This design comes from an exercise in tuning for small area, a short achievable clock period and few clock cycles per item on the open sky130 flow, not from production work. At most, simulation tests tie the RTL to the original design; equivalence was not proved. The series may have gaps, and a smaller design here may also do less where the tests do not look. For runs 3 to 7, only the layout was checked, not whether the RTL still works.

[config.mk]
export PLATFORM = sky130hd
export DESIGN_NAME = loop_compact
export DESIGN_NICKNAME = loop_compact
export VERILOG_FILES = /design/flow/design.v
export SDC_FILE = /design/flow/constraint.sdc
export NUM_CORES = 4
export LEC_CHECK = 0
export CAP_MARGIN = 20
export CORE_MARGIN = 2
export CORE_UTILIZATION = 30
export SLEW_MARGIN = 20
[constraint.sdc]
create_clock -name core_clock -period 16.0 [get_ports {clk}]
set_input_delay 3.2000 -clock core_clock [delete_from_list [all_inputs] [get_ports {clk}]]
set_output_delay 3.2000 -clock core_clock [all_outputs]
set_load 0.01 [all_outputs]
[design.v]
module loop_compact(
    input           clk,
    input           rst_n,
    input           input_valid_i,
    input [63:0]    input_block_index_i,
    input [63:0]    din,
    output          input_ready_o,
    output          output_valid_o,
    output [255:0]  dout
    );
    localparam [255:0] SM3_IV = 256'h7380166f4914b2b9172442d7da8a0600a96f30bc163138aae38dee4db0fb0e4e;
    localparam [31:0]  SM3_T0 = 32'h79cc4519;
    localparam [31:0]  SM3_T1 = 32'h7a879d8a;
    localparam [31:0]  SM3_T1_16 = {SM3_T1[15:0], SM3_T1[31:16]};  
    function [31:0] rotl;
        input [31:0] x;
        input integer n;
        begin
            rotl = (x << n) | (x >> (32 - n));
        end
    endfunction
    function [31:0] p0;
        input [31:0] x;
        begin
            p0 = x ^ rotl(x, 9) ^ rotl(x, 17);
        end
    endfunction
    function [31:0] p1;
        input [31:0] x;
        begin
            p1 = x ^ rotl(x, 15) ^ rotl(x, 23);
        end
    endfunction
    reg        run;       
    reg  [5:0] cnt;       
    reg        fin;       
    reg        ovalid;
    reg        idx0;      
    reg        ffsel;     
    wire accept = input_valid_i & input_ready_o;
    assign input_ready_o  = ~run | (cnt == 6'd33);
    assign output_valid_o = ovalid;
    always @(posedge clk or negedge rst_n) begin
        if (~rst_n) begin
            run    <= 1'b0;
            cnt    <= 6'd0;
            fin    <= 1'b0;
            ovalid <= 1'b0;
        end else begin
            fin    <= run & (cnt == 6'd33);
            ovalid <= fin;
            if (accept) begin
                run <= 1'b1;
                cnt <= 6'd0;
            end else begin
                if (cnt == 6'd33) run <= 1'b0;
                cnt <= cnt + 6'd1;
            end
        end
    end
    reg  [31:0] w [0:15];
    wire [31:0] w16 = p1(w[0] ^ w[7] ^ rotl(w[13], 15)) ^ rotl(w[3], 7) ^ w[10];
    wire [31:0] w17 = p1(w[1] ^ w[8] ^ rotl(w[14], 15)) ^ rotl(w[4], 7) ^ w[11];
    wire        use_exp = run & (cnt >= 6'd7) & (cnt <= 6'd32);
    integer i;
    always @(posedge clk) begin
        for (i = 0; i < 14; i = i + 1) w[i] <= w[i+2];
        w[14] <= use_exp ? w16 : din[63:32];
        w[15] <= use_exp ? w17 : din[31:0];
    end
    reg  [31:0] A, B, C, D, E, F, G, H;
    reg  [31:0] V0, V1, V2, V3, V4, V5, V6, V7;
    reg  [31:0] T;        
    wire [31:0] Wa  = w[10];
    wire [31:0] Wb  = w[11];
    wire [31:0] Wpa = w[10] ^ w[14];
    wire [31:0] Wpb = w[11] ^ w[15];
    wire [31:0] a12   = rotl(A, 12);
    wire [31:0] ss1a  = rotl(a12 + E + T, 7);
    wire [31:0] ss2a  = ss1a ^ a12;
    wire [31:0] ffa   = ffsel ? (A ^ B ^ C) : ((A & B) | (A & C) | (B & C));
    wire [31:0] gga   = ffsel ? (E ^ F ^ G) : ((E & F) | (~E & G));
    wire [31:0] tt1a  = ffa + D + ss2a + Wpa;
    wire [31:0] tt2a  = gga + H + ss1a + Wa;
    wire [31:0] A1 = tt1a, B1 = A, C1 = rotl(B, 9), D1 = C;
    wire [31:0] E1 = p0(tt2a), F1 = E, G1 = rotl(F, 19), H1 = G;
    wire [31:0] b12   = rotl(A1, 12);
    wire [31:0] ss1b  = rotl(b12 + E1 + rotl(T, 1), 7);
    wire [31:0] ss2b  = ss1b ^ b12;
    wire [31:0] ffb   = ffsel ? (A1 ^ B1 ^ C1) : ((A1 & B1) | (A1 & C1) | (B1 & C1));
    wire [31:0] ggb   = ffsel ? (E1 ^ F1 ^ G1) : ((E1 & F1) | (~E1 & G1));
    wire [31:0] tt1b  = ffb + D1 + ss2b + Wpb;
    wire [31:0] tt2b  = ggb + H1 + ss1b + Wb;
    wire init = (cnt == 6'd1);    
    wire [255:0] start = idx0 ? SM3_IV : {V0, V1, V2, V3, V4, V5, V6, V7};
    always @(posedge clk) begin
        if (accept) idx0 <= (input_block_index_i == 64'd0);
        if (init) begin
            {A, B, C, D, E, F, G, H} <= start;
            T     <= SM3_T0;
            ffsel <= 1'b1;
        end else begin
            A <= tt1b;
            B <= A1;
            C <= rotl(B1, 9);
            D <= C1;
            E <= p0(tt2b);
            F <= E1;
            G <= rotl(F1, 19);
            H <= G1;
            if (cnt == 6'd9) begin
                T     <= SM3_T1_16;
                ffsel <= 1'b0;
            end else begin
                T     <= rotl(T, 2);
            end
        end
        if (init & run)
            {V0, V1, V2, V3, V4, V5, V6, V7} <= start;
        else if (fin)
            {V0, V1, V2, V3, V4, V5, V6, V7} <= {V0 ^ A, V1 ^ B, V2 ^ C, V3 ^ D, V4 ^ E, V5 ^ F, V6 ^ G, V7 ^ H};
    end
    assign dout = {V0, V1, V2, V3, V4, V5, V6, V7};
endmodule
[run.sh]
#!/bin/bash
# synth_recipe.tcl (not shown) runs the flow's synth.tcl, then flattens the netlist and writes it again
# the make line also repeats each setting of config.mk as NAME=value (left out here)
make -C /OpenROAD-flow-scripts/flow DESIGN_CONFIG=/design/flow/config.mk WORK_HOME=/design/flow/orfs CLKGATE_MAP_FILE= SYNTH_SCRIPT=/design/flow/synth_recipe.tcl finish
**Run 1: register map, names as in the netlist**

Scale: 1 px per um.
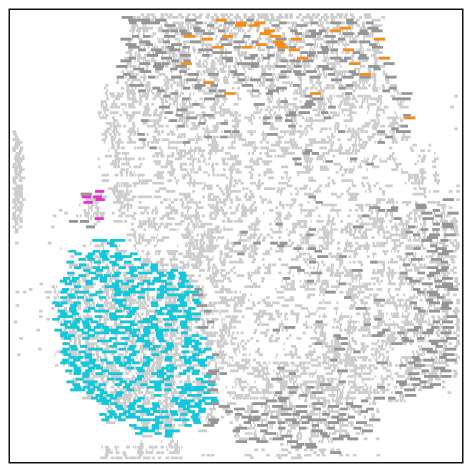
| netlist name | colour | placed flops |
|---|---|---|
| cnt | magenta | 6 |
| V5 | orange | 32 |
| w | cyan | 512 |

**Run 1: nets reached from selected ports**

Scale: 1 px per um.
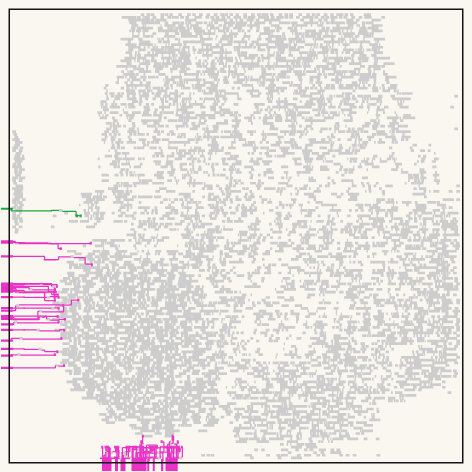
| port | colour | bits | direction | edge | end cells | buffers | wire |
|---|---|---|---|---|---|---|---|
| din | magenta | 64 | input | 42 bottom, 22 left | 64 | 64 | 2,090 um |
| input_valid_i | green | 1 | input | left | 2 | 1 | 73.6 um |
number of buffers added on ports: 388
# IOs: 389

**Run 1: congestion heat map**

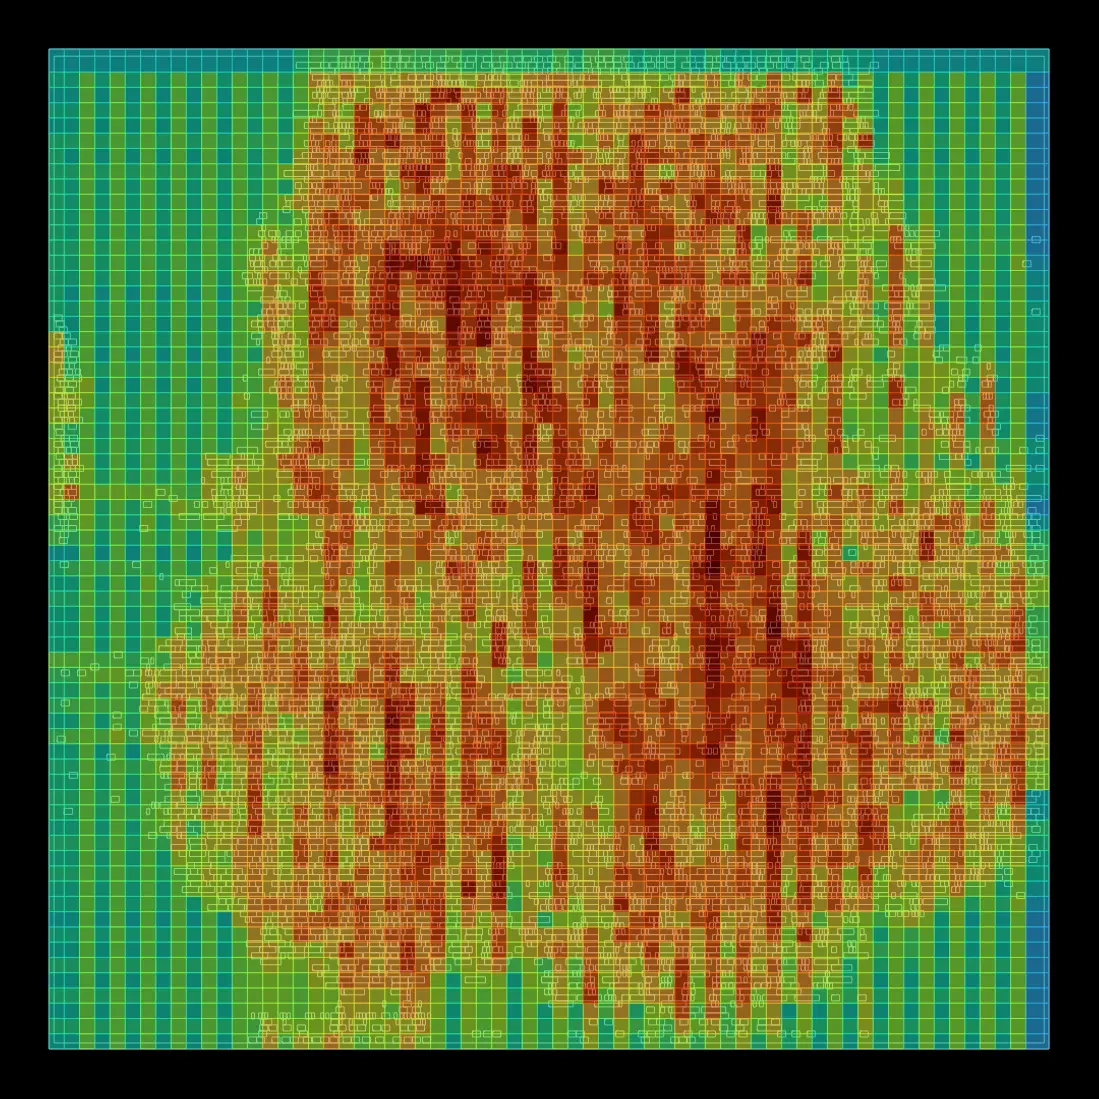
Avg WL per Cell: 30.5 um
Overall Global Routing Usage: 28.1%

==> impl_metrics.toml, run 1 <==
[status]
status = "finished clean"

[worst_hold_path]
hold_end = "w[10][1]"
min_from = "w[12][1]"
min_path_type = "reg -> reg"

[synthesis]
synth_top_family_by_area = "adder cells"
yosys-top-cells-count = "904 x o21ai_0, 801 x dfxtp_1, 671 x nand2_1"
yosys.area_share.simple_pct = 9.32
yosysSeqAreaShare_pct = 39.8
synthCells = 6144
avgSynthCellArea_um2 = 9.80
yosys.area.top_type = "dfxtp_1"
yosysTopAreaCellShare_pct = 26.6
synth_xor_xnor_area_share_pct = 13.2
async_flop_share_pct = 0.843
yosysMostFrequentCell = "o21ai_0"

[setup_path]
critical_path_required_ns = 16.65
crit_family = "compound AO/OA/AOI/OAI gates"
reg2reg_slack_ns = 0.60
crit_end = "A[30]"
crit_buf_inv = 13
worstSetupPathType = "reg -> reg"
r2r-start = "A[20]"
slowest_delay_ns = 0.51
crit_arrival_ns = 16.06
critPathLaunch = "A[20]"
worst-r2r-cell-count = 68

[floorplanning]
initial_core_util_pct = 30.2
tap_cells = 2656
dieArea_um2 = 204000
core_area_um2 = 200000

[clock_tree]
clock_sinks = 1067
cts-root-buf = "clkbuf_16"

[global_route]
grt_start_max_net_pins = 198
grt_overflow = 0
grt_pass1_wl_mm = 396
grt_use_met2_pct = 44.3
antenna_found_initial = 20

[route]
wl_met3_mm = 22.0
post-route-drc-count = 0
top_layer = "met5"
wl_mm = 294
wl_met1_mm = 123
drt_iter0_drc = 5529
dr_total_vias = 49600
wl_met2_mm = 132

[finish]
top_register = "w"
nFlopsAndLatches = 1067
syn2layout_area_growth_pct = 24.3
antenna_cells = 4
buffers = 894
final_core_util_pct = 37.5
fin_area_um2 = 74900
multi_input_area_share_pct = 44.8
multi_input_area_um2 = 33500
layout.nets = 7571

[placed_design]
placed_area_um2 = 70500

[sta]
setup_tns_ns = 0
tightest_slew_ns = 1.38
clock_skew_ns = 0.0961
finalCriticalPeriod_ns = 15.40

[flow_run]
maxCapViolCount = 0
Testbench counts for the RTL of run 1, summed over its fixed seeds: cycles 13,080, items 384.
**Run 1: a small window of the routed layout**

Region (206, 116) to (246, 156) um. Cells in grey, sequential cells in the stronger grey; small squares are vias.
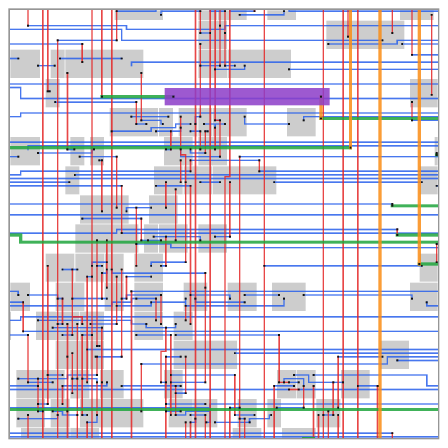

--- run 2 (changed files replaced; the others as in run 1) ---
==> design.v <==
module loop_compact(
    input           clk,
    input           rst_n,
    input           input_valid_i,
    input [63:0]    input_block_index_i,
    input [63:0]    din,
    output          input_ready_o,
    output          output_valid_o,
    output [255:0]  dout
    );
    localparam [255:0] SM3_IV    = 256'h7380166f4914b2b9172442d7da8a0600a96f30bc163138aae38dee4db0fb0e4e;
    localparam [31:0]  SM3_T0    = 32'h79cc4519;
    localparam [31:0]  SM3_T1_16 = 32'h9d8a7a87;    
    function [31:0] rotl;
        input [31:0] x;
        input integer n;
        begin
            rotl = (x << n) | (x >> (32 - n));
        end
    endfunction
    function [31:0] p0;
        input [31:0] x;
        begin
            p0 = x ^ rotl(x, 9) ^ rotl(x, 17);
        end
    endfunction
    function [31:0] p1;
        input [31:0] x;
        begin
            p1 = x ^ rotl(x, 15) ^ rotl(x, 23);
        end
    endfunction
    function [31:0] add;
        input [31:0] x;
        input [31:0] y;
        reg   [31:0] g, p, gn, pn;
        integer d, k;
        begin
            g = x & y;
            p = x ^ y;
            for (d = 1; d < 32; d = d * 2) begin
                gn = g;
                pn = p;
                for (k = d; k < 32; k = k + 1) begin
                    gn[k] = g[k] | (p[k] & g[k-d]);
                    pn[k] = p[k] & p[k-d];
                end
                g = gn;
                p = pn;
            end
            add = (x ^ y) ^ {g[30:0], 1'b0};
        end
    endfunction
    function [31:0] csa_s;
        input [31:0] x;
        input [31:0] y;
        input [31:0] z;
        begin
            csa_s = x ^ y ^ z;
        end
    endfunction
    function [31:0] csa_c;
        input [31:0] x;
        input [31:0] y;
        input [31:0] z;
        begin
            csa_c = {(x[30:0] & y[30:0]) | (x[30:0] & z[30:0]) | (y[30:0] & z[30:0]), 1'b0};
        end
    endfunction
    function [31:0] add3;
        input [31:0] x;
        input [31:0] y;
        input [31:0] z;
        begin
            add3 = add(csa_s(x, y, z), csa_c(x, y, z));
        end
    endfunction
    function [31:0] add4;
        input [31:0] x;
        input [31:0] y;
        input [31:0] u;
        input [31:0] z;
        begin
            add4 = add3(csa_s(x, y, u), csa_c(x, y, u), z);
        end
    endfunction
    reg        run;       
    reg  [5:0] cnt;       
    reg        fin;       
    reg        ovalid;
    reg        idx0;      
    reg        ffsel;     
    wire accept = input_valid_i & input_ready_o;
    wire last   = (cnt == 6'd33);
    assign input_ready_o  = ~run | last;
    assign output_valid_o = ovalid;
    always @(posedge clk or negedge rst_n) begin
        if (~rst_n) begin
            run    <= 1'b0;
            cnt    <= 6'd0;
            fin    <= 1'b0;
            ovalid <= 1'b0;
        end else begin
            fin    <= run & last;
            ovalid <= fin;
            if (accept) begin
                run <= 1'b1;
                cnt <= 6'd0;
            end else begin
                if (last) run <= 1'b0;
                cnt <= cnt + 6'd1;
            end
        end
    end
    reg  [31:0] w [0:15];
    wire [31:0] w16 = p1(w[0] ^ w[7] ^ rotl(w[13], 15)) ^ rotl(w[3], 7) ^ w[10];
    wire [31:0] w17 = p1(w[1] ^ w[8] ^ rotl(w[14], 15)) ^ rotl(w[4], 7) ^ w[11];
    wire        use_exp = run & (cnt >= 6'd7) & (cnt <= 6'd32);
    wire [31:0] in_hi = use_exp ? w16 : din[63:32];
    wire [31:0] in_lo = use_exp ? w17 : din[31:0];
    integer i;
    always @(posedge clk) begin
        for (i = 0; i < 14; i = i + 1) w[i] <= w[i+2];
        w[14] <= in_hi;
        w[15] <= in_lo;
    end
    reg  [31:0] A, B, C, D, E, F, G, H;
    reg  [31:0] V0, V1, V2, V3, V4, V5, V6, V7;
    reg  [31:0] T;        
    wire init = (cnt == 6'd1);    
    wire [255:0] start = idx0 ? SM3_IV : {V0, V1, V2, V3, V4, V5, V6, V7};
    wire [31:0] a12   = rotl(A, 12);
    wire [31:0] ss1a  = rotl(add3(E, T, a12), 7);
    wire [31:0] ss2a  = ss1a ^ a12;
    wire [31:0] ffa   = ffsel ? (A ^ B ^ C) : ((A & B) | (A & C) | (B & C));
    wire [31:0] gga   = ffsel ? (E ^ F ^ G) : ((E & F) | (~E & G));
    wire [31:0] tt1a  = add4(ffa, D, w[10] ^ w[14], ss2a);
    wire [31:0] tt2a  = add4(gga, H, w[10], ss1a);
    wire [31:0] A1 = tt1a, B1 = A, C1 = rotl(B, 9), D1 = C;
    wire [31:0] E1 = p0(tt2a), F1 = E, G1 = rotl(F, 19), H1 = G;
    wire [31:0] b12   = rotl(A1, 12);
    wire [31:0] ss1b  = rotl(add3(rotl(T, 1), b12, E1), 7);
    wire [31:0] ss2b  = ss1b ^ b12;
    wire [31:0] ffb   = ffsel ? (A1 ^ B1 ^ C1) : ((A1 & B1) | (A1 & C1) | (B1 & C1));
    wire [31:0] ggb   = ffsel ? (E1 ^ F1 ^ G1) : ((E1 & F1) | (~E1 & G1));
    wire [31:0] tt1b  = add4(D1, w[11] ^ w[15], ffb, ss2b);
    wire [31:0] tt2b  = add4(H1, w[11], ggb, ss1b);
    always @(posedge clk) begin
        if (accept) idx0 <= (input_block_index_i == 64'd0);
        if (init) begin
            {A, B, C, D, E, F, G, H} <= start;
            T     <= SM3_T0;
            ffsel <= 1'b1;
        end else begin
            A <= tt1b;
            B <= A1;
            C <= rotl(B1, 9);
            D <= C1;
            E <= p0(tt2b);
            F <= E1;
            G <= rotl(F1, 19);
            H <= G1;
            if (cnt == 6'd9) begin
                T     <= SM3_T1_16;
                ffsel <= 1'b0;
            end else begin
                T     <= rotl(T, 2);
            end
        end
        if (init & run)
            {V0, V1, V2, V3, V4, V5, V6, V7} <= start;
        else if (fin)
            {V0, V1, V2, V3, V4, V5, V6, V7} <= {V0 ^ A, V1 ^ B, V2 ^ C, V3 ^ D, V4 ^ E, V5 ^ F, V6 ^ G, V7 ^ H};
    end
    assign dout = {V0, V1, V2, V3, V4, V5, V6, V7};
endmodule
**Run 2: a small window of the routed layout**

Region (207, 116) to (247, 156) um. Cells in grey, sequential cells in the stronger grey; small squares are vias.
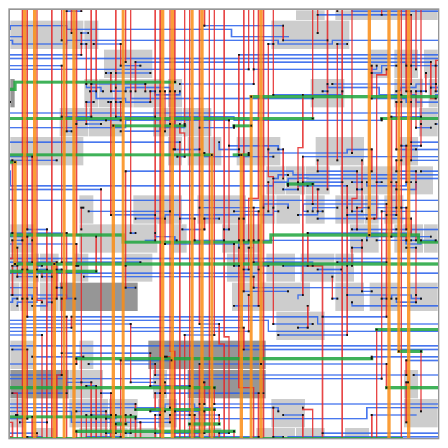
| layer | colour |
|---|---|
| met2 | red |
| met4 | orange |
| met3 | green |
| met1 | blue |
sequential cells in the window: 4
cells with their middle in the window: 78
most frequent: inv_1 (11), a21oi_1 (8), nand2_1 (7)

**Run 2: metal 2**

Scale: 1 px per um.
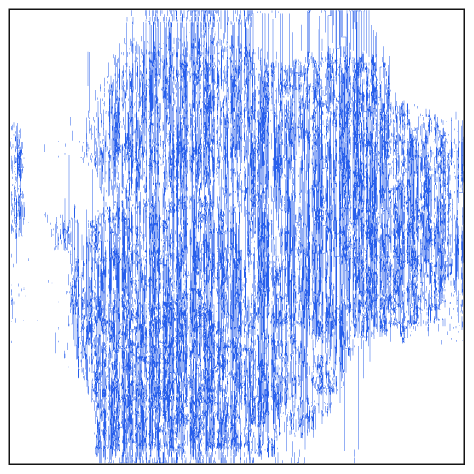
nets with wire on the layer: 6,063
share of all routed wire: 44%
longest straight run: 212 um

==> run 2 against run 1 <==
- critical endpoint is now E[7]
- final area down 3.6%
- first-iteration DRC count up 2.5%
- worst setup slack better by 0.32 ns
- register-to-register slack better by 0.32 ns
- area after synthesis up 0.70%
- still clean
- global-route usage down 1.2 points
==> impl_metrics.toml, run 2 <==
[status]
status = "finished clean"

[finish]
layout.nets = 7315
final_cell_mix = "913 x o21ai_0, 800 x dfxtp_1, 689 x nand2_1"
nFlopsAndLatches = 1067
layout.area.top_class = "multi-input combinational cells"
final_core_util_pct = 35.8
buffers = 519
fin_area_um2 = 72200
syn2layout_area_growth_pct = 19.0
antenna_cells = 5
multi_input_area_share_pct = 46.4
multi_input_area_um2 = 33500
top_register = "w"

[synthesis]
synth_xor_xnor_area_share_pct = 13.0
synthCells = 6256
yosysSeqAreaShare_pct = 39.5
synth_top_family_by_area = "adder cells"
yosys.area.top_type = "dfxtp_1"
avgSynthCellArea_um2 = 9.69
yosysTopAreaCellShare_pct = 26.4
async_flop_share_pct = 0.843
yosys-top-cells-count = "916 x o21ai_0, 801 x dfxtp_1, 692 x nand2_1"
yosys.area_share.simple_pct = 9.77
yosysMostFrequentCell = "o21ai_0"

[placed_design]
placed_area_um2 = 68100
hpwl_mm = 232
io_buffer_count = 388

[setup_path]
crit_family = "compound AO/OA/AOI/OAI gates"
slowest_delay_ns = 0.58
crit_buf_inv = 6
worst-r2r-cell-count = 59
reg2reg_slack_ns = 0.91
worstSetupPathType = "reg -> reg"
r2r-start = "E[1]"
crit_arrival_ns = 15.74
critPathLaunch = "E[1]"
crit_end = "E[7]"

[worst_hold_path]
min_from = "w[2][14]"
hold_end = "w[0][14]"
min_path_type = "reg -> reg"

[global_route]
grt_pass1_wl_mm = 381
antenna_found_initial = 23
grt.met1_usage_pct = 34.8
grt_use_met2_pct = 41.9
track_usage_pct = 27.0
grt_overflow = 0

[clock_tree]
clock_sinks = 1067
cts_made_buffers = 114
cts-root-buf = "clkbuf_16"

[route]
drt_iter0_drc = 5669
wl_met3_mm = 22.6
vias_per_cell = 5.17
post-route-drc-count = 0
top_layer = "met5"
wl_met2_mm = 127
wl_per_cell_um = 30.4
wl_mm = 285
dr_total_vias = 48600

[flow_run]
maxCapViolCount = 0

[floorplanning]
boundaryPins = 389
dieArea_um2 = 206000
initial_core_util_pct = 30.1
tap_cells = 2672
core_area_um2 = 201000

[sta]
clock_skew_ns = 0.0983
setup_tns_ns = 0
finalCriticalPeriod_ns = 15.09
tightest_slew_ns = 1.33
setup_violations = 0
Testbench counts for the RTL of run 2, summed over its fixed seeds: cycles 13,080, items 384.
**Run 2: register map, names as in the netlist**

Scale: 1 px per um.
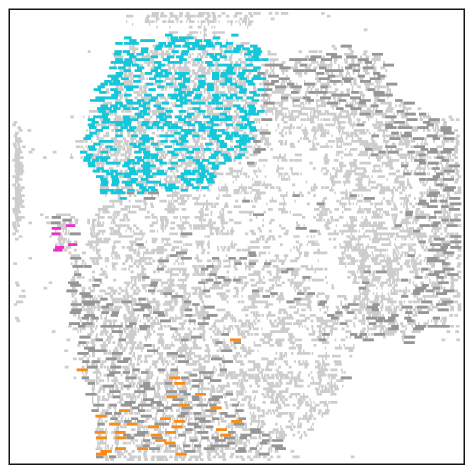
| netlist name | colour | placed flops |
|---|---|---|
| cnt | magenta | 6 |
| w | cyan | 512 |
| V5 | orange | 32 |

**Run 2: nets reached from selected ports**

Scale: 1 px per um.
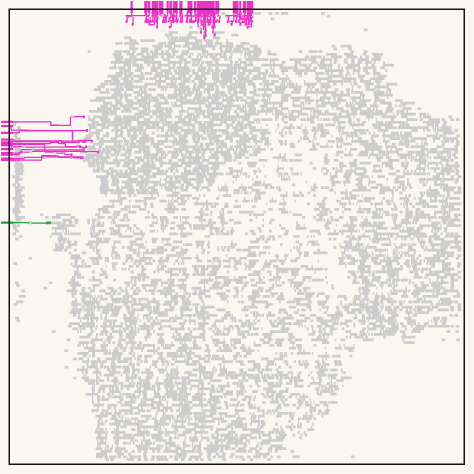
| port | colour | bits | direction | edge | end cells | buffers | wire |
|---|---|---|---|---|---|---|---|
| input_valid_i | green | 1 | input | left | 2 | 1 | 35.7 um |
| din | magenta | 64 | input | 52 top, 12 left | 64 | 64 | 1,830 um |

**Run 2: congestion heat map**

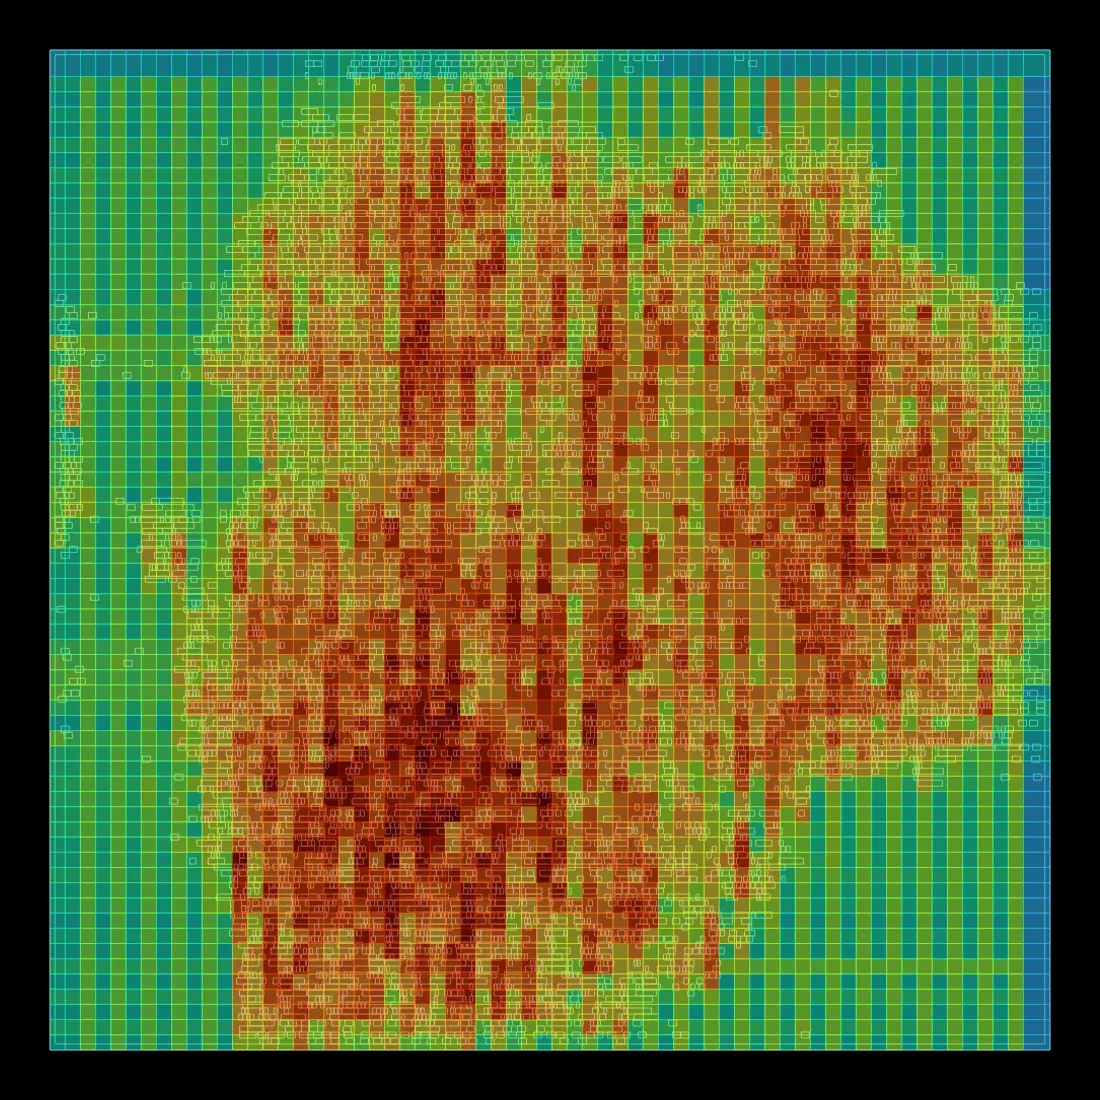

## Run 3: what changed since run 2
--- a/design.v
+++ b/design.v
@@ -43,5 +43,7 @@
                 pn = p;
-                for (k = d; k < 32; k = k + 1) begin
-                    gn[k] = g[k] | (p[k] & g[k-d]);
-                    pn[k] = p[k] & p[k-d];
+                for (k = 0; k < 32; k = k + 1) begin
+                    if ((k / d) % 2 == 1) begin
+                        gn[k] = g[k] | (p[k] & g[(k/d)*d-1]);
+                        pn[k] = p[k] & p[(k/d)*d-1];
+                    end
                 end
--- a/config.mk
+++ b/config.mk
@@ -10,2 +10,3 @@
 export CORE_UTILIZATION = 30
+export SETUP_SLACK_MARGIN = 5
 export SLEW_MARGIN = 20
**Run 3: congestion heat map**

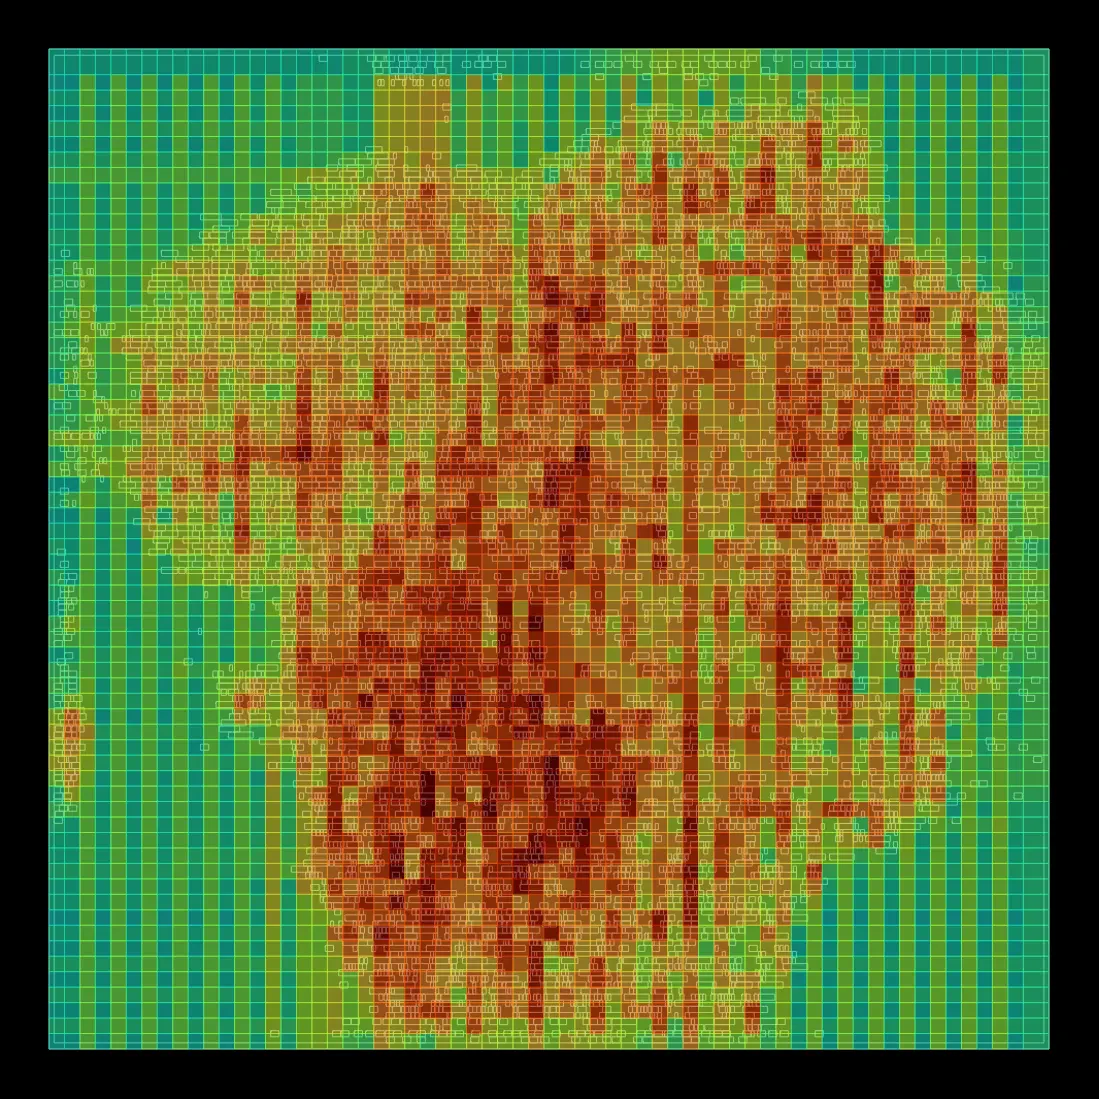
GR peak layer: met2
Overall Global Routing Usage: 27.3%
Avg WL per Cell: 30.7 um
met1 Usage GRT: 37.1%
met2 usage: 42.3%

**Run 3: nets reached from selected ports**

Scale: 1 px per um.
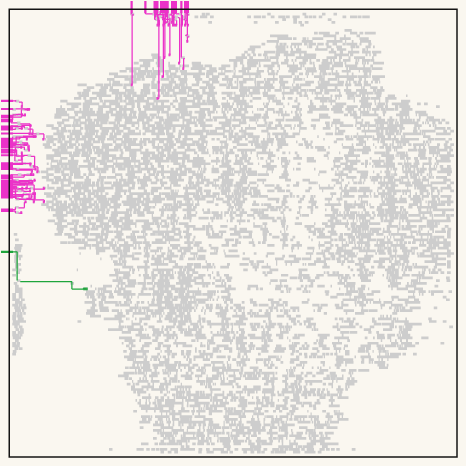
| port | colour | bits | direction | edge | end cells | buffers | wire |
|---|---|---|---|---|---|---|---|
| input_valid_i | green | 1 | input | left | 2 | 1 | 109 um |
| din | magenta | 64 | input | 44 left, 20 top | 64 | 64 | 1,650 um |

==> run 3 against run 2 <==
- still clean on timing, DRC and antenna
- die area shrank 3.3%
- area after synthesis shrank 3.3%
- routed wire length shrank 2.3%
- via count shrank 2.6%
- final area grew 1.3%
- register-to-register slack gained 1.7 ns
- first-iteration DRC count grew 0.60%
- sequential cell count is the same
- critical path type unchanged
- critical endpoint is now E[3]
- highest routed layer unchanged
==> impl_metrics.toml, run 3 <==
[synthesis]
yosys.area_share.simple_pct = 8.45
synth.area.top_cells = "dfxtp_1 27%, fa_1 13%, edfxtp_1 13%"
synth_cell_type_count = 69
yosys-top-cells-count = "857 x o21ai_0, 801 x dfxtp_1, 653 x inv_1"
yosysMostFrequentCell = "o21ai_0"
async_flop_share_pct = 0.843
yosysTopAreaCellShare_pct = 27.3
synthCells = 5957
synth_xor_xnor_area_share_pct = 13.2
yosys.area.top_type = "dfxtp_1"
synth_top_family_by_area = "adder cells"
syn-num-nets = 6669
avgSynthCellArea_um2 = 9.85
yosysSeqAreaShare_pct = 40.9

[route]
drt_iter0_drc = 5703
wl_met1_mm = 117
vias_per_cell = 5.21
dr_total_vias = 47300
wl_met2_mm = 123
top_layer = "met5"
wl_met3_mm = 22.7
antenna_left = 0
post-route-drc-count = 0
wl_mm = 279

[finish]
multi_input_area_share_pct = 45.7
antenna_cells = 3
fin_area_um2 = 73100
top_register = "w"
layout.area.top_class = "multi-input combinational cells"
syn2layout_area_growth_pct = 24.7
nFlopsAndLatches = 1067
nonClockInverterCount = 654
final_cell_mix = "809 x o21ai_0, 760 x dfxtp_1, 633 x inv_1"
buffers = 622
multi_input_area_um2 = 33400
layout.nets = 7140

[floorplanning]
initial_core_util_pct = 30.1
core_area_um2 = 195000
tap_cells = 2542
dieArea_um2 = 199000
boundaryPins = 389

[global_route]
grt_pass1_wl_mm = 373
grt_overflow = 0
antenna_found_initial = 19
grt_start_max_net_pins = 172
grt_pass1_vias = 44300

[flow_run]
maxCapViolCount = 0

[clock_tree]
postCtsHoldBufs = 0
cts_made_buffers = 114
clock_sinks = 1067
ctsResizeCount = 248
cts-root-buf = "clkbuf_16"
clk_latency_ns = 0.82
clockBufferDepth = 3

[setup_path]
crit_end = "E[3]"
worst-r2r-cell-count = 62
crit_arrival_ns = 13.98
critical_path_required_ns = 16.60
slowest_delay_ns = 0.60
worstSetupPathType = "reg -> reg"
critPathLaunch = "E[17]"
critPathSlowestCell = "fa_1"
reg2reg_slack_ns = 2.62
crit_family = "compound AO/OA/AOI/OAI gates"
crit_buf_inv = 7
r2r-start = "E[17]"

[sta]
finalCriticalPeriod_ns = 13.38
tightest_slew_ns = 1.28
clock_skew_ns = 0.0938
setup_violations = 0
rsz0062_at_grt = "true"
setup_tns_ns = 0
max_slew_margin_pct = 14.1

[placed_design]
placed_area_um2 = 66200
io_buffer_count = 388
dp.cells = 8731
hpwl_mm = 226

[worst_hold_path]
hold_end = "w[10][23]"
min_path_type = "reg -> reg"
min_from = "w[12][23]"

[status]
status = "finished clean"
**Run 3: a small window of the routed layout**

Region (203, 114) to (243, 154) um. Cells in grey, sequential cells in the stronger grey; small squares are vias.
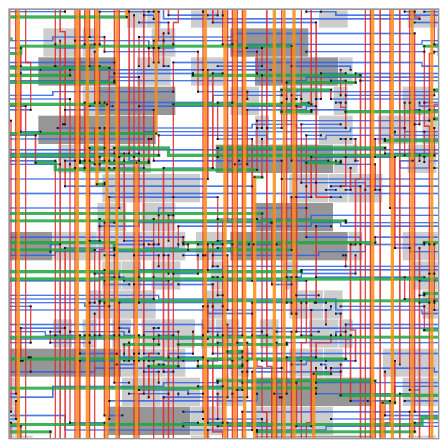
| layer | colour |
|---|---|
| met3 | green |
| met4 | orange |
| met2 | red |
| met1 | blue |
most frequent: nand2_1 (15), o21ai_0 (11)
cells with their middle in the window: 87
netlist names of flops here include: E (4), V4 (4), G (3)
sequential cells in the window: 12

**Run 3: register map, names as in the netlist**

Scale: 1 px per um.
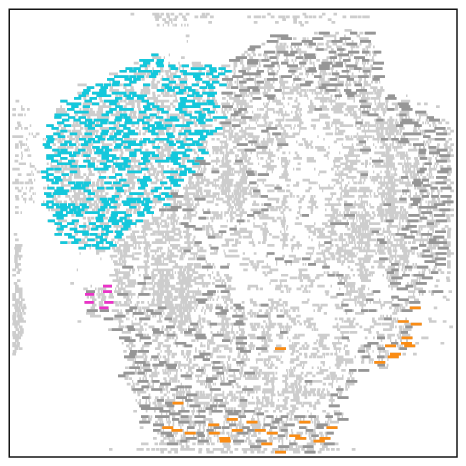
| netlist name | colour | placed flops |
|---|---|---|
| cnt | magenta | 6 |
| w | cyan | 512 |
| V5 | orange | 32 |
sequential cell area share: 32.9%
Seq. cell area: 24,100 um2
fin util: 37.6%

**Run 3: metal 2**

Scale: 1 px per um.
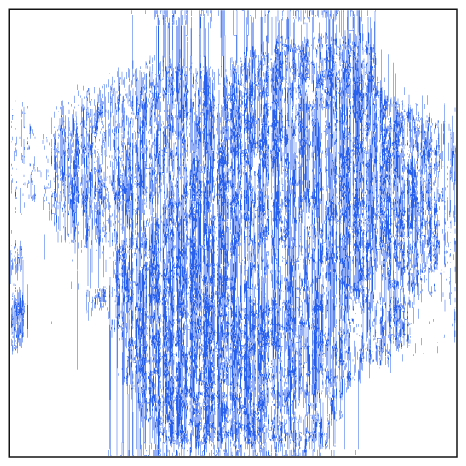

## Run 4: what changed since run 3
--- a/config.mk
+++ b/config.mk
@@ -7,2 +7,3 @@
 export LEC_CHECK = 0
+export ABC_AREA = 1
 export CAP_MARGIN = 20
**Run 4: metal 2**

Scale: 1 px per um.
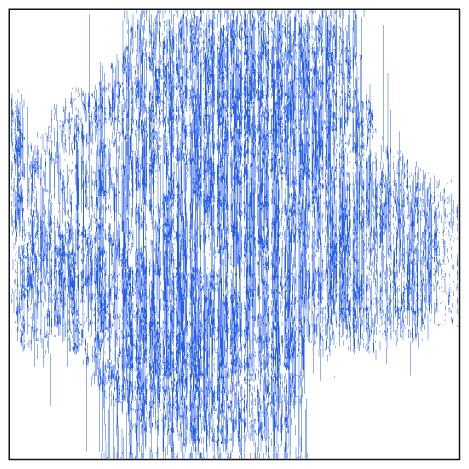
DR vias: 46,200
DRT Wirelength: 274 mm

**Run 4: a small window of the routed layout**

Region (204, 115) to (244, 155) um. Cells in grey, sequential cells in the stronger grey; small squares are vias.
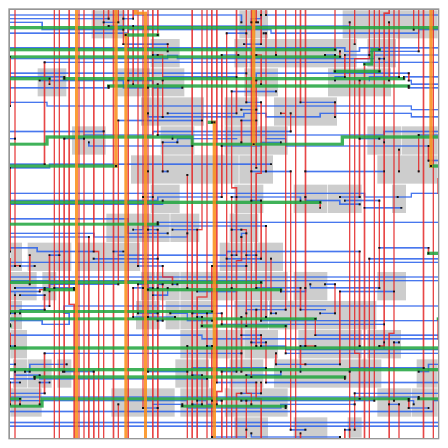
| layer | colour |
|---|---|
| met3 | green |
| met2 | red |
| met4 | orange |
| met1 | blue |
sequential cells in the window: 0
cells with their middle in the window: 68
most frequent: xor2_1 (17), buf_4 (10), xor2_2 (7)

**Run 4: congestion heat map**

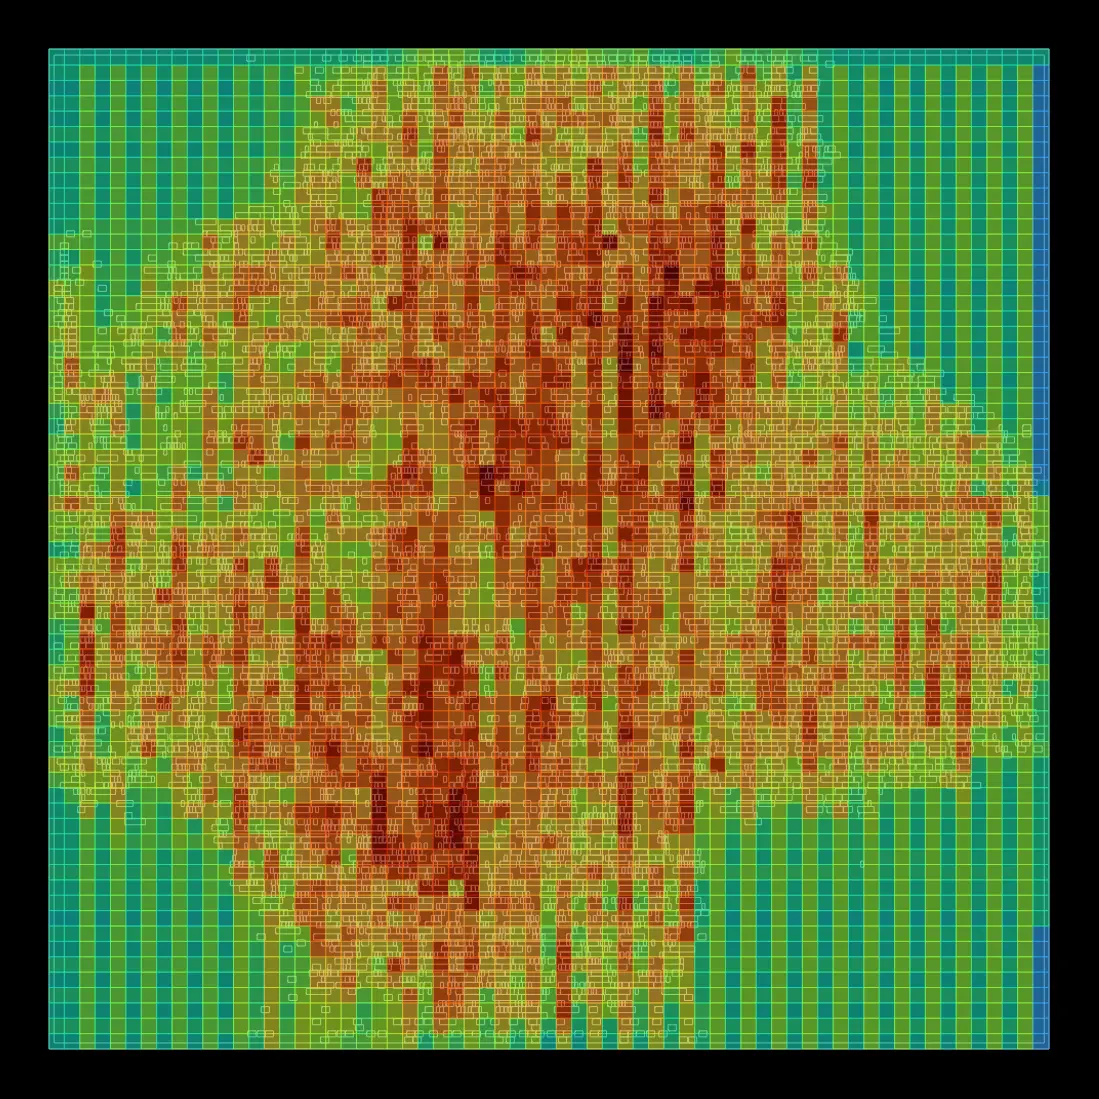
Overall Global Routing Usage: 26.6%
Avg WL per Cell: 28.4 um
grt met3 use: 6.10%

**Run 4: nets reached from selected ports**

Scale: 1 px per um.
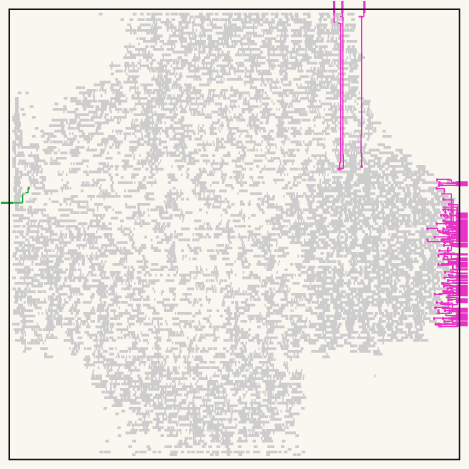
| port | colour | bits | direction | edge | end cells | buffers | wire |
|---|---|---|---|---|---|---|---|
| din | magenta | 64 | input | 61 right, 3 top | 64 | 64 | 2,070 um |
| input_valid_i | green | 1 | input | left | 1 | 1 | 27.9 um |

==> run 4 against run 3 <==
- still clean on timing, DRC and antenna
- area after synthesis rose by 1.2%
- critical path type unchanged
==> impl_metrics.toml, run 4 <==
[synthesis]
yosysTopAreaCellShare_pct = 27.0
async_flop_share_pct = 0.843
synthMuxAreaShare_pct = 0.422
avgSynthCellArea_um2 = 9.41
synth_edf_count = 257
yosys-top-cells-count = "1,114 x nand2_1, 869 x inv_1, 847 x xor2_1"
syn_area_um2 = 59400
synth_cell_type_count = 67
syn-num-nets = 7019
synthCells = 6307
synth_top_family_by_area = "adder cells"
synth_xor_xnor_area_share_pct = 16.1
yosysMostFrequentCell = "nand2_1"
yosysSeqAreaShare_pct = 40.4
synth.area.top_cells = "dfxtp_1 27%, fa_1 13%, edfxtp_1 13%"
yosysWarningCount = 2
ys_ff_latch = 1067
synth_compound_area_share_pct = 8.37
yosys.area.top_type = "dfxtp_1"
yosys.area_share.adder_pct = 17.2
synth_top_flop_cell = "dfxtp_1"
yosys.area_share.simple_pct = 10.7

[finish]
nonClockInverterCount = 880
final_core_util_pct = 38.2
drive_gt1_share_pct = 14.2
ff_latch_area_um2 = 24100
fin_area_um2 = 75200
layout.nets = 7601
final_cell_mix = "1,001 x nand2_1, 829 x inv_1, 777 x xor2_1"
multi_input_area_um2 = 34000
stdcell_count = 9636
antenna_cells = 5
buffers = 652
multi_input_area_share_pct = 45.3
seq_area_share_pct = 32.1
final-nonclk-buf-share_pct = 8.27
num-multi-input-gates = 4172
top_register = "w"
syn2layout_area_growth_pct = 26.7
layout.area.top_class = "multi-input combinational cells"
clk_share_pct = 5.47
layout_commonest_cell = "nand2_1"
nFlopsAndLatches = 1067
largest_reg_flops = 512
fill_cells = 19800
nClkBuffers = 150

[global_route]
top_usage_layer = "met2"
grt_overflow = 0
grt_pass1_vias = 45200
grt_start_max_net_pins = 235
grt_pass1_wl_mm = 369
grt_use_met2_pct = 41.1
grt.met1_usage_pct = 35.7
antenna_found_initial = 6

[clock_tree]
postCtsSetupRepairBufs = 126
cts_tree = "yes"
clk_latency_ns = 0.85
h-tree-depth = 3
clock_sinks = 1067
cts-root-buf = "clkbuf_16"
path_clk_slew_ns = 0.07
postCtsHoldBufs = 0
clockBufferDepth = 3
cts_made_buffers = 116
ctsResizeCount = 444

[floorplanning]
initial_core_util_pct = 30.1
dieArea_um2 = 201000
core_area_um2 = 197000
rows = 163
tap_cells = 2640
dieHeight_um = 449
boundaryPins = 389
die_w_um = 449

[placed_design]
dpl_worst_slack_ns = 2.15
hpwl_mm = 221
io_buffer_count = 388
place.gp.congestion = 1.04
dp.cells = 9228
placed_area_um2 = 66600

[worst_hold_path]
min_path_type = "reg -> reg"
hold_end = "w[4][17]"
min_from = "w[6][17]"
whs_path_depth = 0

[sta]
timing.hold.ws_ns = 0.285
final-hold-violation-count = 0
setup_tns_ns = 0
final.period_utilization_pct = 72.0
slew_violations = 0
tightest_slew_ns = 1.28
layout_setup_ws_ns = 4.48
rsz0062_at_grt = "true"
finalCriticalPeriod_ns = 11.52
clock_skew_ns = 0.112
setup_violations = 0
max_freq_ghz = 0.0868
max_slew_margin_pct = 14.8

[setup_path]
path_depth = 72
critical_path_required_ns = 16.68
critPathSlowestCell = "fa_2"
worst-r2r-cell-count = 72
reg2reg_slack_ns = 4.48
worstSetupPathType = "reg -> reg"
slowest_delay_ns = 0.60
crit_arrival_ns = 12.20
crit_end = "A[31]"
startpoint_type = "register"
r2r-start = "E[8]"
crit_buf_inv = 16
cpMostUsedCell = "nand2_2"
path_max_fanout = 3
crit_family = "adder cells"
critPathLaunch = "E[8]"
end_kind = "register"
r2r-end = "A[31]"

[route]
antenna_left = 0
wl_met2_mm = 122
drt_iter0_drc = 4874
top_layer = "met5"
wl_met3_mm = 22.4
wl_met1_mm = 117
vias_per_cell = 4.79
post-route-drc-count = 0
dr.pass1.iters = 6

[status]
status = "finished clean"

[flow_run]
maxCapViolCount = 0
**Run 4: register map, names as in the netlist**

Scale: 1 px per um.
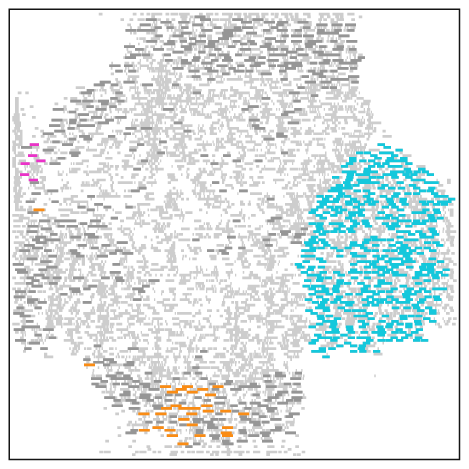

## Run 5: what changed since run 4
--- a/config.mk
+++ b/config.mk
@@ -7,3 +7,2 @@
 export LEC_CHECK = 0
-export ABC_AREA = 1
 export CAP_MARGIN = 20
@@ -11,2 +10,3 @@
 export CORE_UTILIZATION = 30
+export CTS_BUF_LIST = sky130_fd_sc_hd__clkbuf_4 sky130_fd_sc_hd__clkbuf_8
 export SETUP_SLACK_MARGIN = 5
**Run 5: register map, names as in the netlist**

Scale: 1 px per um.
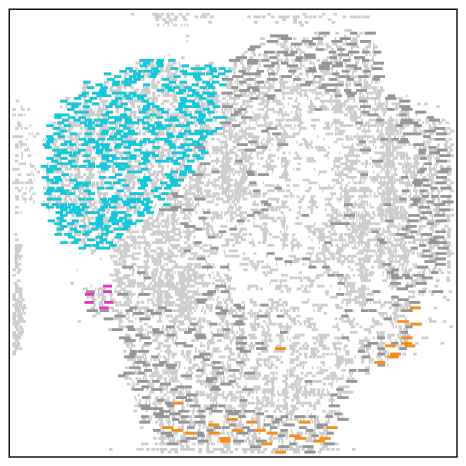
| netlist name | colour | placed flops |
|---|---|---|
| w | cyan | 512 |
| V5 | orange | 32 |
| cnt | magenta | 6 |
not coloured: 517

**Run 5: nets reached from selected ports**

Scale: 1 px per um.
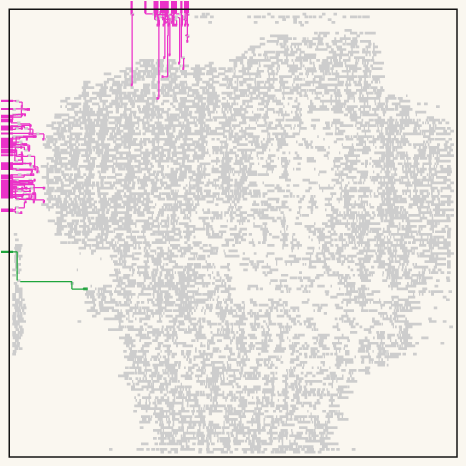
| port | colour | bits | direction | edge | end cells | buffers | wire |
|---|---|---|---|---|---|---|---|
| input_valid_i | green | 1 | input | left | 2 | 1 | 109 um |
| din | magenta | 64 | input | 44 left, 20 top | 64 | 64 | 1,660 um |

==> run 5 against run 4 <==
- final area is 2.9% lower
- die area fell by 1.2%
- first-iteration DRC count up 14%
- count of clock-buffer cells in the layout increased by 130
- register-to-register slack got worse by 2.0 ns
- routed wire length rose by 2.2%
- area after synthesis is 1.2% lower
==> impl_metrics.toml, run 5 <==
[synthesis]
yosysWarningCount = 2
synth.area.top_cells = "dfxtp_1 27%, fa_1 13%, edfxtp_1 13%"
avgSynthCellArea_um2 = 9.85
yosysSeqAreaShare_pct = 40.9
yosysMostFrequentCell = "o21ai_0"
syn_area_um2 = 58600
ys_ff_latch = 1067
yosys.area_share.adder_pct = 18.2
syn-num-nets = 6669
synth_xor_xnor_area_share_pct = 13.2
synth_top_flop_cell = "dfxtp_1"
synth_edf_count = 257
synth_cell_type_count = 69
synthMuxAreaShare_pct = 1.19
synth_top_family_by_area = "adder cells"

[placed_design]
placed_area_um2 = 66200
dp.cells = 8731
hpwl_mm = 226
place.gp.congestion = 1.02

[route]
wl_met2_mm = 123
dr_total_vias = 47700
wl_met1_mm = 115
wl_met3_mm = 25.3
vias_per_cell = 5.19
top_layer = "met5"
post-route-drc-count = 0

[status]
status = "finished clean"

[clock_tree]
cts_made_buffers = 184
h-tree-depth = 4
cts_tree = "yes"
clock_sinks = 1067
path_clk_slew_ns = 0.06
postCtsSetupRepairBufs = 76
postCtsHoldBufs = 0
clockBufferDepth = 3

[setup_path]
critPathSlowestCell = "fa_1"
path_max_fanout = 7
path_depth = 62
r2r-start = "E[17]"
startpoint_type = "register"
crit_family = "compound AO/OA/AOI/OAI gates"
r2r-end = "A[22]"
worst-r2r-cell-count = 62
reg2reg_slack_ns = 2.53
slowest_delay_ns = 0.59
critical_path_required_ns = 16.81

[floorplanning]
boundaryPins = 389
tap_cells = 2542
die_w_um = 446
dieArea_um2 = 199000

[flow_run]
maxCapViolCount = 0

[finish]
multi_input_area_um2 = 33400
ff_latch_area_um2 = 24100
largest_reg_flops = 512
final-nonclk-buf-share_pct = 7.93
fin_area_um2 = 73000
clk_share_pct = 5.58
stdcell_count = 9197
drive_gt1_share_pct = 14.1
syn2layout_area_growth_pct = 24.5

[global_route]
antenna_found_initial = 22
grt_pass1_vias = 45300
track_usage_pct = 27.5
grt_overflow = 0

[sta]
setup_violations = 0
tightest_slew_ns = 1.32
max_freq_ghz = 0.0742
layout_setup_ws_ns = 2.53

[worst_hold_path]
min_path_type = "reg -> reg"
whs_path_depth = 0
**Run 5: congestion heat map**

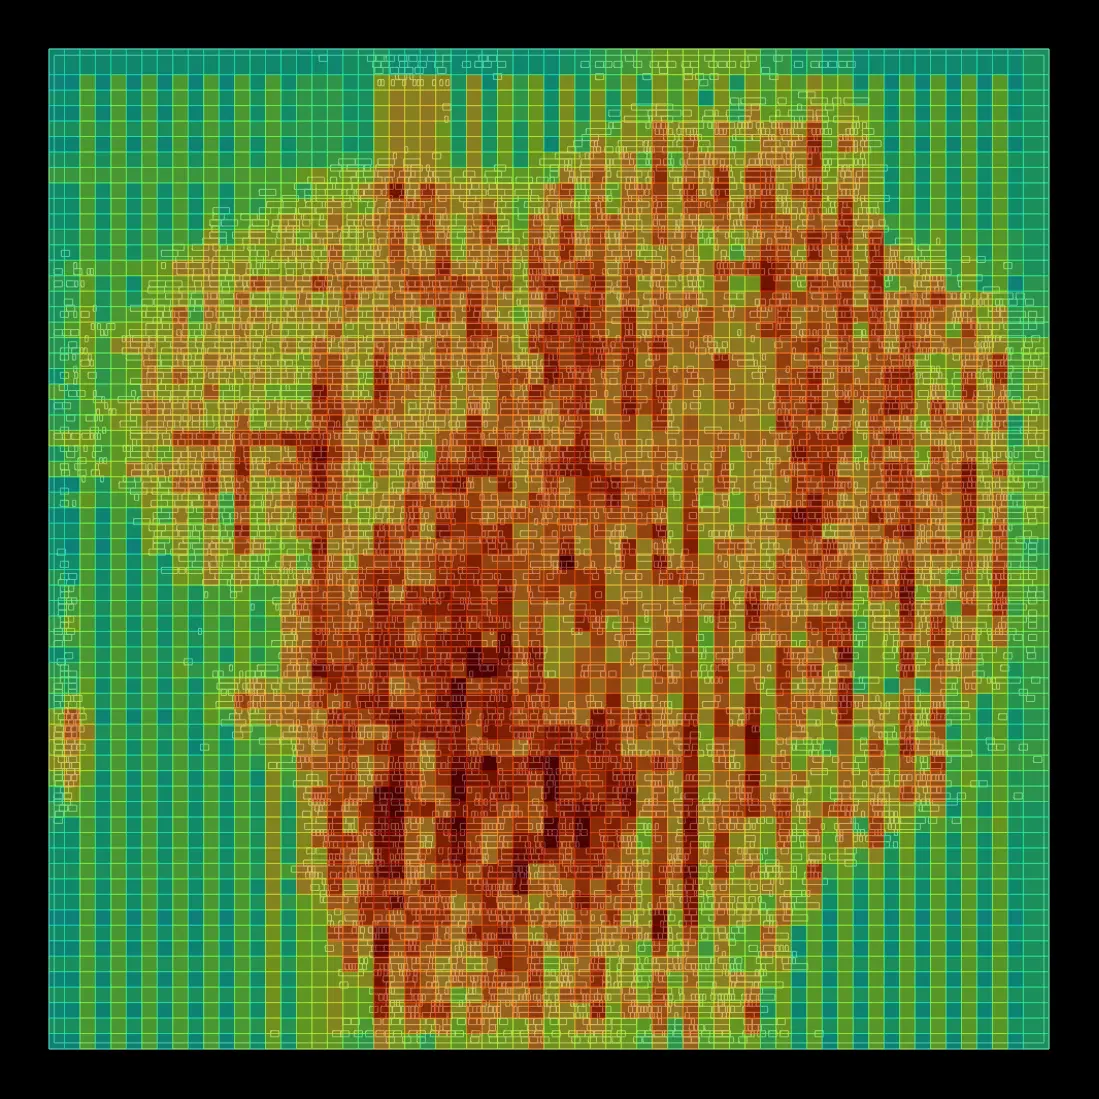
fin util: 37.5%
met1 Usage GRT: 36.6%
Avg WL per Cell: 30.4 um
met2 usage: 42.3%

**Run 5: a small window of the routed layout**

Region (203, 114) to (243, 154) um. Cells in grey, sequential cells in the stronger grey; small squares are vias.
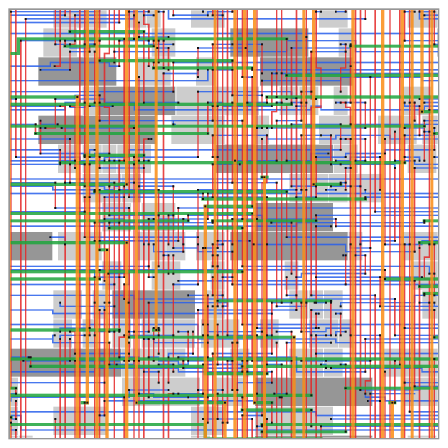

**Run 5: metal 2**

Scale: 1 px per um.
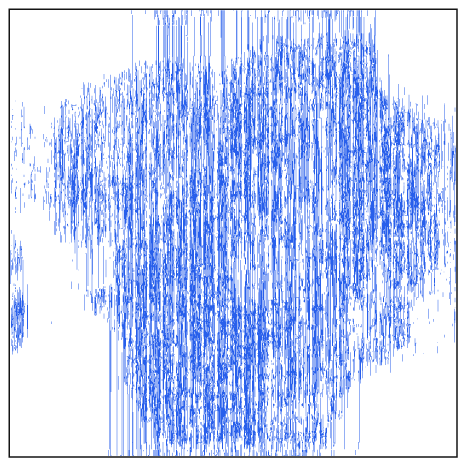

## Run 6: what changed since run 5
==> flow/run.sh (new file) <==
#!/bin/bash
# Layout: the standard flow (standard.sh, unchanged synthesis), with
# buf_1 cells as the port buffers and timing repair aiming at 5 ns of slack.
set -euo pipefail
bash standard.sh "BUFFER_PORTS_ARGS=-buffer_cell sky130_fd_sc_hd__buf_1" SETUP_SLACK_MARGIN=5 finish > standard_flow.log 2>&1
==> standard.sh (new file) <==
#!/bin/bash
# synth_recipe.tcl (not shown) runs the flow's synth.tcl, then flattens the netlist and writes it again
# the make line also repeats each setting of config.mk as NAME=value (left out here)
make -C /OpenROAD-flow-scripts/flow DESIGN_CONFIG=/design/flow/config.mk WORK_HOME=/design/flow/orfs CLKGATE_MAP_FILE= SYNTH_SCRIPT=/design/flow/synth_recipe.tcl "${@:-finish}"
--- a/config.mk
+++ b/config.mk
@@ -10,4 +10,2 @@
 export CORE_UTILIZATION = 30
-export CTS_BUF_LIST = sky130_fd_sc_hd__clkbuf_4 sky130_fd_sc_hd__clkbuf_8
-export SETUP_SLACK_MARGIN = 5
 export SLEW_MARGIN = 20
removed: run.sh
**Run 6: metal 2**

Scale: 1 px per um.
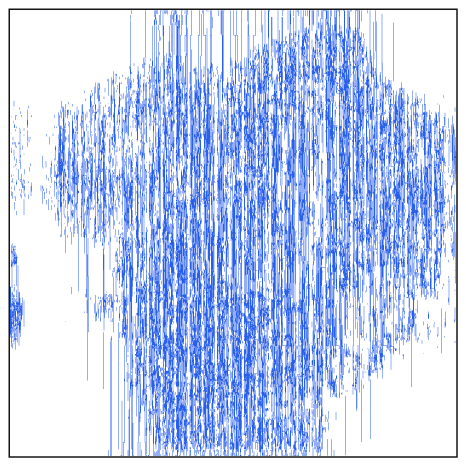
wire length on this layer: 124 mm
nets with wire on the layer: 5,988
share of all routed wire: 44%

**Run 6: register map, names as in the netlist**

Scale: 1 px per um.
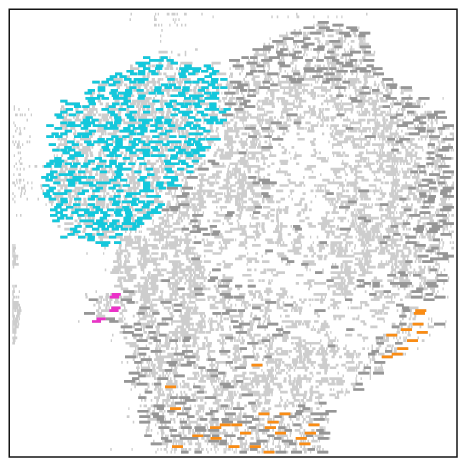
fin util: 36.2%
Seq. cell area: 24,100 um2

==> run 6 against run 5 <==
- still clean
- global-route usage increased by 0.10 points
- sequential cell count is the same
- clock skew is 0.013 ns lower
- via count down 1.3%
- critical path type unchanged
- highest routed layer unchanged
==> impl_metrics.toml, run 6 <==
[setup_path]
worst-r2r-cell-count = 58
end_kind = "register"
r2r-end = "A[30]"
path_max_fanout = 4
crit_arrival_ns = 13.89
worstSetupPathType = "reg -> reg"
critPathSlowestCell = "fa_1"
slowest_delay_ns = 0.57
path_depth = 58
critical_path_required_ns = 16.60
crit_buf_inv = 4

[sta]
final.period_utilization_pct = 83.0
max_slew_margin_pct = 11.4
setup_tns_ns = 0
timing.hold.ws_ns = 0.282
tightest_slew_ns = 1.32
max_freq_ghz = 0.0753
setup_violations = 0
final-hold-violation-count = 0
finalCriticalPeriod_ns = 13.29

[synthesis]
synth_top_family_by_area = "adder cells"
ys_ff_latch = 1067
syn-num-nets = 6669
async_flop_share_pct = 0.843
synth_top_flop_cell = "dfxtp_1"
synth_compound_area_share_pct = 12.2
yosys.area_share.adder_pct = 18.2
yosysSeqAreaShare_pct = 40.9
yosys.area_share.simple_pct = 8.45
yosys-top-cells-count = "857 x o21ai_0, 801 x dfxtp_1, 653 x inv_1"
synthCells = 5957
syn_area_um2 = 58600
synth_cell_type_count = 69

[global_route]
grt_pass1_wl_mm = 377
top_usage_layer = "met2"
antenna_found_initial = 22
track_usage_pct = 27.6
grt_use_met2_pct = 42.4
met3_usage_pct = 5.46

[finish]
nonClockInverterCount = 654
syn2layout_area_growth_pct = 20.2
top_register = "w"
fin_area_um2 = 70500
multi_input_area_um2 = 33500
nClkBuffers = 153
seq_area_share_pct = 34.2
nFlopsAndLatches = 1067
largest_reg_flops = 512
multi_input_area_share_pct = 47.5
drive_gt1_share_pct = 12.0
fill_cells = 19600
layout.nets = 7113
clk_share_pct = 5.79
layout_commonest_cell = "o21ai_0"
layout.area.top_class = "multi-input combinational cells"
num-multi-input-gates = 3969
final-nonclk-buf-share_pct = 4.45

[floorplanning]
tap_cells = 2542
rows = 162
die_w_um = 446

[status]
status = "finished clean"

[clock_tree]
clockBufferDepth = 3
path_clk_slew_ns = 0.06
clk_latency_ns = 0.83
postCtsHoldBufs = 0
ctsResizeCount = 226
clock_sinks = 1067
cts_tree = "yes"

[route]
wl_met2_mm = 124
wl_met3_mm = 24.4
post-route-drc-count = 0
wl_per_cell_um = 31.0
dr_total_vias = 47100
drt_iter0_drc = 5528
wl_met1_mm = 115
top_layer = "met5"
wl_mm = 280

[placed_design]
hpwl_mm = 228
dpl_worst_slack_ns = 1.01
placed_area_um2 = 63700

[worst_hold_path]
min_path_type = "reg -> reg"
hold_end = "w[0][14]"

[power_and_ir_drop]
**Run 6: a small window of the routed layout**

Region (203, 114) to (243, 154) um. Cells in grey, sequential cells in the stronger grey; small squares are vias.
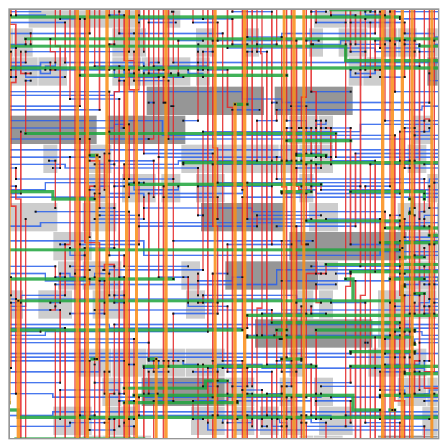

**Run 6: nets reached from selected ports**

Scale: 1 px per um.
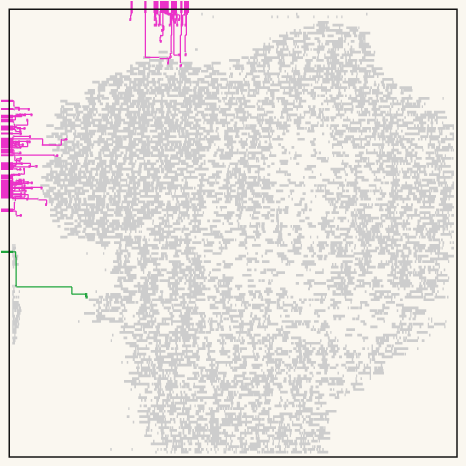

**Run 6: congestion heat map**

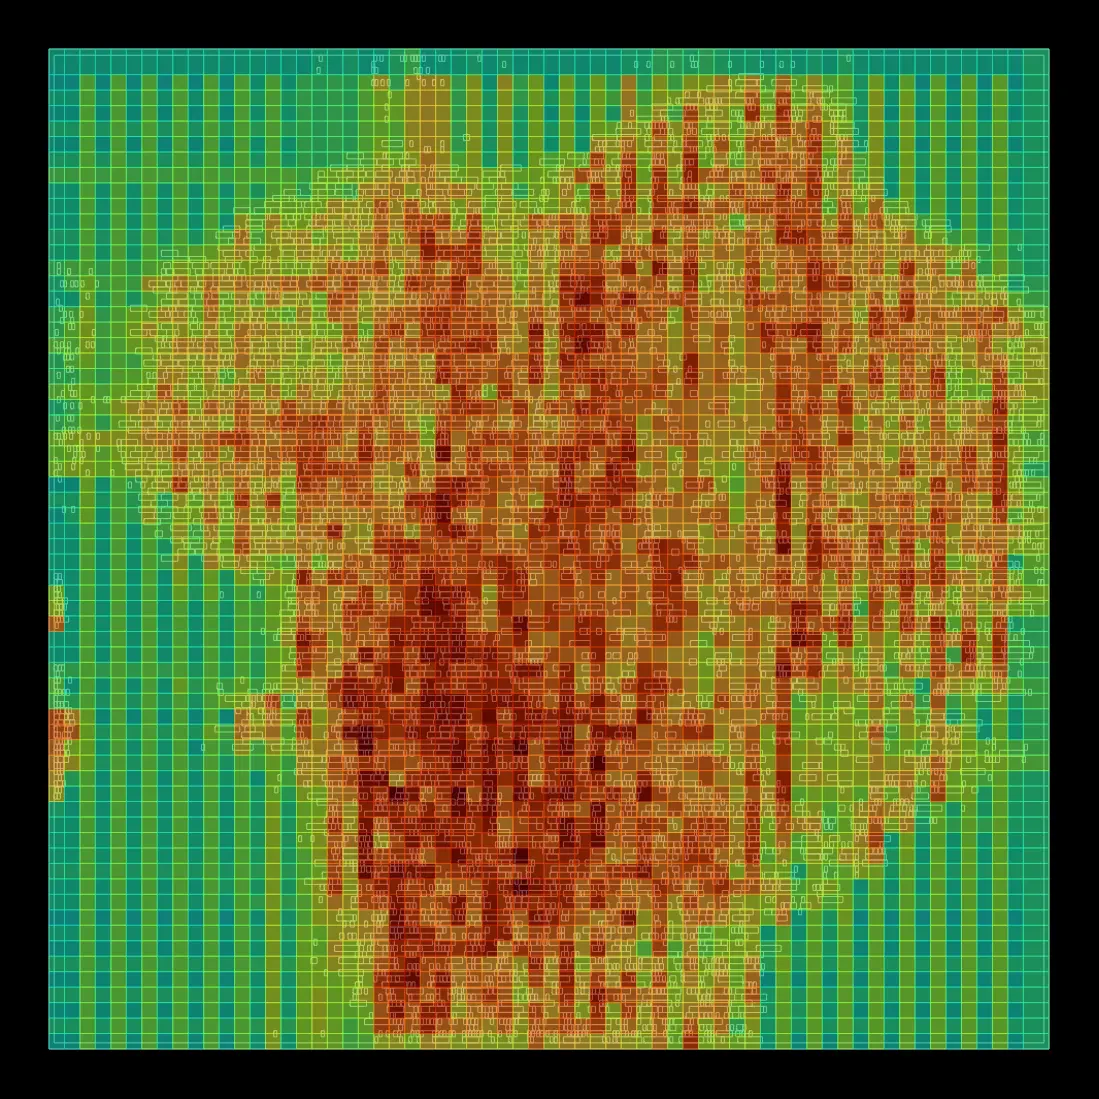

## Run 7: what changed since run 6
==> flow/run.sh (replaced) <==
#!/bin/bash
# Layout: the standard flow (standard.sh, unchanged synthesis), with
# buf_1 cells as the port buffers and timing repair aiming at 8 ns of slack.
set -euo pipefail
bash standard.sh "BUFFER_PORTS_ARGS=-buffer_cell sky130_fd_sc_hd__buf_1" SETUP_SLACK_MARGIN=8 finish > standard_flow.log 2>&1
**Run 7: congestion heat map**

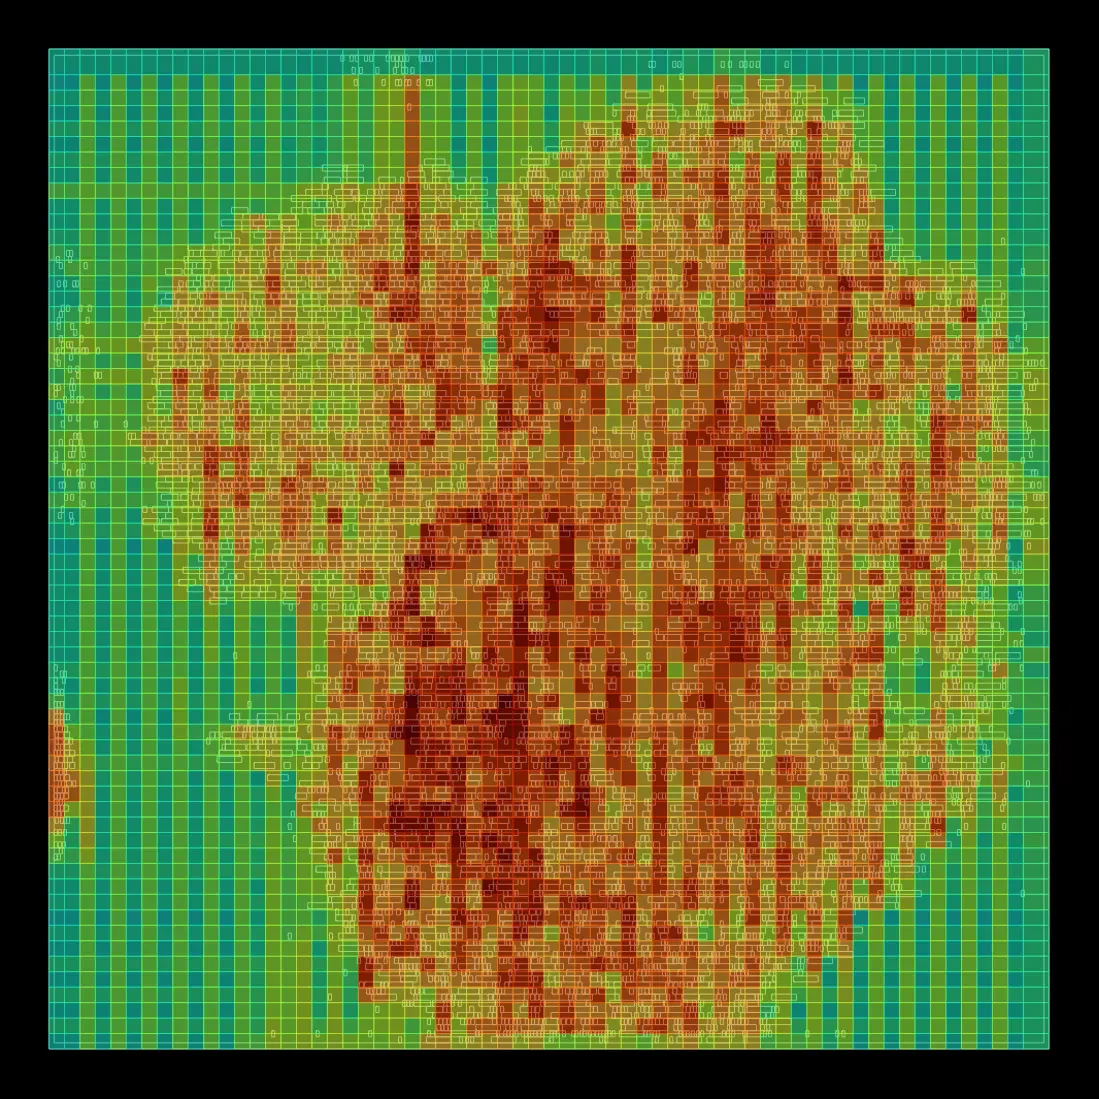
Avg WL per Cell: 30.9 um
fin util: 36.5%

**Run 7: metal 2**

Scale: 1 px per um.
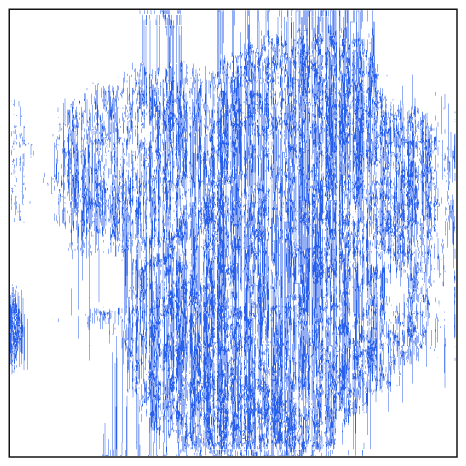
DR vias: 47,500
DRT Wirelength: 281 mm
met2 usage: 41.4%

==> run 7 against run 6 <==
- maximum frequency decreased by 2.4%
- die area unchanged
- sequential cell count did not move
- count of clock-buffer cells in the layout increased by 12
- critical path depth is the same
- non-clock buffer count grew 28
- critical path type unchanged
- largest cell class unchanged
==> impl_metrics.toml, run 7 <==
[finish]
layout.area.top_class = "multi-input combinational cells"
fin_area_um2 = 71000
multi_input_area_um2 = 33500
clk_share_pct = 6.04
nClkBuffers = 165
final-nonclk-buf-share_pct = 4.74
top_register = "w"
final_cell_mix = "808 x o21ai_0, 752 x dfxtp_1, 630 x nand2_1"
nonClockInverterCount = 654
fill_cells = 19600
antenna_cells = 8
ff_latch_area_um2 = 24100
buffers = 623
seq_area_share_pct = 34.0
num-multi-input-gates = 3969
layout.nets = 7144
nFlopsAndLatches = 1067
layout_commonest_cell = "o21ai_0"
drive_gt1_share_pct = 12.8
stdcell_count = 9086
largest_reg_flops = 512
multi_input_area_share_pct = 47.3
syn2layout_area_growth_pct = 21.0

[setup_path]
slowest_delay_ns = 0.56
critPathLaunch = "A[8]"
critical_path_required_ns = 16.56
crit_arrival_ns = 14.18
r2r-start = "A[8]"
worst-r2r-cell-count = 58
reg2reg_slack_ns = 2.38
worstSetupPathType = "reg -> reg"
r2r-end = "E[8]"
crit_buf_inv = 4
path_depth = 58
path_max_fanout = 4
crit_end = "E[8]"
end_kind = "register"
startpoint_type = "register"
critPathSlowestCell = "fa_1"
crit_family = "compound AO/OA/AOI/OAI gates"

[placed_design]
dpl_worst_slack_ns = 1.16
io_buffer_count = 388
placed_area_um2 = 63700
dp.cells = 8727
hpwl_mm = 227
place.gp.congestion = 1.04

[floorplanning]
boundaryPins = 389
rows = 162
initial_core_util_pct = 30.1
dieArea_um2 = 199000
core_area_um2 = 195000
dieHeight_um = 446
tap_cells = 2542
die_w_um = 446

[route]
top_layer = "met5"
wl_met1_mm = 119
wl_met3_mm = 23.9
post-route-drc-count = 0
drt_iter0_drc = 5626
dr.pass1.iters = 6
antenna_left = 0
vias_per_cell = 5.23
wl_met2_mm = 122

[global_route]
grt_start_max_net_pins = 163
met3_usage_pct = 4.87
grt_pass1_wl_mm = 375
top_usage_layer = "met2"
grt_overflow = 0
grt.met1_usage_pct = 37.5
grt_pass1_vias = 44700
track_usage_pct = 27.4
antenna_found_initial = 21

[worst_hold_path]
min_path_type = "reg -> reg"
hold_end = "w[0][2]"
whs_path_depth = 0
min_from = "w[2][2]"

[status]
status = "finished clean"

[clock_tree]
clock_sinks = 1067
cts-root-buf = "clkbuf_16"
cts_tree = "yes"
ctsResizeCount = 261
cts_made_buffers = 117
h-tree-depth = 3
postCtsSetupRepairBufs = 84
clk_latency_ns = 0.80
clockBufferDepth = 3
path_clk_slew_ns = 0.07
postCtsHoldBufs = 0

[synthesis]
yosys.area.top_type = "dfxtp_1"
synth_cell_type_count = 69
yosysWarningCount = 2
synthMuxAreaShare_pct = 1.19
avgSynthCellArea_um2 = 9.85
yosysSeqAreaShare_pct = 40.9
synthCells = 5957
yosys.area_share.simple_pct = 8.45
syn-num-nets = 6669
yosysMostFrequentCell = "o21ai_0"
syn_area_um2 = 58600
synth.area.top_cells = "dfxtp_1 27%, fa_1 13%, edfxtp_1 13%"
ys_ff_latch = 1067
yosys-top-cells-count = "857 x o21ai_0, 801 x dfxtp_1, 653 x inv_1"
async_flop_share_pct = 0.843
synth_compound_area_share_pct = 12.2
synth_top_family_by_area = "adder cells"
yosys.area_share.adder_pct = 18.2
synth_top_flop_cell = "dfxtp_1"
yosysTopAreaCellShare_pct = 27.3
synth_xor_xnor_area_share_pct = 13.2
synth_edf_count = 257

[sta]
slew_violations = 0
timing.hold.ws_ns = 0.294
rsz0062_at_grt = "true"
max_slew_margin_pct = 10.8
setup_violations = 0
layout_setup_ws_ns = 2.38
clock_skew_ns = 0.106
tightest_slew_ns = 1.33
final-hold-violation-count = 0
final.period_utilization_pct = 85.1
setup_tns_ns = 0
max_freq_ghz = 0.0734
finalCriticalPeriod_ns = 13.62

[flow_run]
maxCapViolCount = 0
**Run 7: nets reached from selected ports**

Scale: 1 px per um.
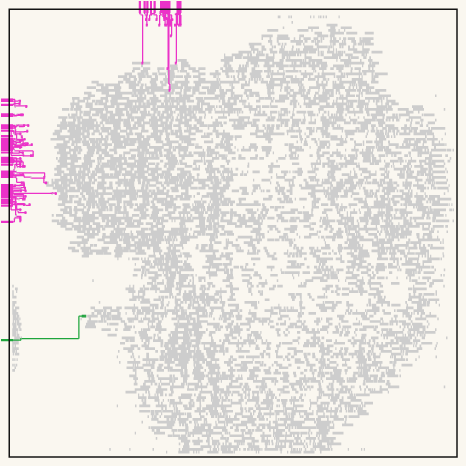

**Run 7: a small window of the routed layout**

Region (203, 114) to (243, 154) um. Cells in grey, sequential cells in the stronger grey; small squares are vias.
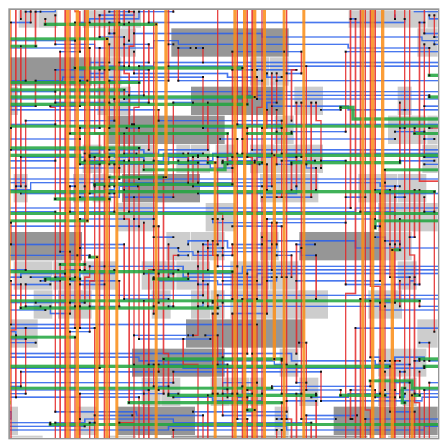

**Run 7: register map, names as in the netlist**

Scale: 1 px per um.
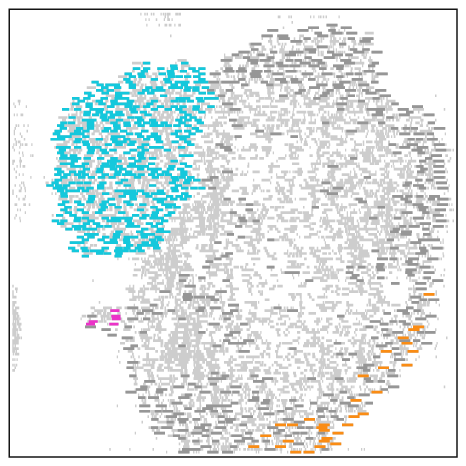

## Run 8: what changed since run 7
--- a/design.v
+++ b/design.v
@@ -171,6 +171,6 @@
         end
-        if (init & run)
-            {V0, V1, V2, V3, V4, V5, V6, V7} <= start;
-        else if (fin)
+        if (fin)
             {V0, V1, V2, V3, V4, V5, V6, V7} <= {V0 ^ A, V1 ^ B, V2 ^ C, V3 ^ D, V4 ^ E, V5 ^ F, V6 ^ G, V7 ^ H};
+        else if (init & run & idx0)
+            {V0, V1, V2, V3, V4, V5, V6, V7} <= SM3_IV;
     end
==> run.sh (new file) <==
#!/bin/bash
# synth_recipe.tcl (not shown) runs the flow's synth.tcl, then flattens the netlist and writes it again
# the make line also repeats each setting of config.mk as NAME=value (left out here)
make -C /OpenROAD-flow-scripts/flow DESIGN_CONFIG=/design/flow/config.mk WORK_HOME=/design/flow/orfs CLKGATE_MAP_FILE= SYNTH_SCRIPT=/design/flow/synth_recipe.tcl finish
--- a/config.mk
+++ b/config.mk
@@ -7,5 +7,7 @@
 export LEC_CHECK = 0
+export ABC_AREA = 1
 export CAP_MARGIN = 20
 export CORE_MARGIN = 2
-export CORE_UTILIZATION = 30
+export CORE_UTILIZATION = 45
+export SETUP_SLACK_MARGIN = 5
 export SLEW_MARGIN = 20
removed: flow/run.sh
removed: standard.sh
**Run 8: register map, names as in the netlist**

Scale: 1 px per um.
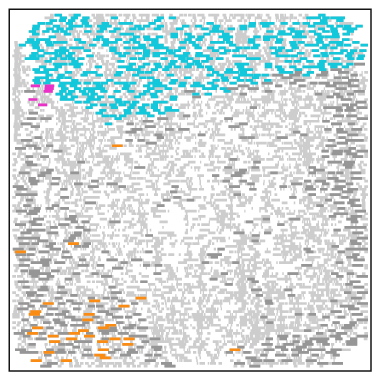
Seq. cell area: 24,100 um2
fin util: 56.1%
sequential cell area share: 34.1%

**Run 8: congestion heat map**

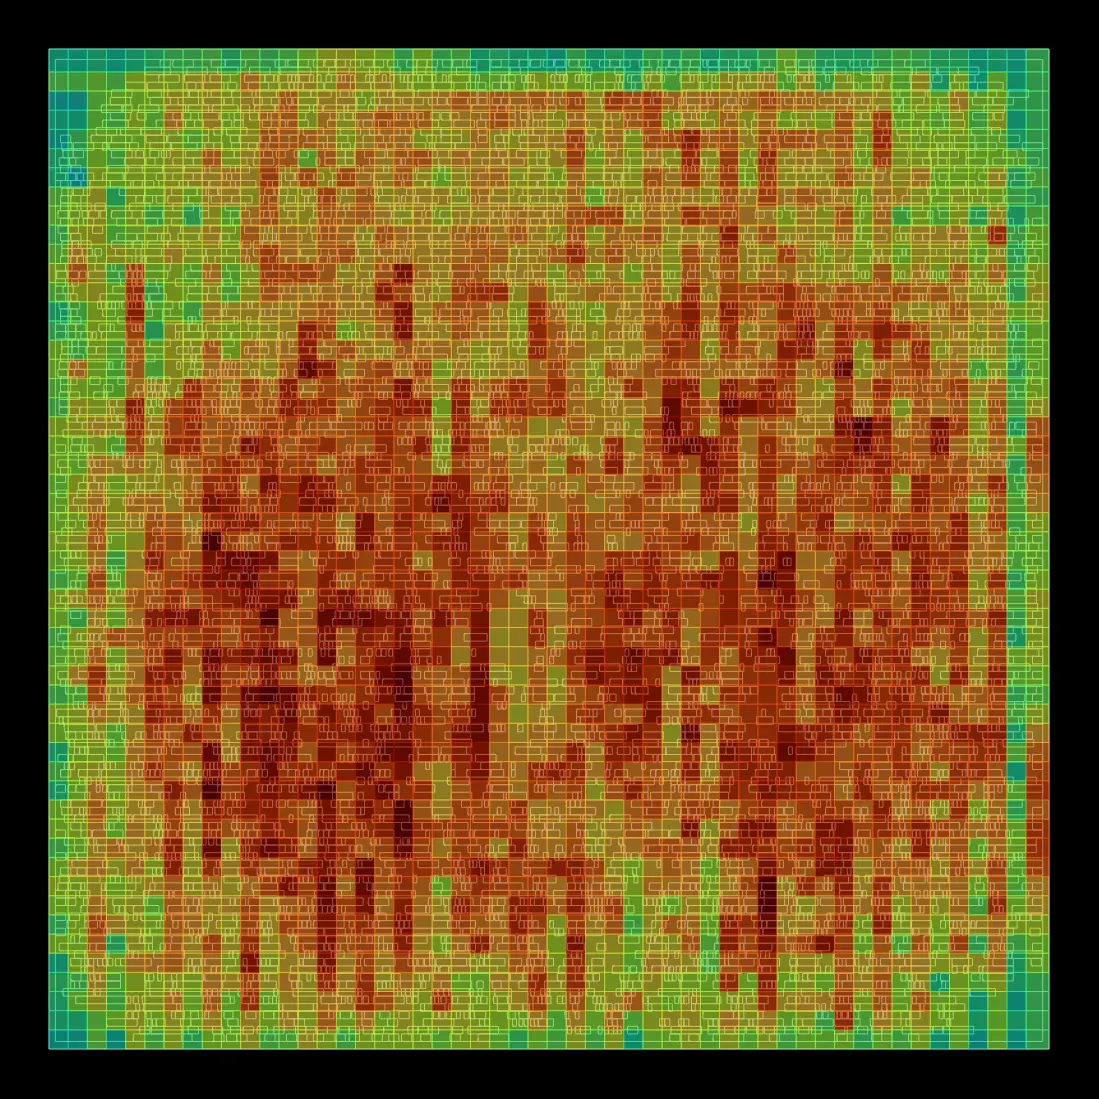
grt met3 use: 7.13%
met2 usage: 55.2%
met1 Usage GRT: 52.5%

**Run 8: a small window of the routed layout**

Region (160, 88) to (200, 128) um. Cells in grey, sequential cells in the stronger grey; small squares are vias.
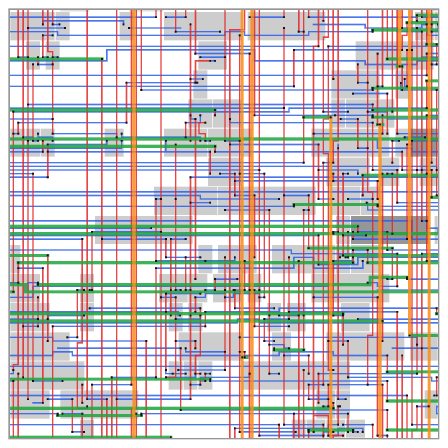
| layer | colour |
|---|---|
| met4 | orange |
| met2 | red |
| met3 | green |
| met1 | blue |
netlist names of flops here include: T (1)
sequential cells in the window: 1
cells with their middle in the window: 74
most frequent: inv_1 (15), nand2_1 (11), fa_1 (10)

**Run 8: nets reached from selected ports**

Scale: 1 px per um.
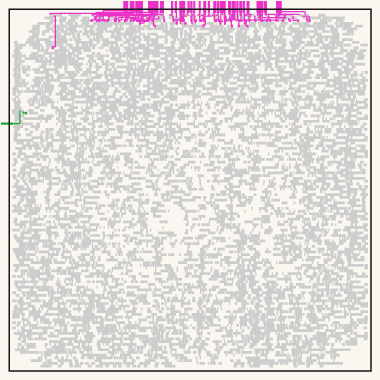
| port | colour | bits | direction | edge | end cells | buffers | wire |
|---|---|---|---|---|---|---|---|
| input_valid_i | green | 1 | input | left | 1 | 1 | 27.0 um |
| din | magenta | 64 | input | top | 64 | 64 | 1,490 um |

==> run 8 against run 7 <==
- die area shrank 35%
- sequential cell count is the same
- sequential share of layout area grew 0.14 points
- non-clock buffer count shrank 51
- global-route usage grew 11 points
- count of clock-buffer cells in the layout shrank 19
- register-to-register slack gained 2.2 ns
- final area shrank 0.57%
- critical path type unchanged
- highest routed layer unchanged
==> impl_metrics.toml, run 8 <==
[clock_tree]
h-tree-depth = 3
clock_sinks = 1067
cts_tree = "yes"
clockBufferDepth = 3
cts_made_buffers = 112
path_clk_slew_ns = 0.07
postCtsSetupRepairBufs = 90

[setup_path]
end_kind = "register"
crit_arrival_ns = 12.12
path_max_fanout = 4
critPathSlowestCell = "xor2_1"
critPathLaunch = "E[18]"
r2r-end = "E[8]"
reg2reg_slack_ns = 4.57
crit_family = "adder cells"
path_depth = 45
worst-r2r-cell-count = 45
crit_end = "E[8]"
r2r-start = "E[18]"
worstSetupPathType = "reg -> reg"

[sta]
slew_violations = 0
tightest_slew_ns = 1.30
final-hold-violation-count = 0
finalCriticalPeriod_ns = 11.43
setup_tns_ns = 0
rsz0062_at_grt = "true"
max_slew_margin_pct = 13.0
final.period_utilization_pct = 71.4
layout_setup_ws_ns = 4.57
clock_skew_ns = 0.0647

[finish]
antenna_cells = 6
layout.nets = 7181
final-nonclk-buf-share_pct = 7.64
fill_cells = 11200
top_register = "w"
drive_gt1_share_pct = 12.7
multi_input_area_um2 = 31300
multi_input_area_share_pct = 44.4
syn2layout_area_growth_pct = 23.6
clk_share_pct = 5.73
layout.area.top_class = "multi-input combinational cells"
nFlopsAndLatches = 1067
nClkBuffers = 146
nonClockInverterCount = 959
final_cell_mix = "922 x inv_1, 761 x dfxtp_1, 706 x nand2_1"
buffers = 572
stdcell_count = 8223
largest_reg_flops = 512

[floorplanning]
core_area_um2 = 126000
tap_cells = 1650
dieArea_um2 = 130000
initial_core_util_pct = 45.4
boundaryPins = 389
dieHeight_um = 360

[route]
dr.pass1.iters = 6
wl_met3_mm = 22.5
wl_per_cell_um = 30.9
wl_mm = 254
drt_iter0_drc = 5151
top_layer = "met5"
vias_per_cell = 5.42
antenna_left = 0
wl_met2_mm = 105
dr_total_vias = 44600
wl_met1_mm = 105
post-route-drc-count = 0

[synthesis]
synthMuxAreaShare_pct = 0.438
yosysWarningCount = 2
synth_top_family_by_area = "adder cells"
avgSynthCellArea_um2 = 9.66
synth_top_flop_cell = "dfxtp_1"
synth_cell_type_count = 62
yosysMostFrequentCell = "inv_1"
synth_edf_count = 257
syn-num-nets = 6620
ys_ff_latch = 1067
synth.area.top_cells = "dfxtp_1 28%, fa_1 14%, edfxtp_1 14%"
synth_compound_area_share_pct = 8.43
yosys.area.top_type = "dfxtp_1"
synthCells = 5908
yosys.area_share.adder_pct = 17.9
syn_area_um2 = 57100
yosys-top-cells-count = "952 x inv_1, 801 x dfxtp_1, 800 x nand2_1"
yosys.area_share.simple_pct = 9.69

[global_route]
grt_pass1_vias = 42300
top_usage_layer = "met2"
grt_pass1_wl_mm = 341
grt_start_max_net_pins = 136
antenna_found_initial = 13
track_usage_pct = 38.5

[placed_design]
dpl_worst_slack_ns = 2.67
dp.cells = 7876
hpwl_mm = 206
place.gp.congestion = 1.06
io_buffer_count = 388

[worst_hold_path]
whs_path_depth = 0
min_from = "w[5][3]"
hold_end = "w[3][3]"

[flow_run]
maxCapViolCount = 0

[status]
status = "finished clean"
Testbench counts for the RTL of run 8, summed over its fixed seeds: cycles 13,080, items 384.
**Run 8: metal 2**

Scale: 1.5 px per um.
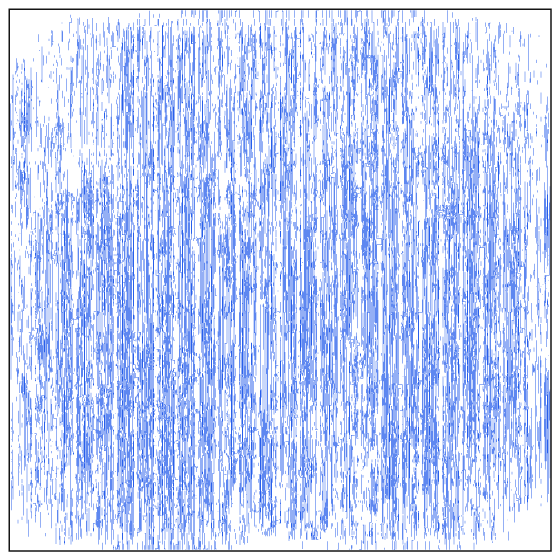

## Run 9: what changed since run 8
--- a/config.mk
+++ b/config.mk
@@ -10,3 +10,3 @@
 export CORE_MARGIN = 2
-export CORE_UTILIZATION = 45
+export CORE_UTILIZATION = 30
 export SETUP_SLACK_MARGIN = 5
**Run 9: metal 2**

Scale: 1 px per um.
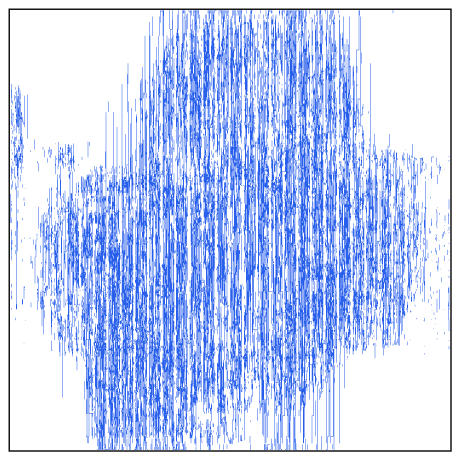
share of all routed wire: 45%
wire length on this layer: 119 mm
longest straight run: 222 um
nets with wire on the layer: 6,144
DR vias: 44,700
DRT Wirelength: 264 mm
met2 usage: 42.1%

**Run 9: a small window of the routed layout**

Region (200, 112) to (240, 152) um. Cells in grey, sequential cells in the stronger grey; small squares are vias.
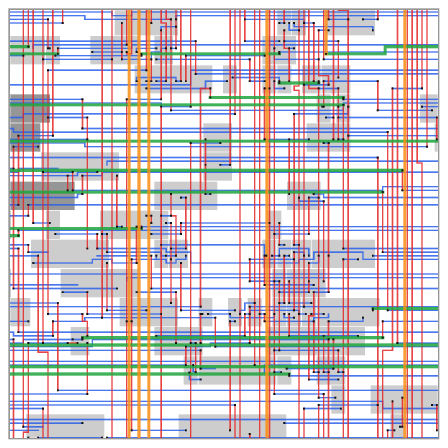
| layer | colour |
|---|---|
| met4 | orange |
| met2 | red |
| met3 | green |
| met1 | blue |
sequential cells in the window: 2
netlist names of flops here include: T (2)
cells with their middle in the window: 60
most frequent: nand2_1 (12), inv_1 (11), fa_1 (5)

==> run 9 against run 8 <==
- die area is 49% higher
- worst setup slack gained 0.017 ns
- global-route usage is 12 points lower
- core utilization fell by 18 points
- sequential cell count stayed put
- largest cell class unchanged
- first-iteration DRC count fell by 12%
- non-clock buffer count is 30 higher
- final cell count rose by 11%
==> impl_metrics.toml, run 9 <==
[sta]
slew_violations = 0
tightest_slew_ns = 1.17
layout_setup_ws_ns = 4.59
final-hold-violation-count = 0
rsz0062_at_grt = "true"
timing.hold.ws_ns = 0.302
setup_tns_ns = 0

[setup_path]
path_depth = 60
crit_family = "adder cells"
reg2reg_slack_ns = 4.59
r2r-start = "E[4]"
crit_end = "E[2]"
worst-r2r-cell-count = 60
slowest_delay_ns = 0.63
crit_buf_inv = 6
critPathLaunch = "E[4]"

[finish]
clk_share_pct = 5.52
fin_area_um2 = 72300
nonClockInverterCount = 959
stdcell_count = 9117
antenna_cells = 11
ff_latch_area_um2 = 24000
drive_gt1_share_pct = 13.8
final-nonclk-buf-share_pct = 7.84
top_register = "w"
nFlopsAndLatches = 1067

[synthesis]
synth_cell_type_count = 62
yosysSeqAreaShare_pct = 42.0
synth_edf_count = 257
synth_top_family_by_area = "adder cells"
yosys.area_share.simple_pct = 9.69
synthMuxAreaShare_pct = 0.438
synth_xor_xnor_area_share_pct = 14.3
synth.area.top_cells = "dfxtp_1 28%, fa_1 14%, edfxtp_1 14%"
yosysWarningCount = 2

[clock_tree]
postCtsHoldBufs = 0
ctsResizeCount = 358
clock_sinks = 1067
postCtsSetupRepairBufs = 112
clk_latency_ns = 0.82
cts_tree = "yes"
cts-root-buf = "clkbuf_16"
path_clk_slew_ns = 0.07
clockBufferDepth = 3

[placed_design]
place.gp.congestion = 1.04
dpl_worst_slack_ns = 2.61
dp.cells = 8733

[floorplanning]
rows = 160
die_w_um = 440
dieHeight_um = 440
core_area_um2 = 190000
tap_cells = 2511

[route]
wl_met1_mm = 106
wl_per_cell_um = 29.0
wl_met2_mm = 119
top_layer = "met5"
dr.pass1.iters = 8

[status]
status = "finished clean"

[worst_hold_path]
min_path_type = "reg -> reg"
whs_path_depth = 0

[global_route]
grt_overflow = 0
**Run 9: nets reached from selected ports**

Scale: 1 px per um.
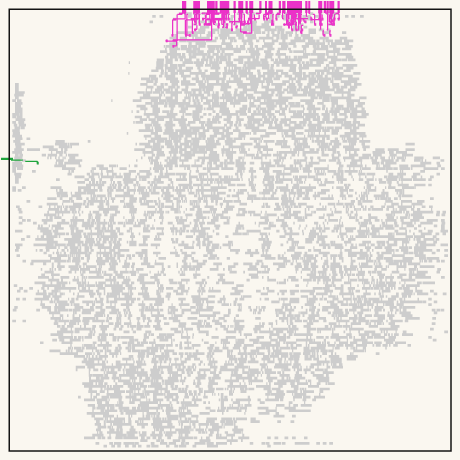
| port | colour | bits | direction | edge | end cells | buffers | wire |
|---|---|---|---|---|---|---|---|
| din | magenta | 64 | input | top | 64 | 64 | 1,330 um |
| input_valid_i | green | 1 | input | left | 1 | 1 | 27.3 um |

**Run 9: register map, names as in the netlist**

Scale: 1 px per um.
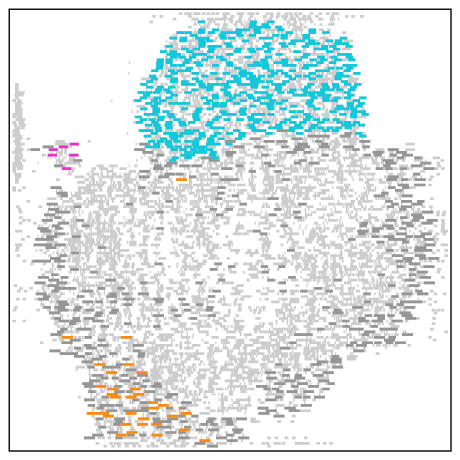
| netlist name | colour | placed flops |
|---|---|---|
| cnt | magenta | 6 |
| w | cyan | 512 |
| V5 | orange | 32 |
not coloured: 517
sequential cell area share: 33.2%
fin util: 38.1%

**Run 9: congestion heat map**

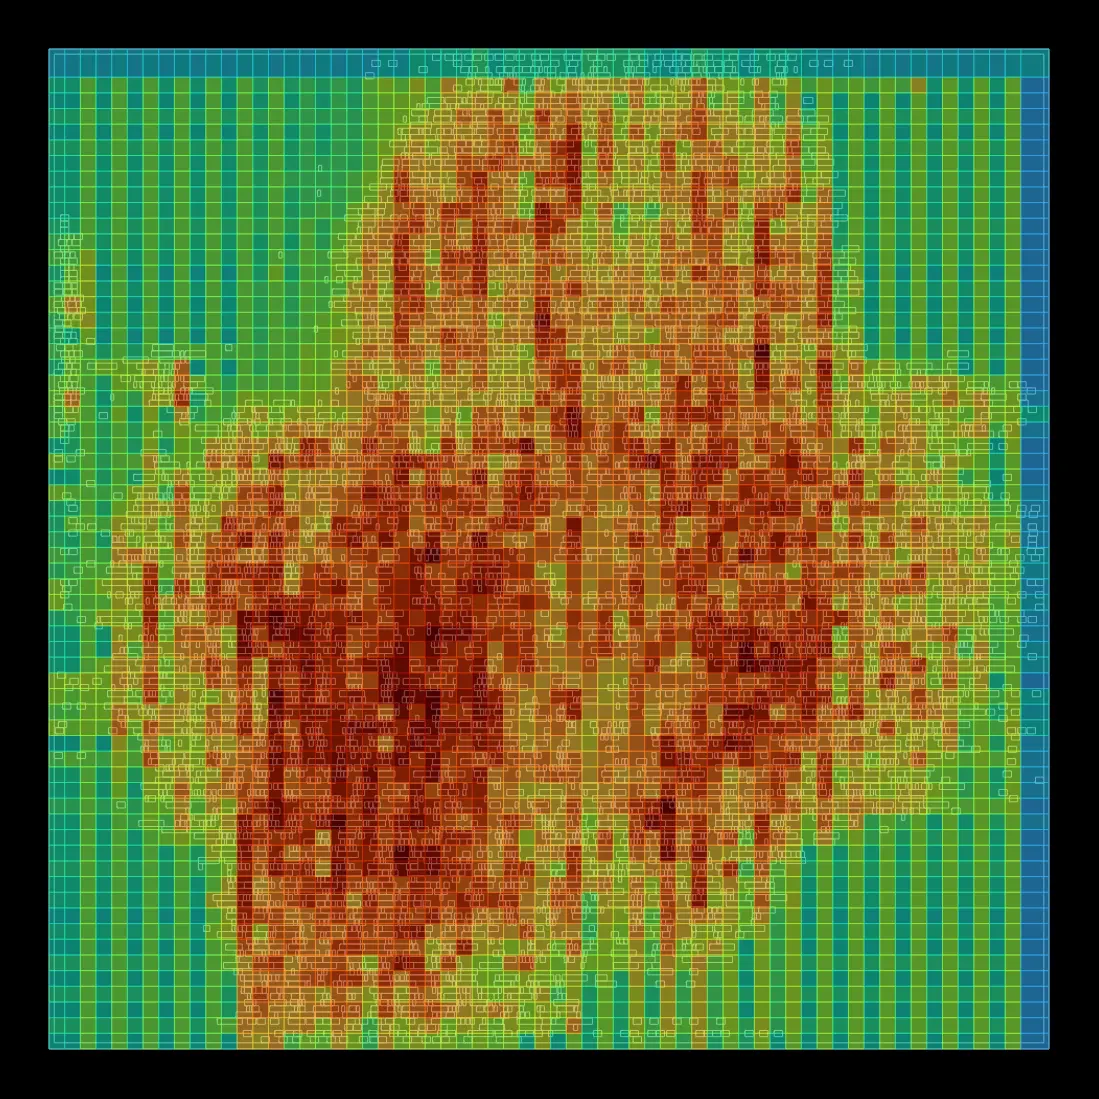

## Run 10: what changed since run 9
--- a/config.mk
+++ b/config.mk
@@ -11,2 +11,4 @@
 export CORE_UTILIZATION = 30
+export CTS_CLUSTER_DIAMETER = 100
+export CTS_CLUSTER_SIZE = 22
 export SETUP_SLACK_MARGIN = 5
**Run 10: congestion heat map**

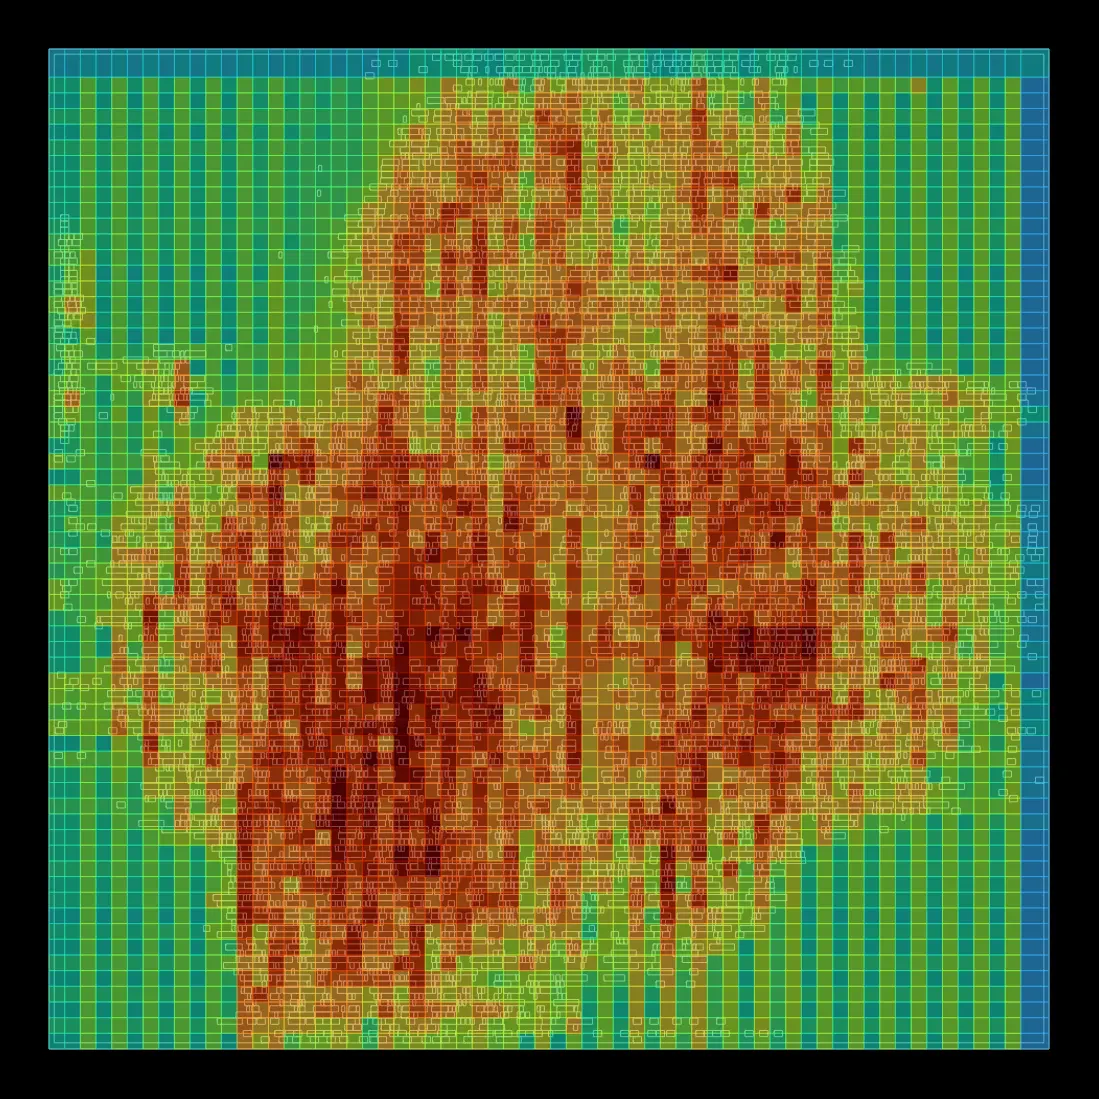
Overall Global Routing Usage: 26.3%
met1 Usage GRT: 33.6%
grt met3 use: 4.17%
met2 usage: 41.6%

**Run 10: a small window of the routed layout**

Region (200, 112) to (240, 152) um. Cells in grey, sequential cells in the stronger grey; small squares are vias.
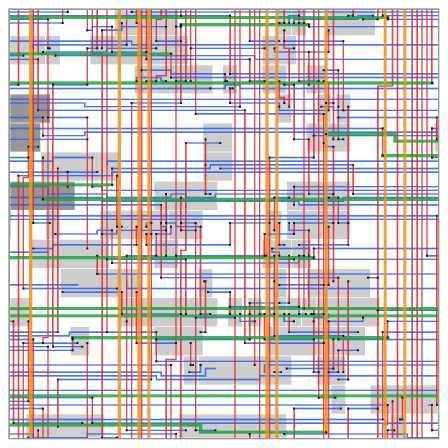
| layer | colour |
|---|---|
| met2 | red |
| met3 | green |
| met4 | orange |
| met1 | blue |
netlist names of flops here include: T (2)
most frequent: inv_1 (11), nand2_1 (10), fa_1 (5)
cells with their middle in the window: 57
sequential cells in the window: 2

**Run 10: register map, names as in the netlist**

Scale: 1 px per um.
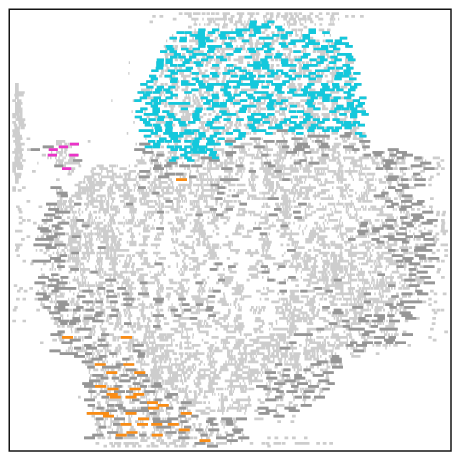
| netlist name | colour | placed flops |
|---|---|---|
| V5 | orange | 32 |
| cnt | magenta | 6 |
| w | cyan | 512 |
not coloured: 517

**Run 10: metal 2**

Scale: 1 px per um.
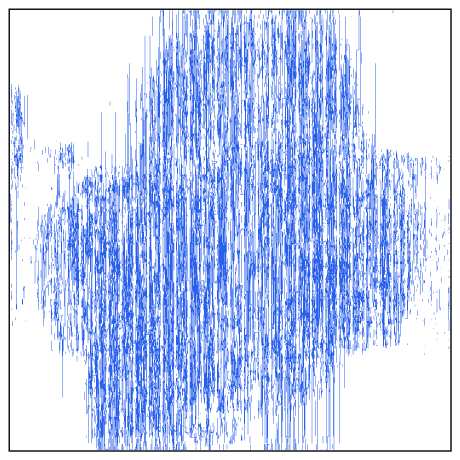
main direction: vertical
wire length on this layer: 118 mm
longest straight run: 170 um
DR vias: 44,100
DRT Wirelength: 262 mm

==> run 10 against run 9 <==
- largest cell class unchanged
- critical path depth is 2 lower
- first-iteration DRC count up 2.5%
- still clean on timing, DRC and antenna
- sequential cell count did not move
- count of clock-buffer cells in the layout fell by 74
==> impl_metrics.toml, run 10 <==
[clock_tree]
path_clk_slew_ns = 0.10
ctsResizeCount = 408
cts_tree = "yes"
clock_sinks = 1067
h-tree-depth = 2
clk_latency_ns = 0.75
postCtsSetupRepairBufs = 113
postCtsHoldBufs = 0

[setup_path]
slowest_delay_ns = 0.64
worstSetupPathType = "reg -> reg"
path_depth = 58
crit_family = "adder cells"
r2r-end = "E[2]"
r2r-start = "E[4]"
cpMostUsedCell = "nand2_2"
crit_buf_inv = 6
critPathSlowestCell = "fa_2"
critPathLaunch = "E[4]"
worst-r2r-cell-count = 58
reg2reg_slack_ns = 4.66
crit_arrival_ns = 11.97
crit_end = "E[2]"
startpoint_type = "register"
path_max_fanout = 5
end_kind = "register"

[finish]
antenna_cells = 9
final-nonclk-buf-share_pct = 7.90
multi_input_area_um2 = 31800
nonClockInverterCount = 959
layout.nets = 7140
ff_latch_area_um2 = 24100
top_register = "w"
final_cell_mix = "913 x inv_1, 755 x dfxtp_1, 685 x nand2_1"
layout.area.top_class = "multi-input combinational cells"
largest_reg_flops = 512
seq_area_share_pct = 34.3
fin_area_um2 = 70100
buffers = 583
syn2layout_area_growth_pct = 22.8
final_core_util_pct = 37.0
multi_input_area_share_pct = 45.4

[flow_run]
maxCapViolCount = 0

[sta]
final-hold-violation-count = 0
layout_setup_ws_ns = 4.66
finalCriticalPeriod_ns = 11.34
setup_tns_ns = 0
timing.hold.ws_ns = 0.313
max_freq_ghz = 0.0882
tightest_slew_ns = 1.18
max_slew_margin_pct = 20.8
slew_violations = 0
clock_skew_ns = 0.0422
final.period_utilization_pct = 70.8

[synthesis]
syn_area_um2 = 57100
yosysSeqAreaShare_pct = 42.0
ys_ff_latch = 1067
synth_edf_count = 257
yosysMostFrequentCell = "inv_1"
synthCells = 5908
synth_top_flop_cell = "dfxtp_1"
yosys.area_share.adder_pct = 17.9
avgSynthCellArea_um2 = 9.66
yosys-top-cells-count = "952 x inv_1, 801 x dfxtp_1, 800 x nand2_1"
synth_cell_type_count = 62
yosys.area.top_type = "dfxtp_1"
yosysWarningCount = 2
syn-num-nets = 6620
synth_xor_xnor_area_share_pct = 14.3
async_flop_share_pct = 0.843
synth_top_family_by_area = "adder cells"
synth_compound_area_share_pct = 8.43

[status]
status = "finished clean"

[floorplanning]
boundaryPins = 389
dieHeight_um = 440
core_area_um2 = 190000
tap_cells = 2511
initial_core_util_pct = 30.1

[global_route]
grt_overflow = 0
top_usage_layer = "met2"
grt_pass1_vias = 42300
grt_start_max_net_pins = 108

[route]
antenna_left = 0
wl_met1_mm = 104
drt_iter0_drc = 4635
wl_per_cell_um = 29.2
post-route-drc-count = 0
wl_met3_mm = 20.0
wl_met2_mm = 118

[placed_design]
place.gp.congestion = 1.04
hpwl_mm = 215
dpl_worst_slack_ns = 2.61
io_buffer_count = 388

[worst_hold_path]
whs_path_depth = 0
hold_end = "w[0][17]"
min_path_type = "reg -> reg"
**Run 10: nets reached from selected ports**

Scale: 1 px per um.
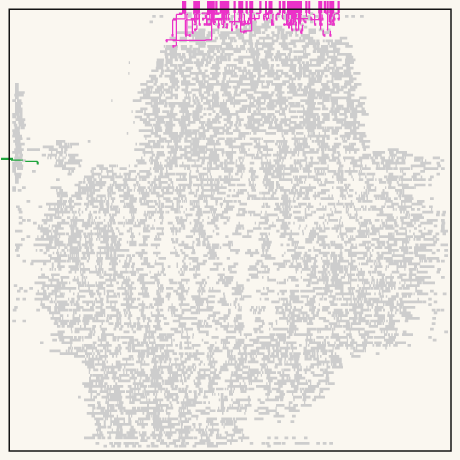

## Run 11: what changed since run 10
==> flow/run.sh (new file) <==
#!/bin/bash
set -euo pipefail
bash standard.sh "BUFFER_PORTS_ARGS=-buffer_cell sky130_fd_sc_hd__buf_1" SETUP_SLACK_MARGIN=7 finish > standard_flow.log 2>&1
==> standard.sh (new file) <==
#!/bin/bash
# synth_recipe.tcl (not shown) runs the flow's synth.tcl, then flattens the netlist and writes it again
# the make line also repeats each setting of config.mk as NAME=value (left out here)
make -C /OpenROAD-flow-scripts/flow DESIGN_CONFIG=/design/flow/config.mk WORK_HOME=/design/flow/orfs CLKGATE_MAP_FILE= SYNTH_SCRIPT=/design/flow/synth_recipe.tcl "${@:-finish}"
--- a/config.mk
+++ b/config.mk
@@ -11,5 +11,2 @@
 export CORE_UTILIZATION = 30
-export CTS_CLUSTER_DIAMETER = 100
-export CTS_CLUSTER_SIZE = 22
-export SETUP_SLACK_MARGIN = 5
 export SLEW_MARGIN = 20
removed: run.sh
**Run 11: nets reached from selected ports**

Scale: 1 px per um.
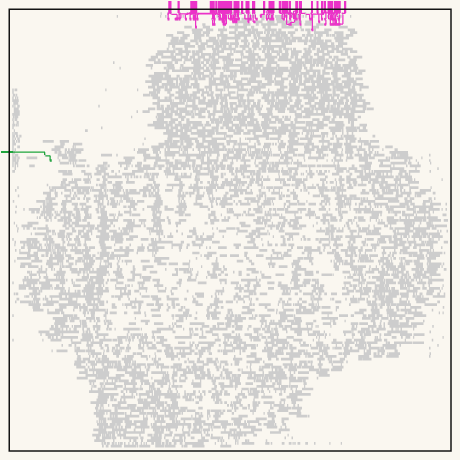

**Run 11: register map, names as in the netlist**

Scale: 1 px per um.
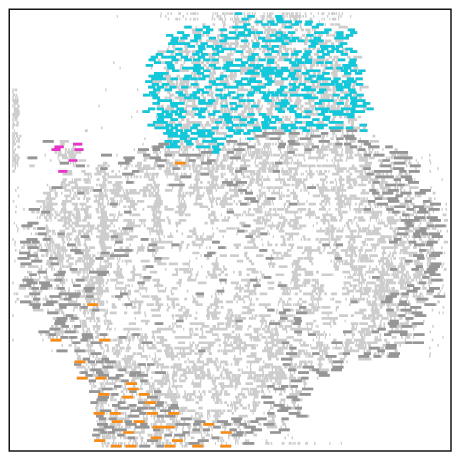
| netlist name | colour | placed flops |
|---|---|---|
| cnt | magenta | 6 |
| V5 | orange | 32 |
| w | cyan | 512 |

**Run 11: metal 2**

Scale: 1 px per um.
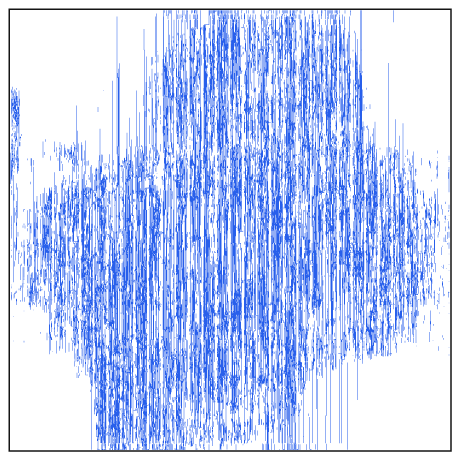
longest straight run: 220 um
wire length on this layer: 121 mm

**Run 11: a small window of the routed layout**

Region (200, 112) to (240, 152) um. Cells in grey, sequential cells in the stronger grey; small squares are vias.
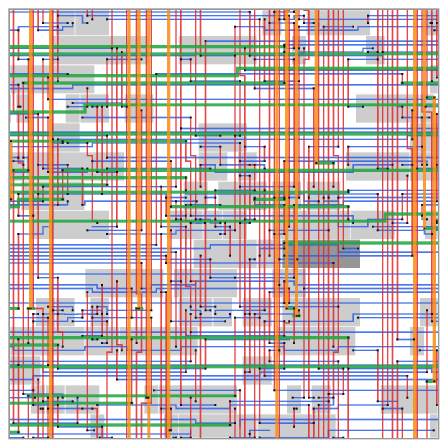
| layer | colour |
|---|---|
| met3 | green |
| met2 | red |
| met4 | orange |
| met1 | blue |
netlist names of flops here include: T (1)
most frequent: fa_1 (12), inv_1 (10)
sequential cells in the window: 1
cells with their middle in the window: 71

==> run 11 against run 10 <==
- global-route usage grew 0.82 points
- routed wire length rose by 2.3%
- sequential cell count did not move
- first-iteration DRC count decreased by 4.4%
- register-to-register slack got worse by 0.18 ns
- count of clock-buffer cells in the layout grew 74
- core utilization barely moved
- clock skew grew 0.079 ns
- critical path type unchanged
- critical endpoint unchanged
==> impl_metrics.toml, run 11 <==
[status]
status = "finished clean"

[floorplanning]
initial_core_util_pct = 30.1
rows = 160
core_area_um2 = 190000
dieHeight_um = 440
tap_cells = 2511
dieArea_um2 = 194000
die_w_um = 440
boundaryPins = 389

[route]
dr.pass1.iters = 7
wl_mm = 268
wl_per_cell_um = 29.3
dr_total_vias = 44600
wl_met1_mm = 109
drt_iter0_drc = 4431
antenna_left = 0

[placed_design]
dpl_worst_slack_ns = 2.65
dp.cells = 8738
place.gp.congestion = 1.03
hpwl_mm = 221
io_buffer_count = 388

[clock_tree]
clockBufferDepth = 3
cts_made_buffers = 115
clock_sinks = 1067
cts_tree = "yes"
clk_latency_ns = 0.82
postCtsSetupRepairBufs = 140
postCtsHoldBufs = 0
ctsResizeCount = 344
cts-root-buf = "clkbuf_16"

[synthesis]
synthMuxAreaShare_pct = 0.438
syn_area_um2 = 57100
avgSynthCellArea_um2 = 9.66
synth_top_flop_cell = "dfxtp_1"
synth_compound_area_share_pct = 8.43
syn-num-nets = 6620
synth_top_family_by_area = "adder cells"
async_flop_share_pct = 0.843
yosysTopAreaCellShare_pct = 28.1
yosys-top-cells-count = "952 x inv_1, 801 x dfxtp_1, 800 x nand2_1"
yosysSeqAreaShare_pct = 42.0
yosysMostFrequentCell = "inv_1"
synth_edf_count = 257
yosysWarningCount = 2
synthCells = 5908
yosys.area_share.adder_pct = 17.9
ys_ff_latch = 1067

[finish]
buffers = 630
seq_area_share_pct = 34.4
layout_commonest_cell = "inv_1"
nonClockInverterCount = 959
multi_input_area_um2 = 31900
layout.nets = 7242
fill_cells = 19000
final_cell_mix = "917 x inv_1, 741 x dfxtp_1, 683 x nand2_1"
syn2layout_area_growth_pct = 22.9
num-multi-input-gates = 3757
clk_share_pct = 5.52
largest_reg_flops = 512
drive_gt1_share_pct = 14.9
antenna_cells = 5

[setup_path]
crit_buf_inv = 8
path_depth = 73
end_kind = "register"
crit_family = "adder cells"
r2r-end = "E[2]"
path_max_fanout = 4
critical_path_required_ns = 16.66
r2r-start = "A[4]"
critPathLaunch = "A[4]"
worstSetupPathType = "reg -> reg"
reg2reg_slack_ns = 4.48
critPathSlowestCell = "fa_2"
startpoint_type = "register"
crit_end = "E[2]"

[sta]
rsz0062_at_grt = "true"
tightest_slew_ns = 1.26
slew_violations = 0
clock_skew_ns = 0.121
timing.hold.ws_ns = 0.320
max_freq_ghz = 0.0868
layout_setup_ws_ns = 4.48
setup_violations = 0

[worst_hold_path]
hold_end = "w[10][25]"
min_path_type = "reg -> reg"
whs_path_depth = 0

[global_route]
grt_pass1_vias = 42700
track_usage_pct = 27.1
grt_overflow = 0
grt.met1_usage_pct = 35.0
grt_pass1_wl_mm = 357
antenna_found_initial = 14
top_usage_layer = "met2"

[flow_run]
maxCapViolCount = 0

[re-timing with driven ports]
How much do the figures lean on ideal ports? The routed layouts below were timed once more, with nothing changed but the port constraints.
Step 1: set_driving_cell puts a clkbuf_16 on clk and a buf_2 on each other input, an assumption about the parent block.
Step 2 adds t to the input delays and takes it off the output delays; t is the mean of the earliest and latest rising clock arrival at the registers after step 1. Input paths then give back, and output paths get back, about the clock's delay inside the block.
a / b / c = no drivers / after step 1 / after step 2; a / b = the first two.
run | t (ns) | setup WS [ns] | worst setup path at the end
run 1 | 0.863 | 0.595 / 0.595 / 0.595 | register to register
run 2 | 0.848 | 0.913 / 0.913 / 0.913 | register to register
run 3 | 0.867 | 2.621 / 2.621 / 2.621 | register to register
run 4 | 0.890 | 4.479 / 4.479 / 4.479 | register to register
run 5 | 1.052 | 2.528 / 2.528 / 2.528 | register to register
run 6 | 0.875 | 2.715 / 2.715 / 2.715 | register to register
run 7 | 0.838 | 2.381 / 2.381 / 2.381 | register to register
run 8 | 0.818 | 4.571 / 4.571 / 4.571 | register to register
run 9 | 0.848 | 4.589 / 4.589 / 4.589 | register to register
run 10 | 0.820 | 4.665 / 4.665 / 4.665 | register to register
run 11 | 0.849 | 4.485 / 4.485 / 4.485 | register to register
After both steps setup and hold are still met in every run listed.
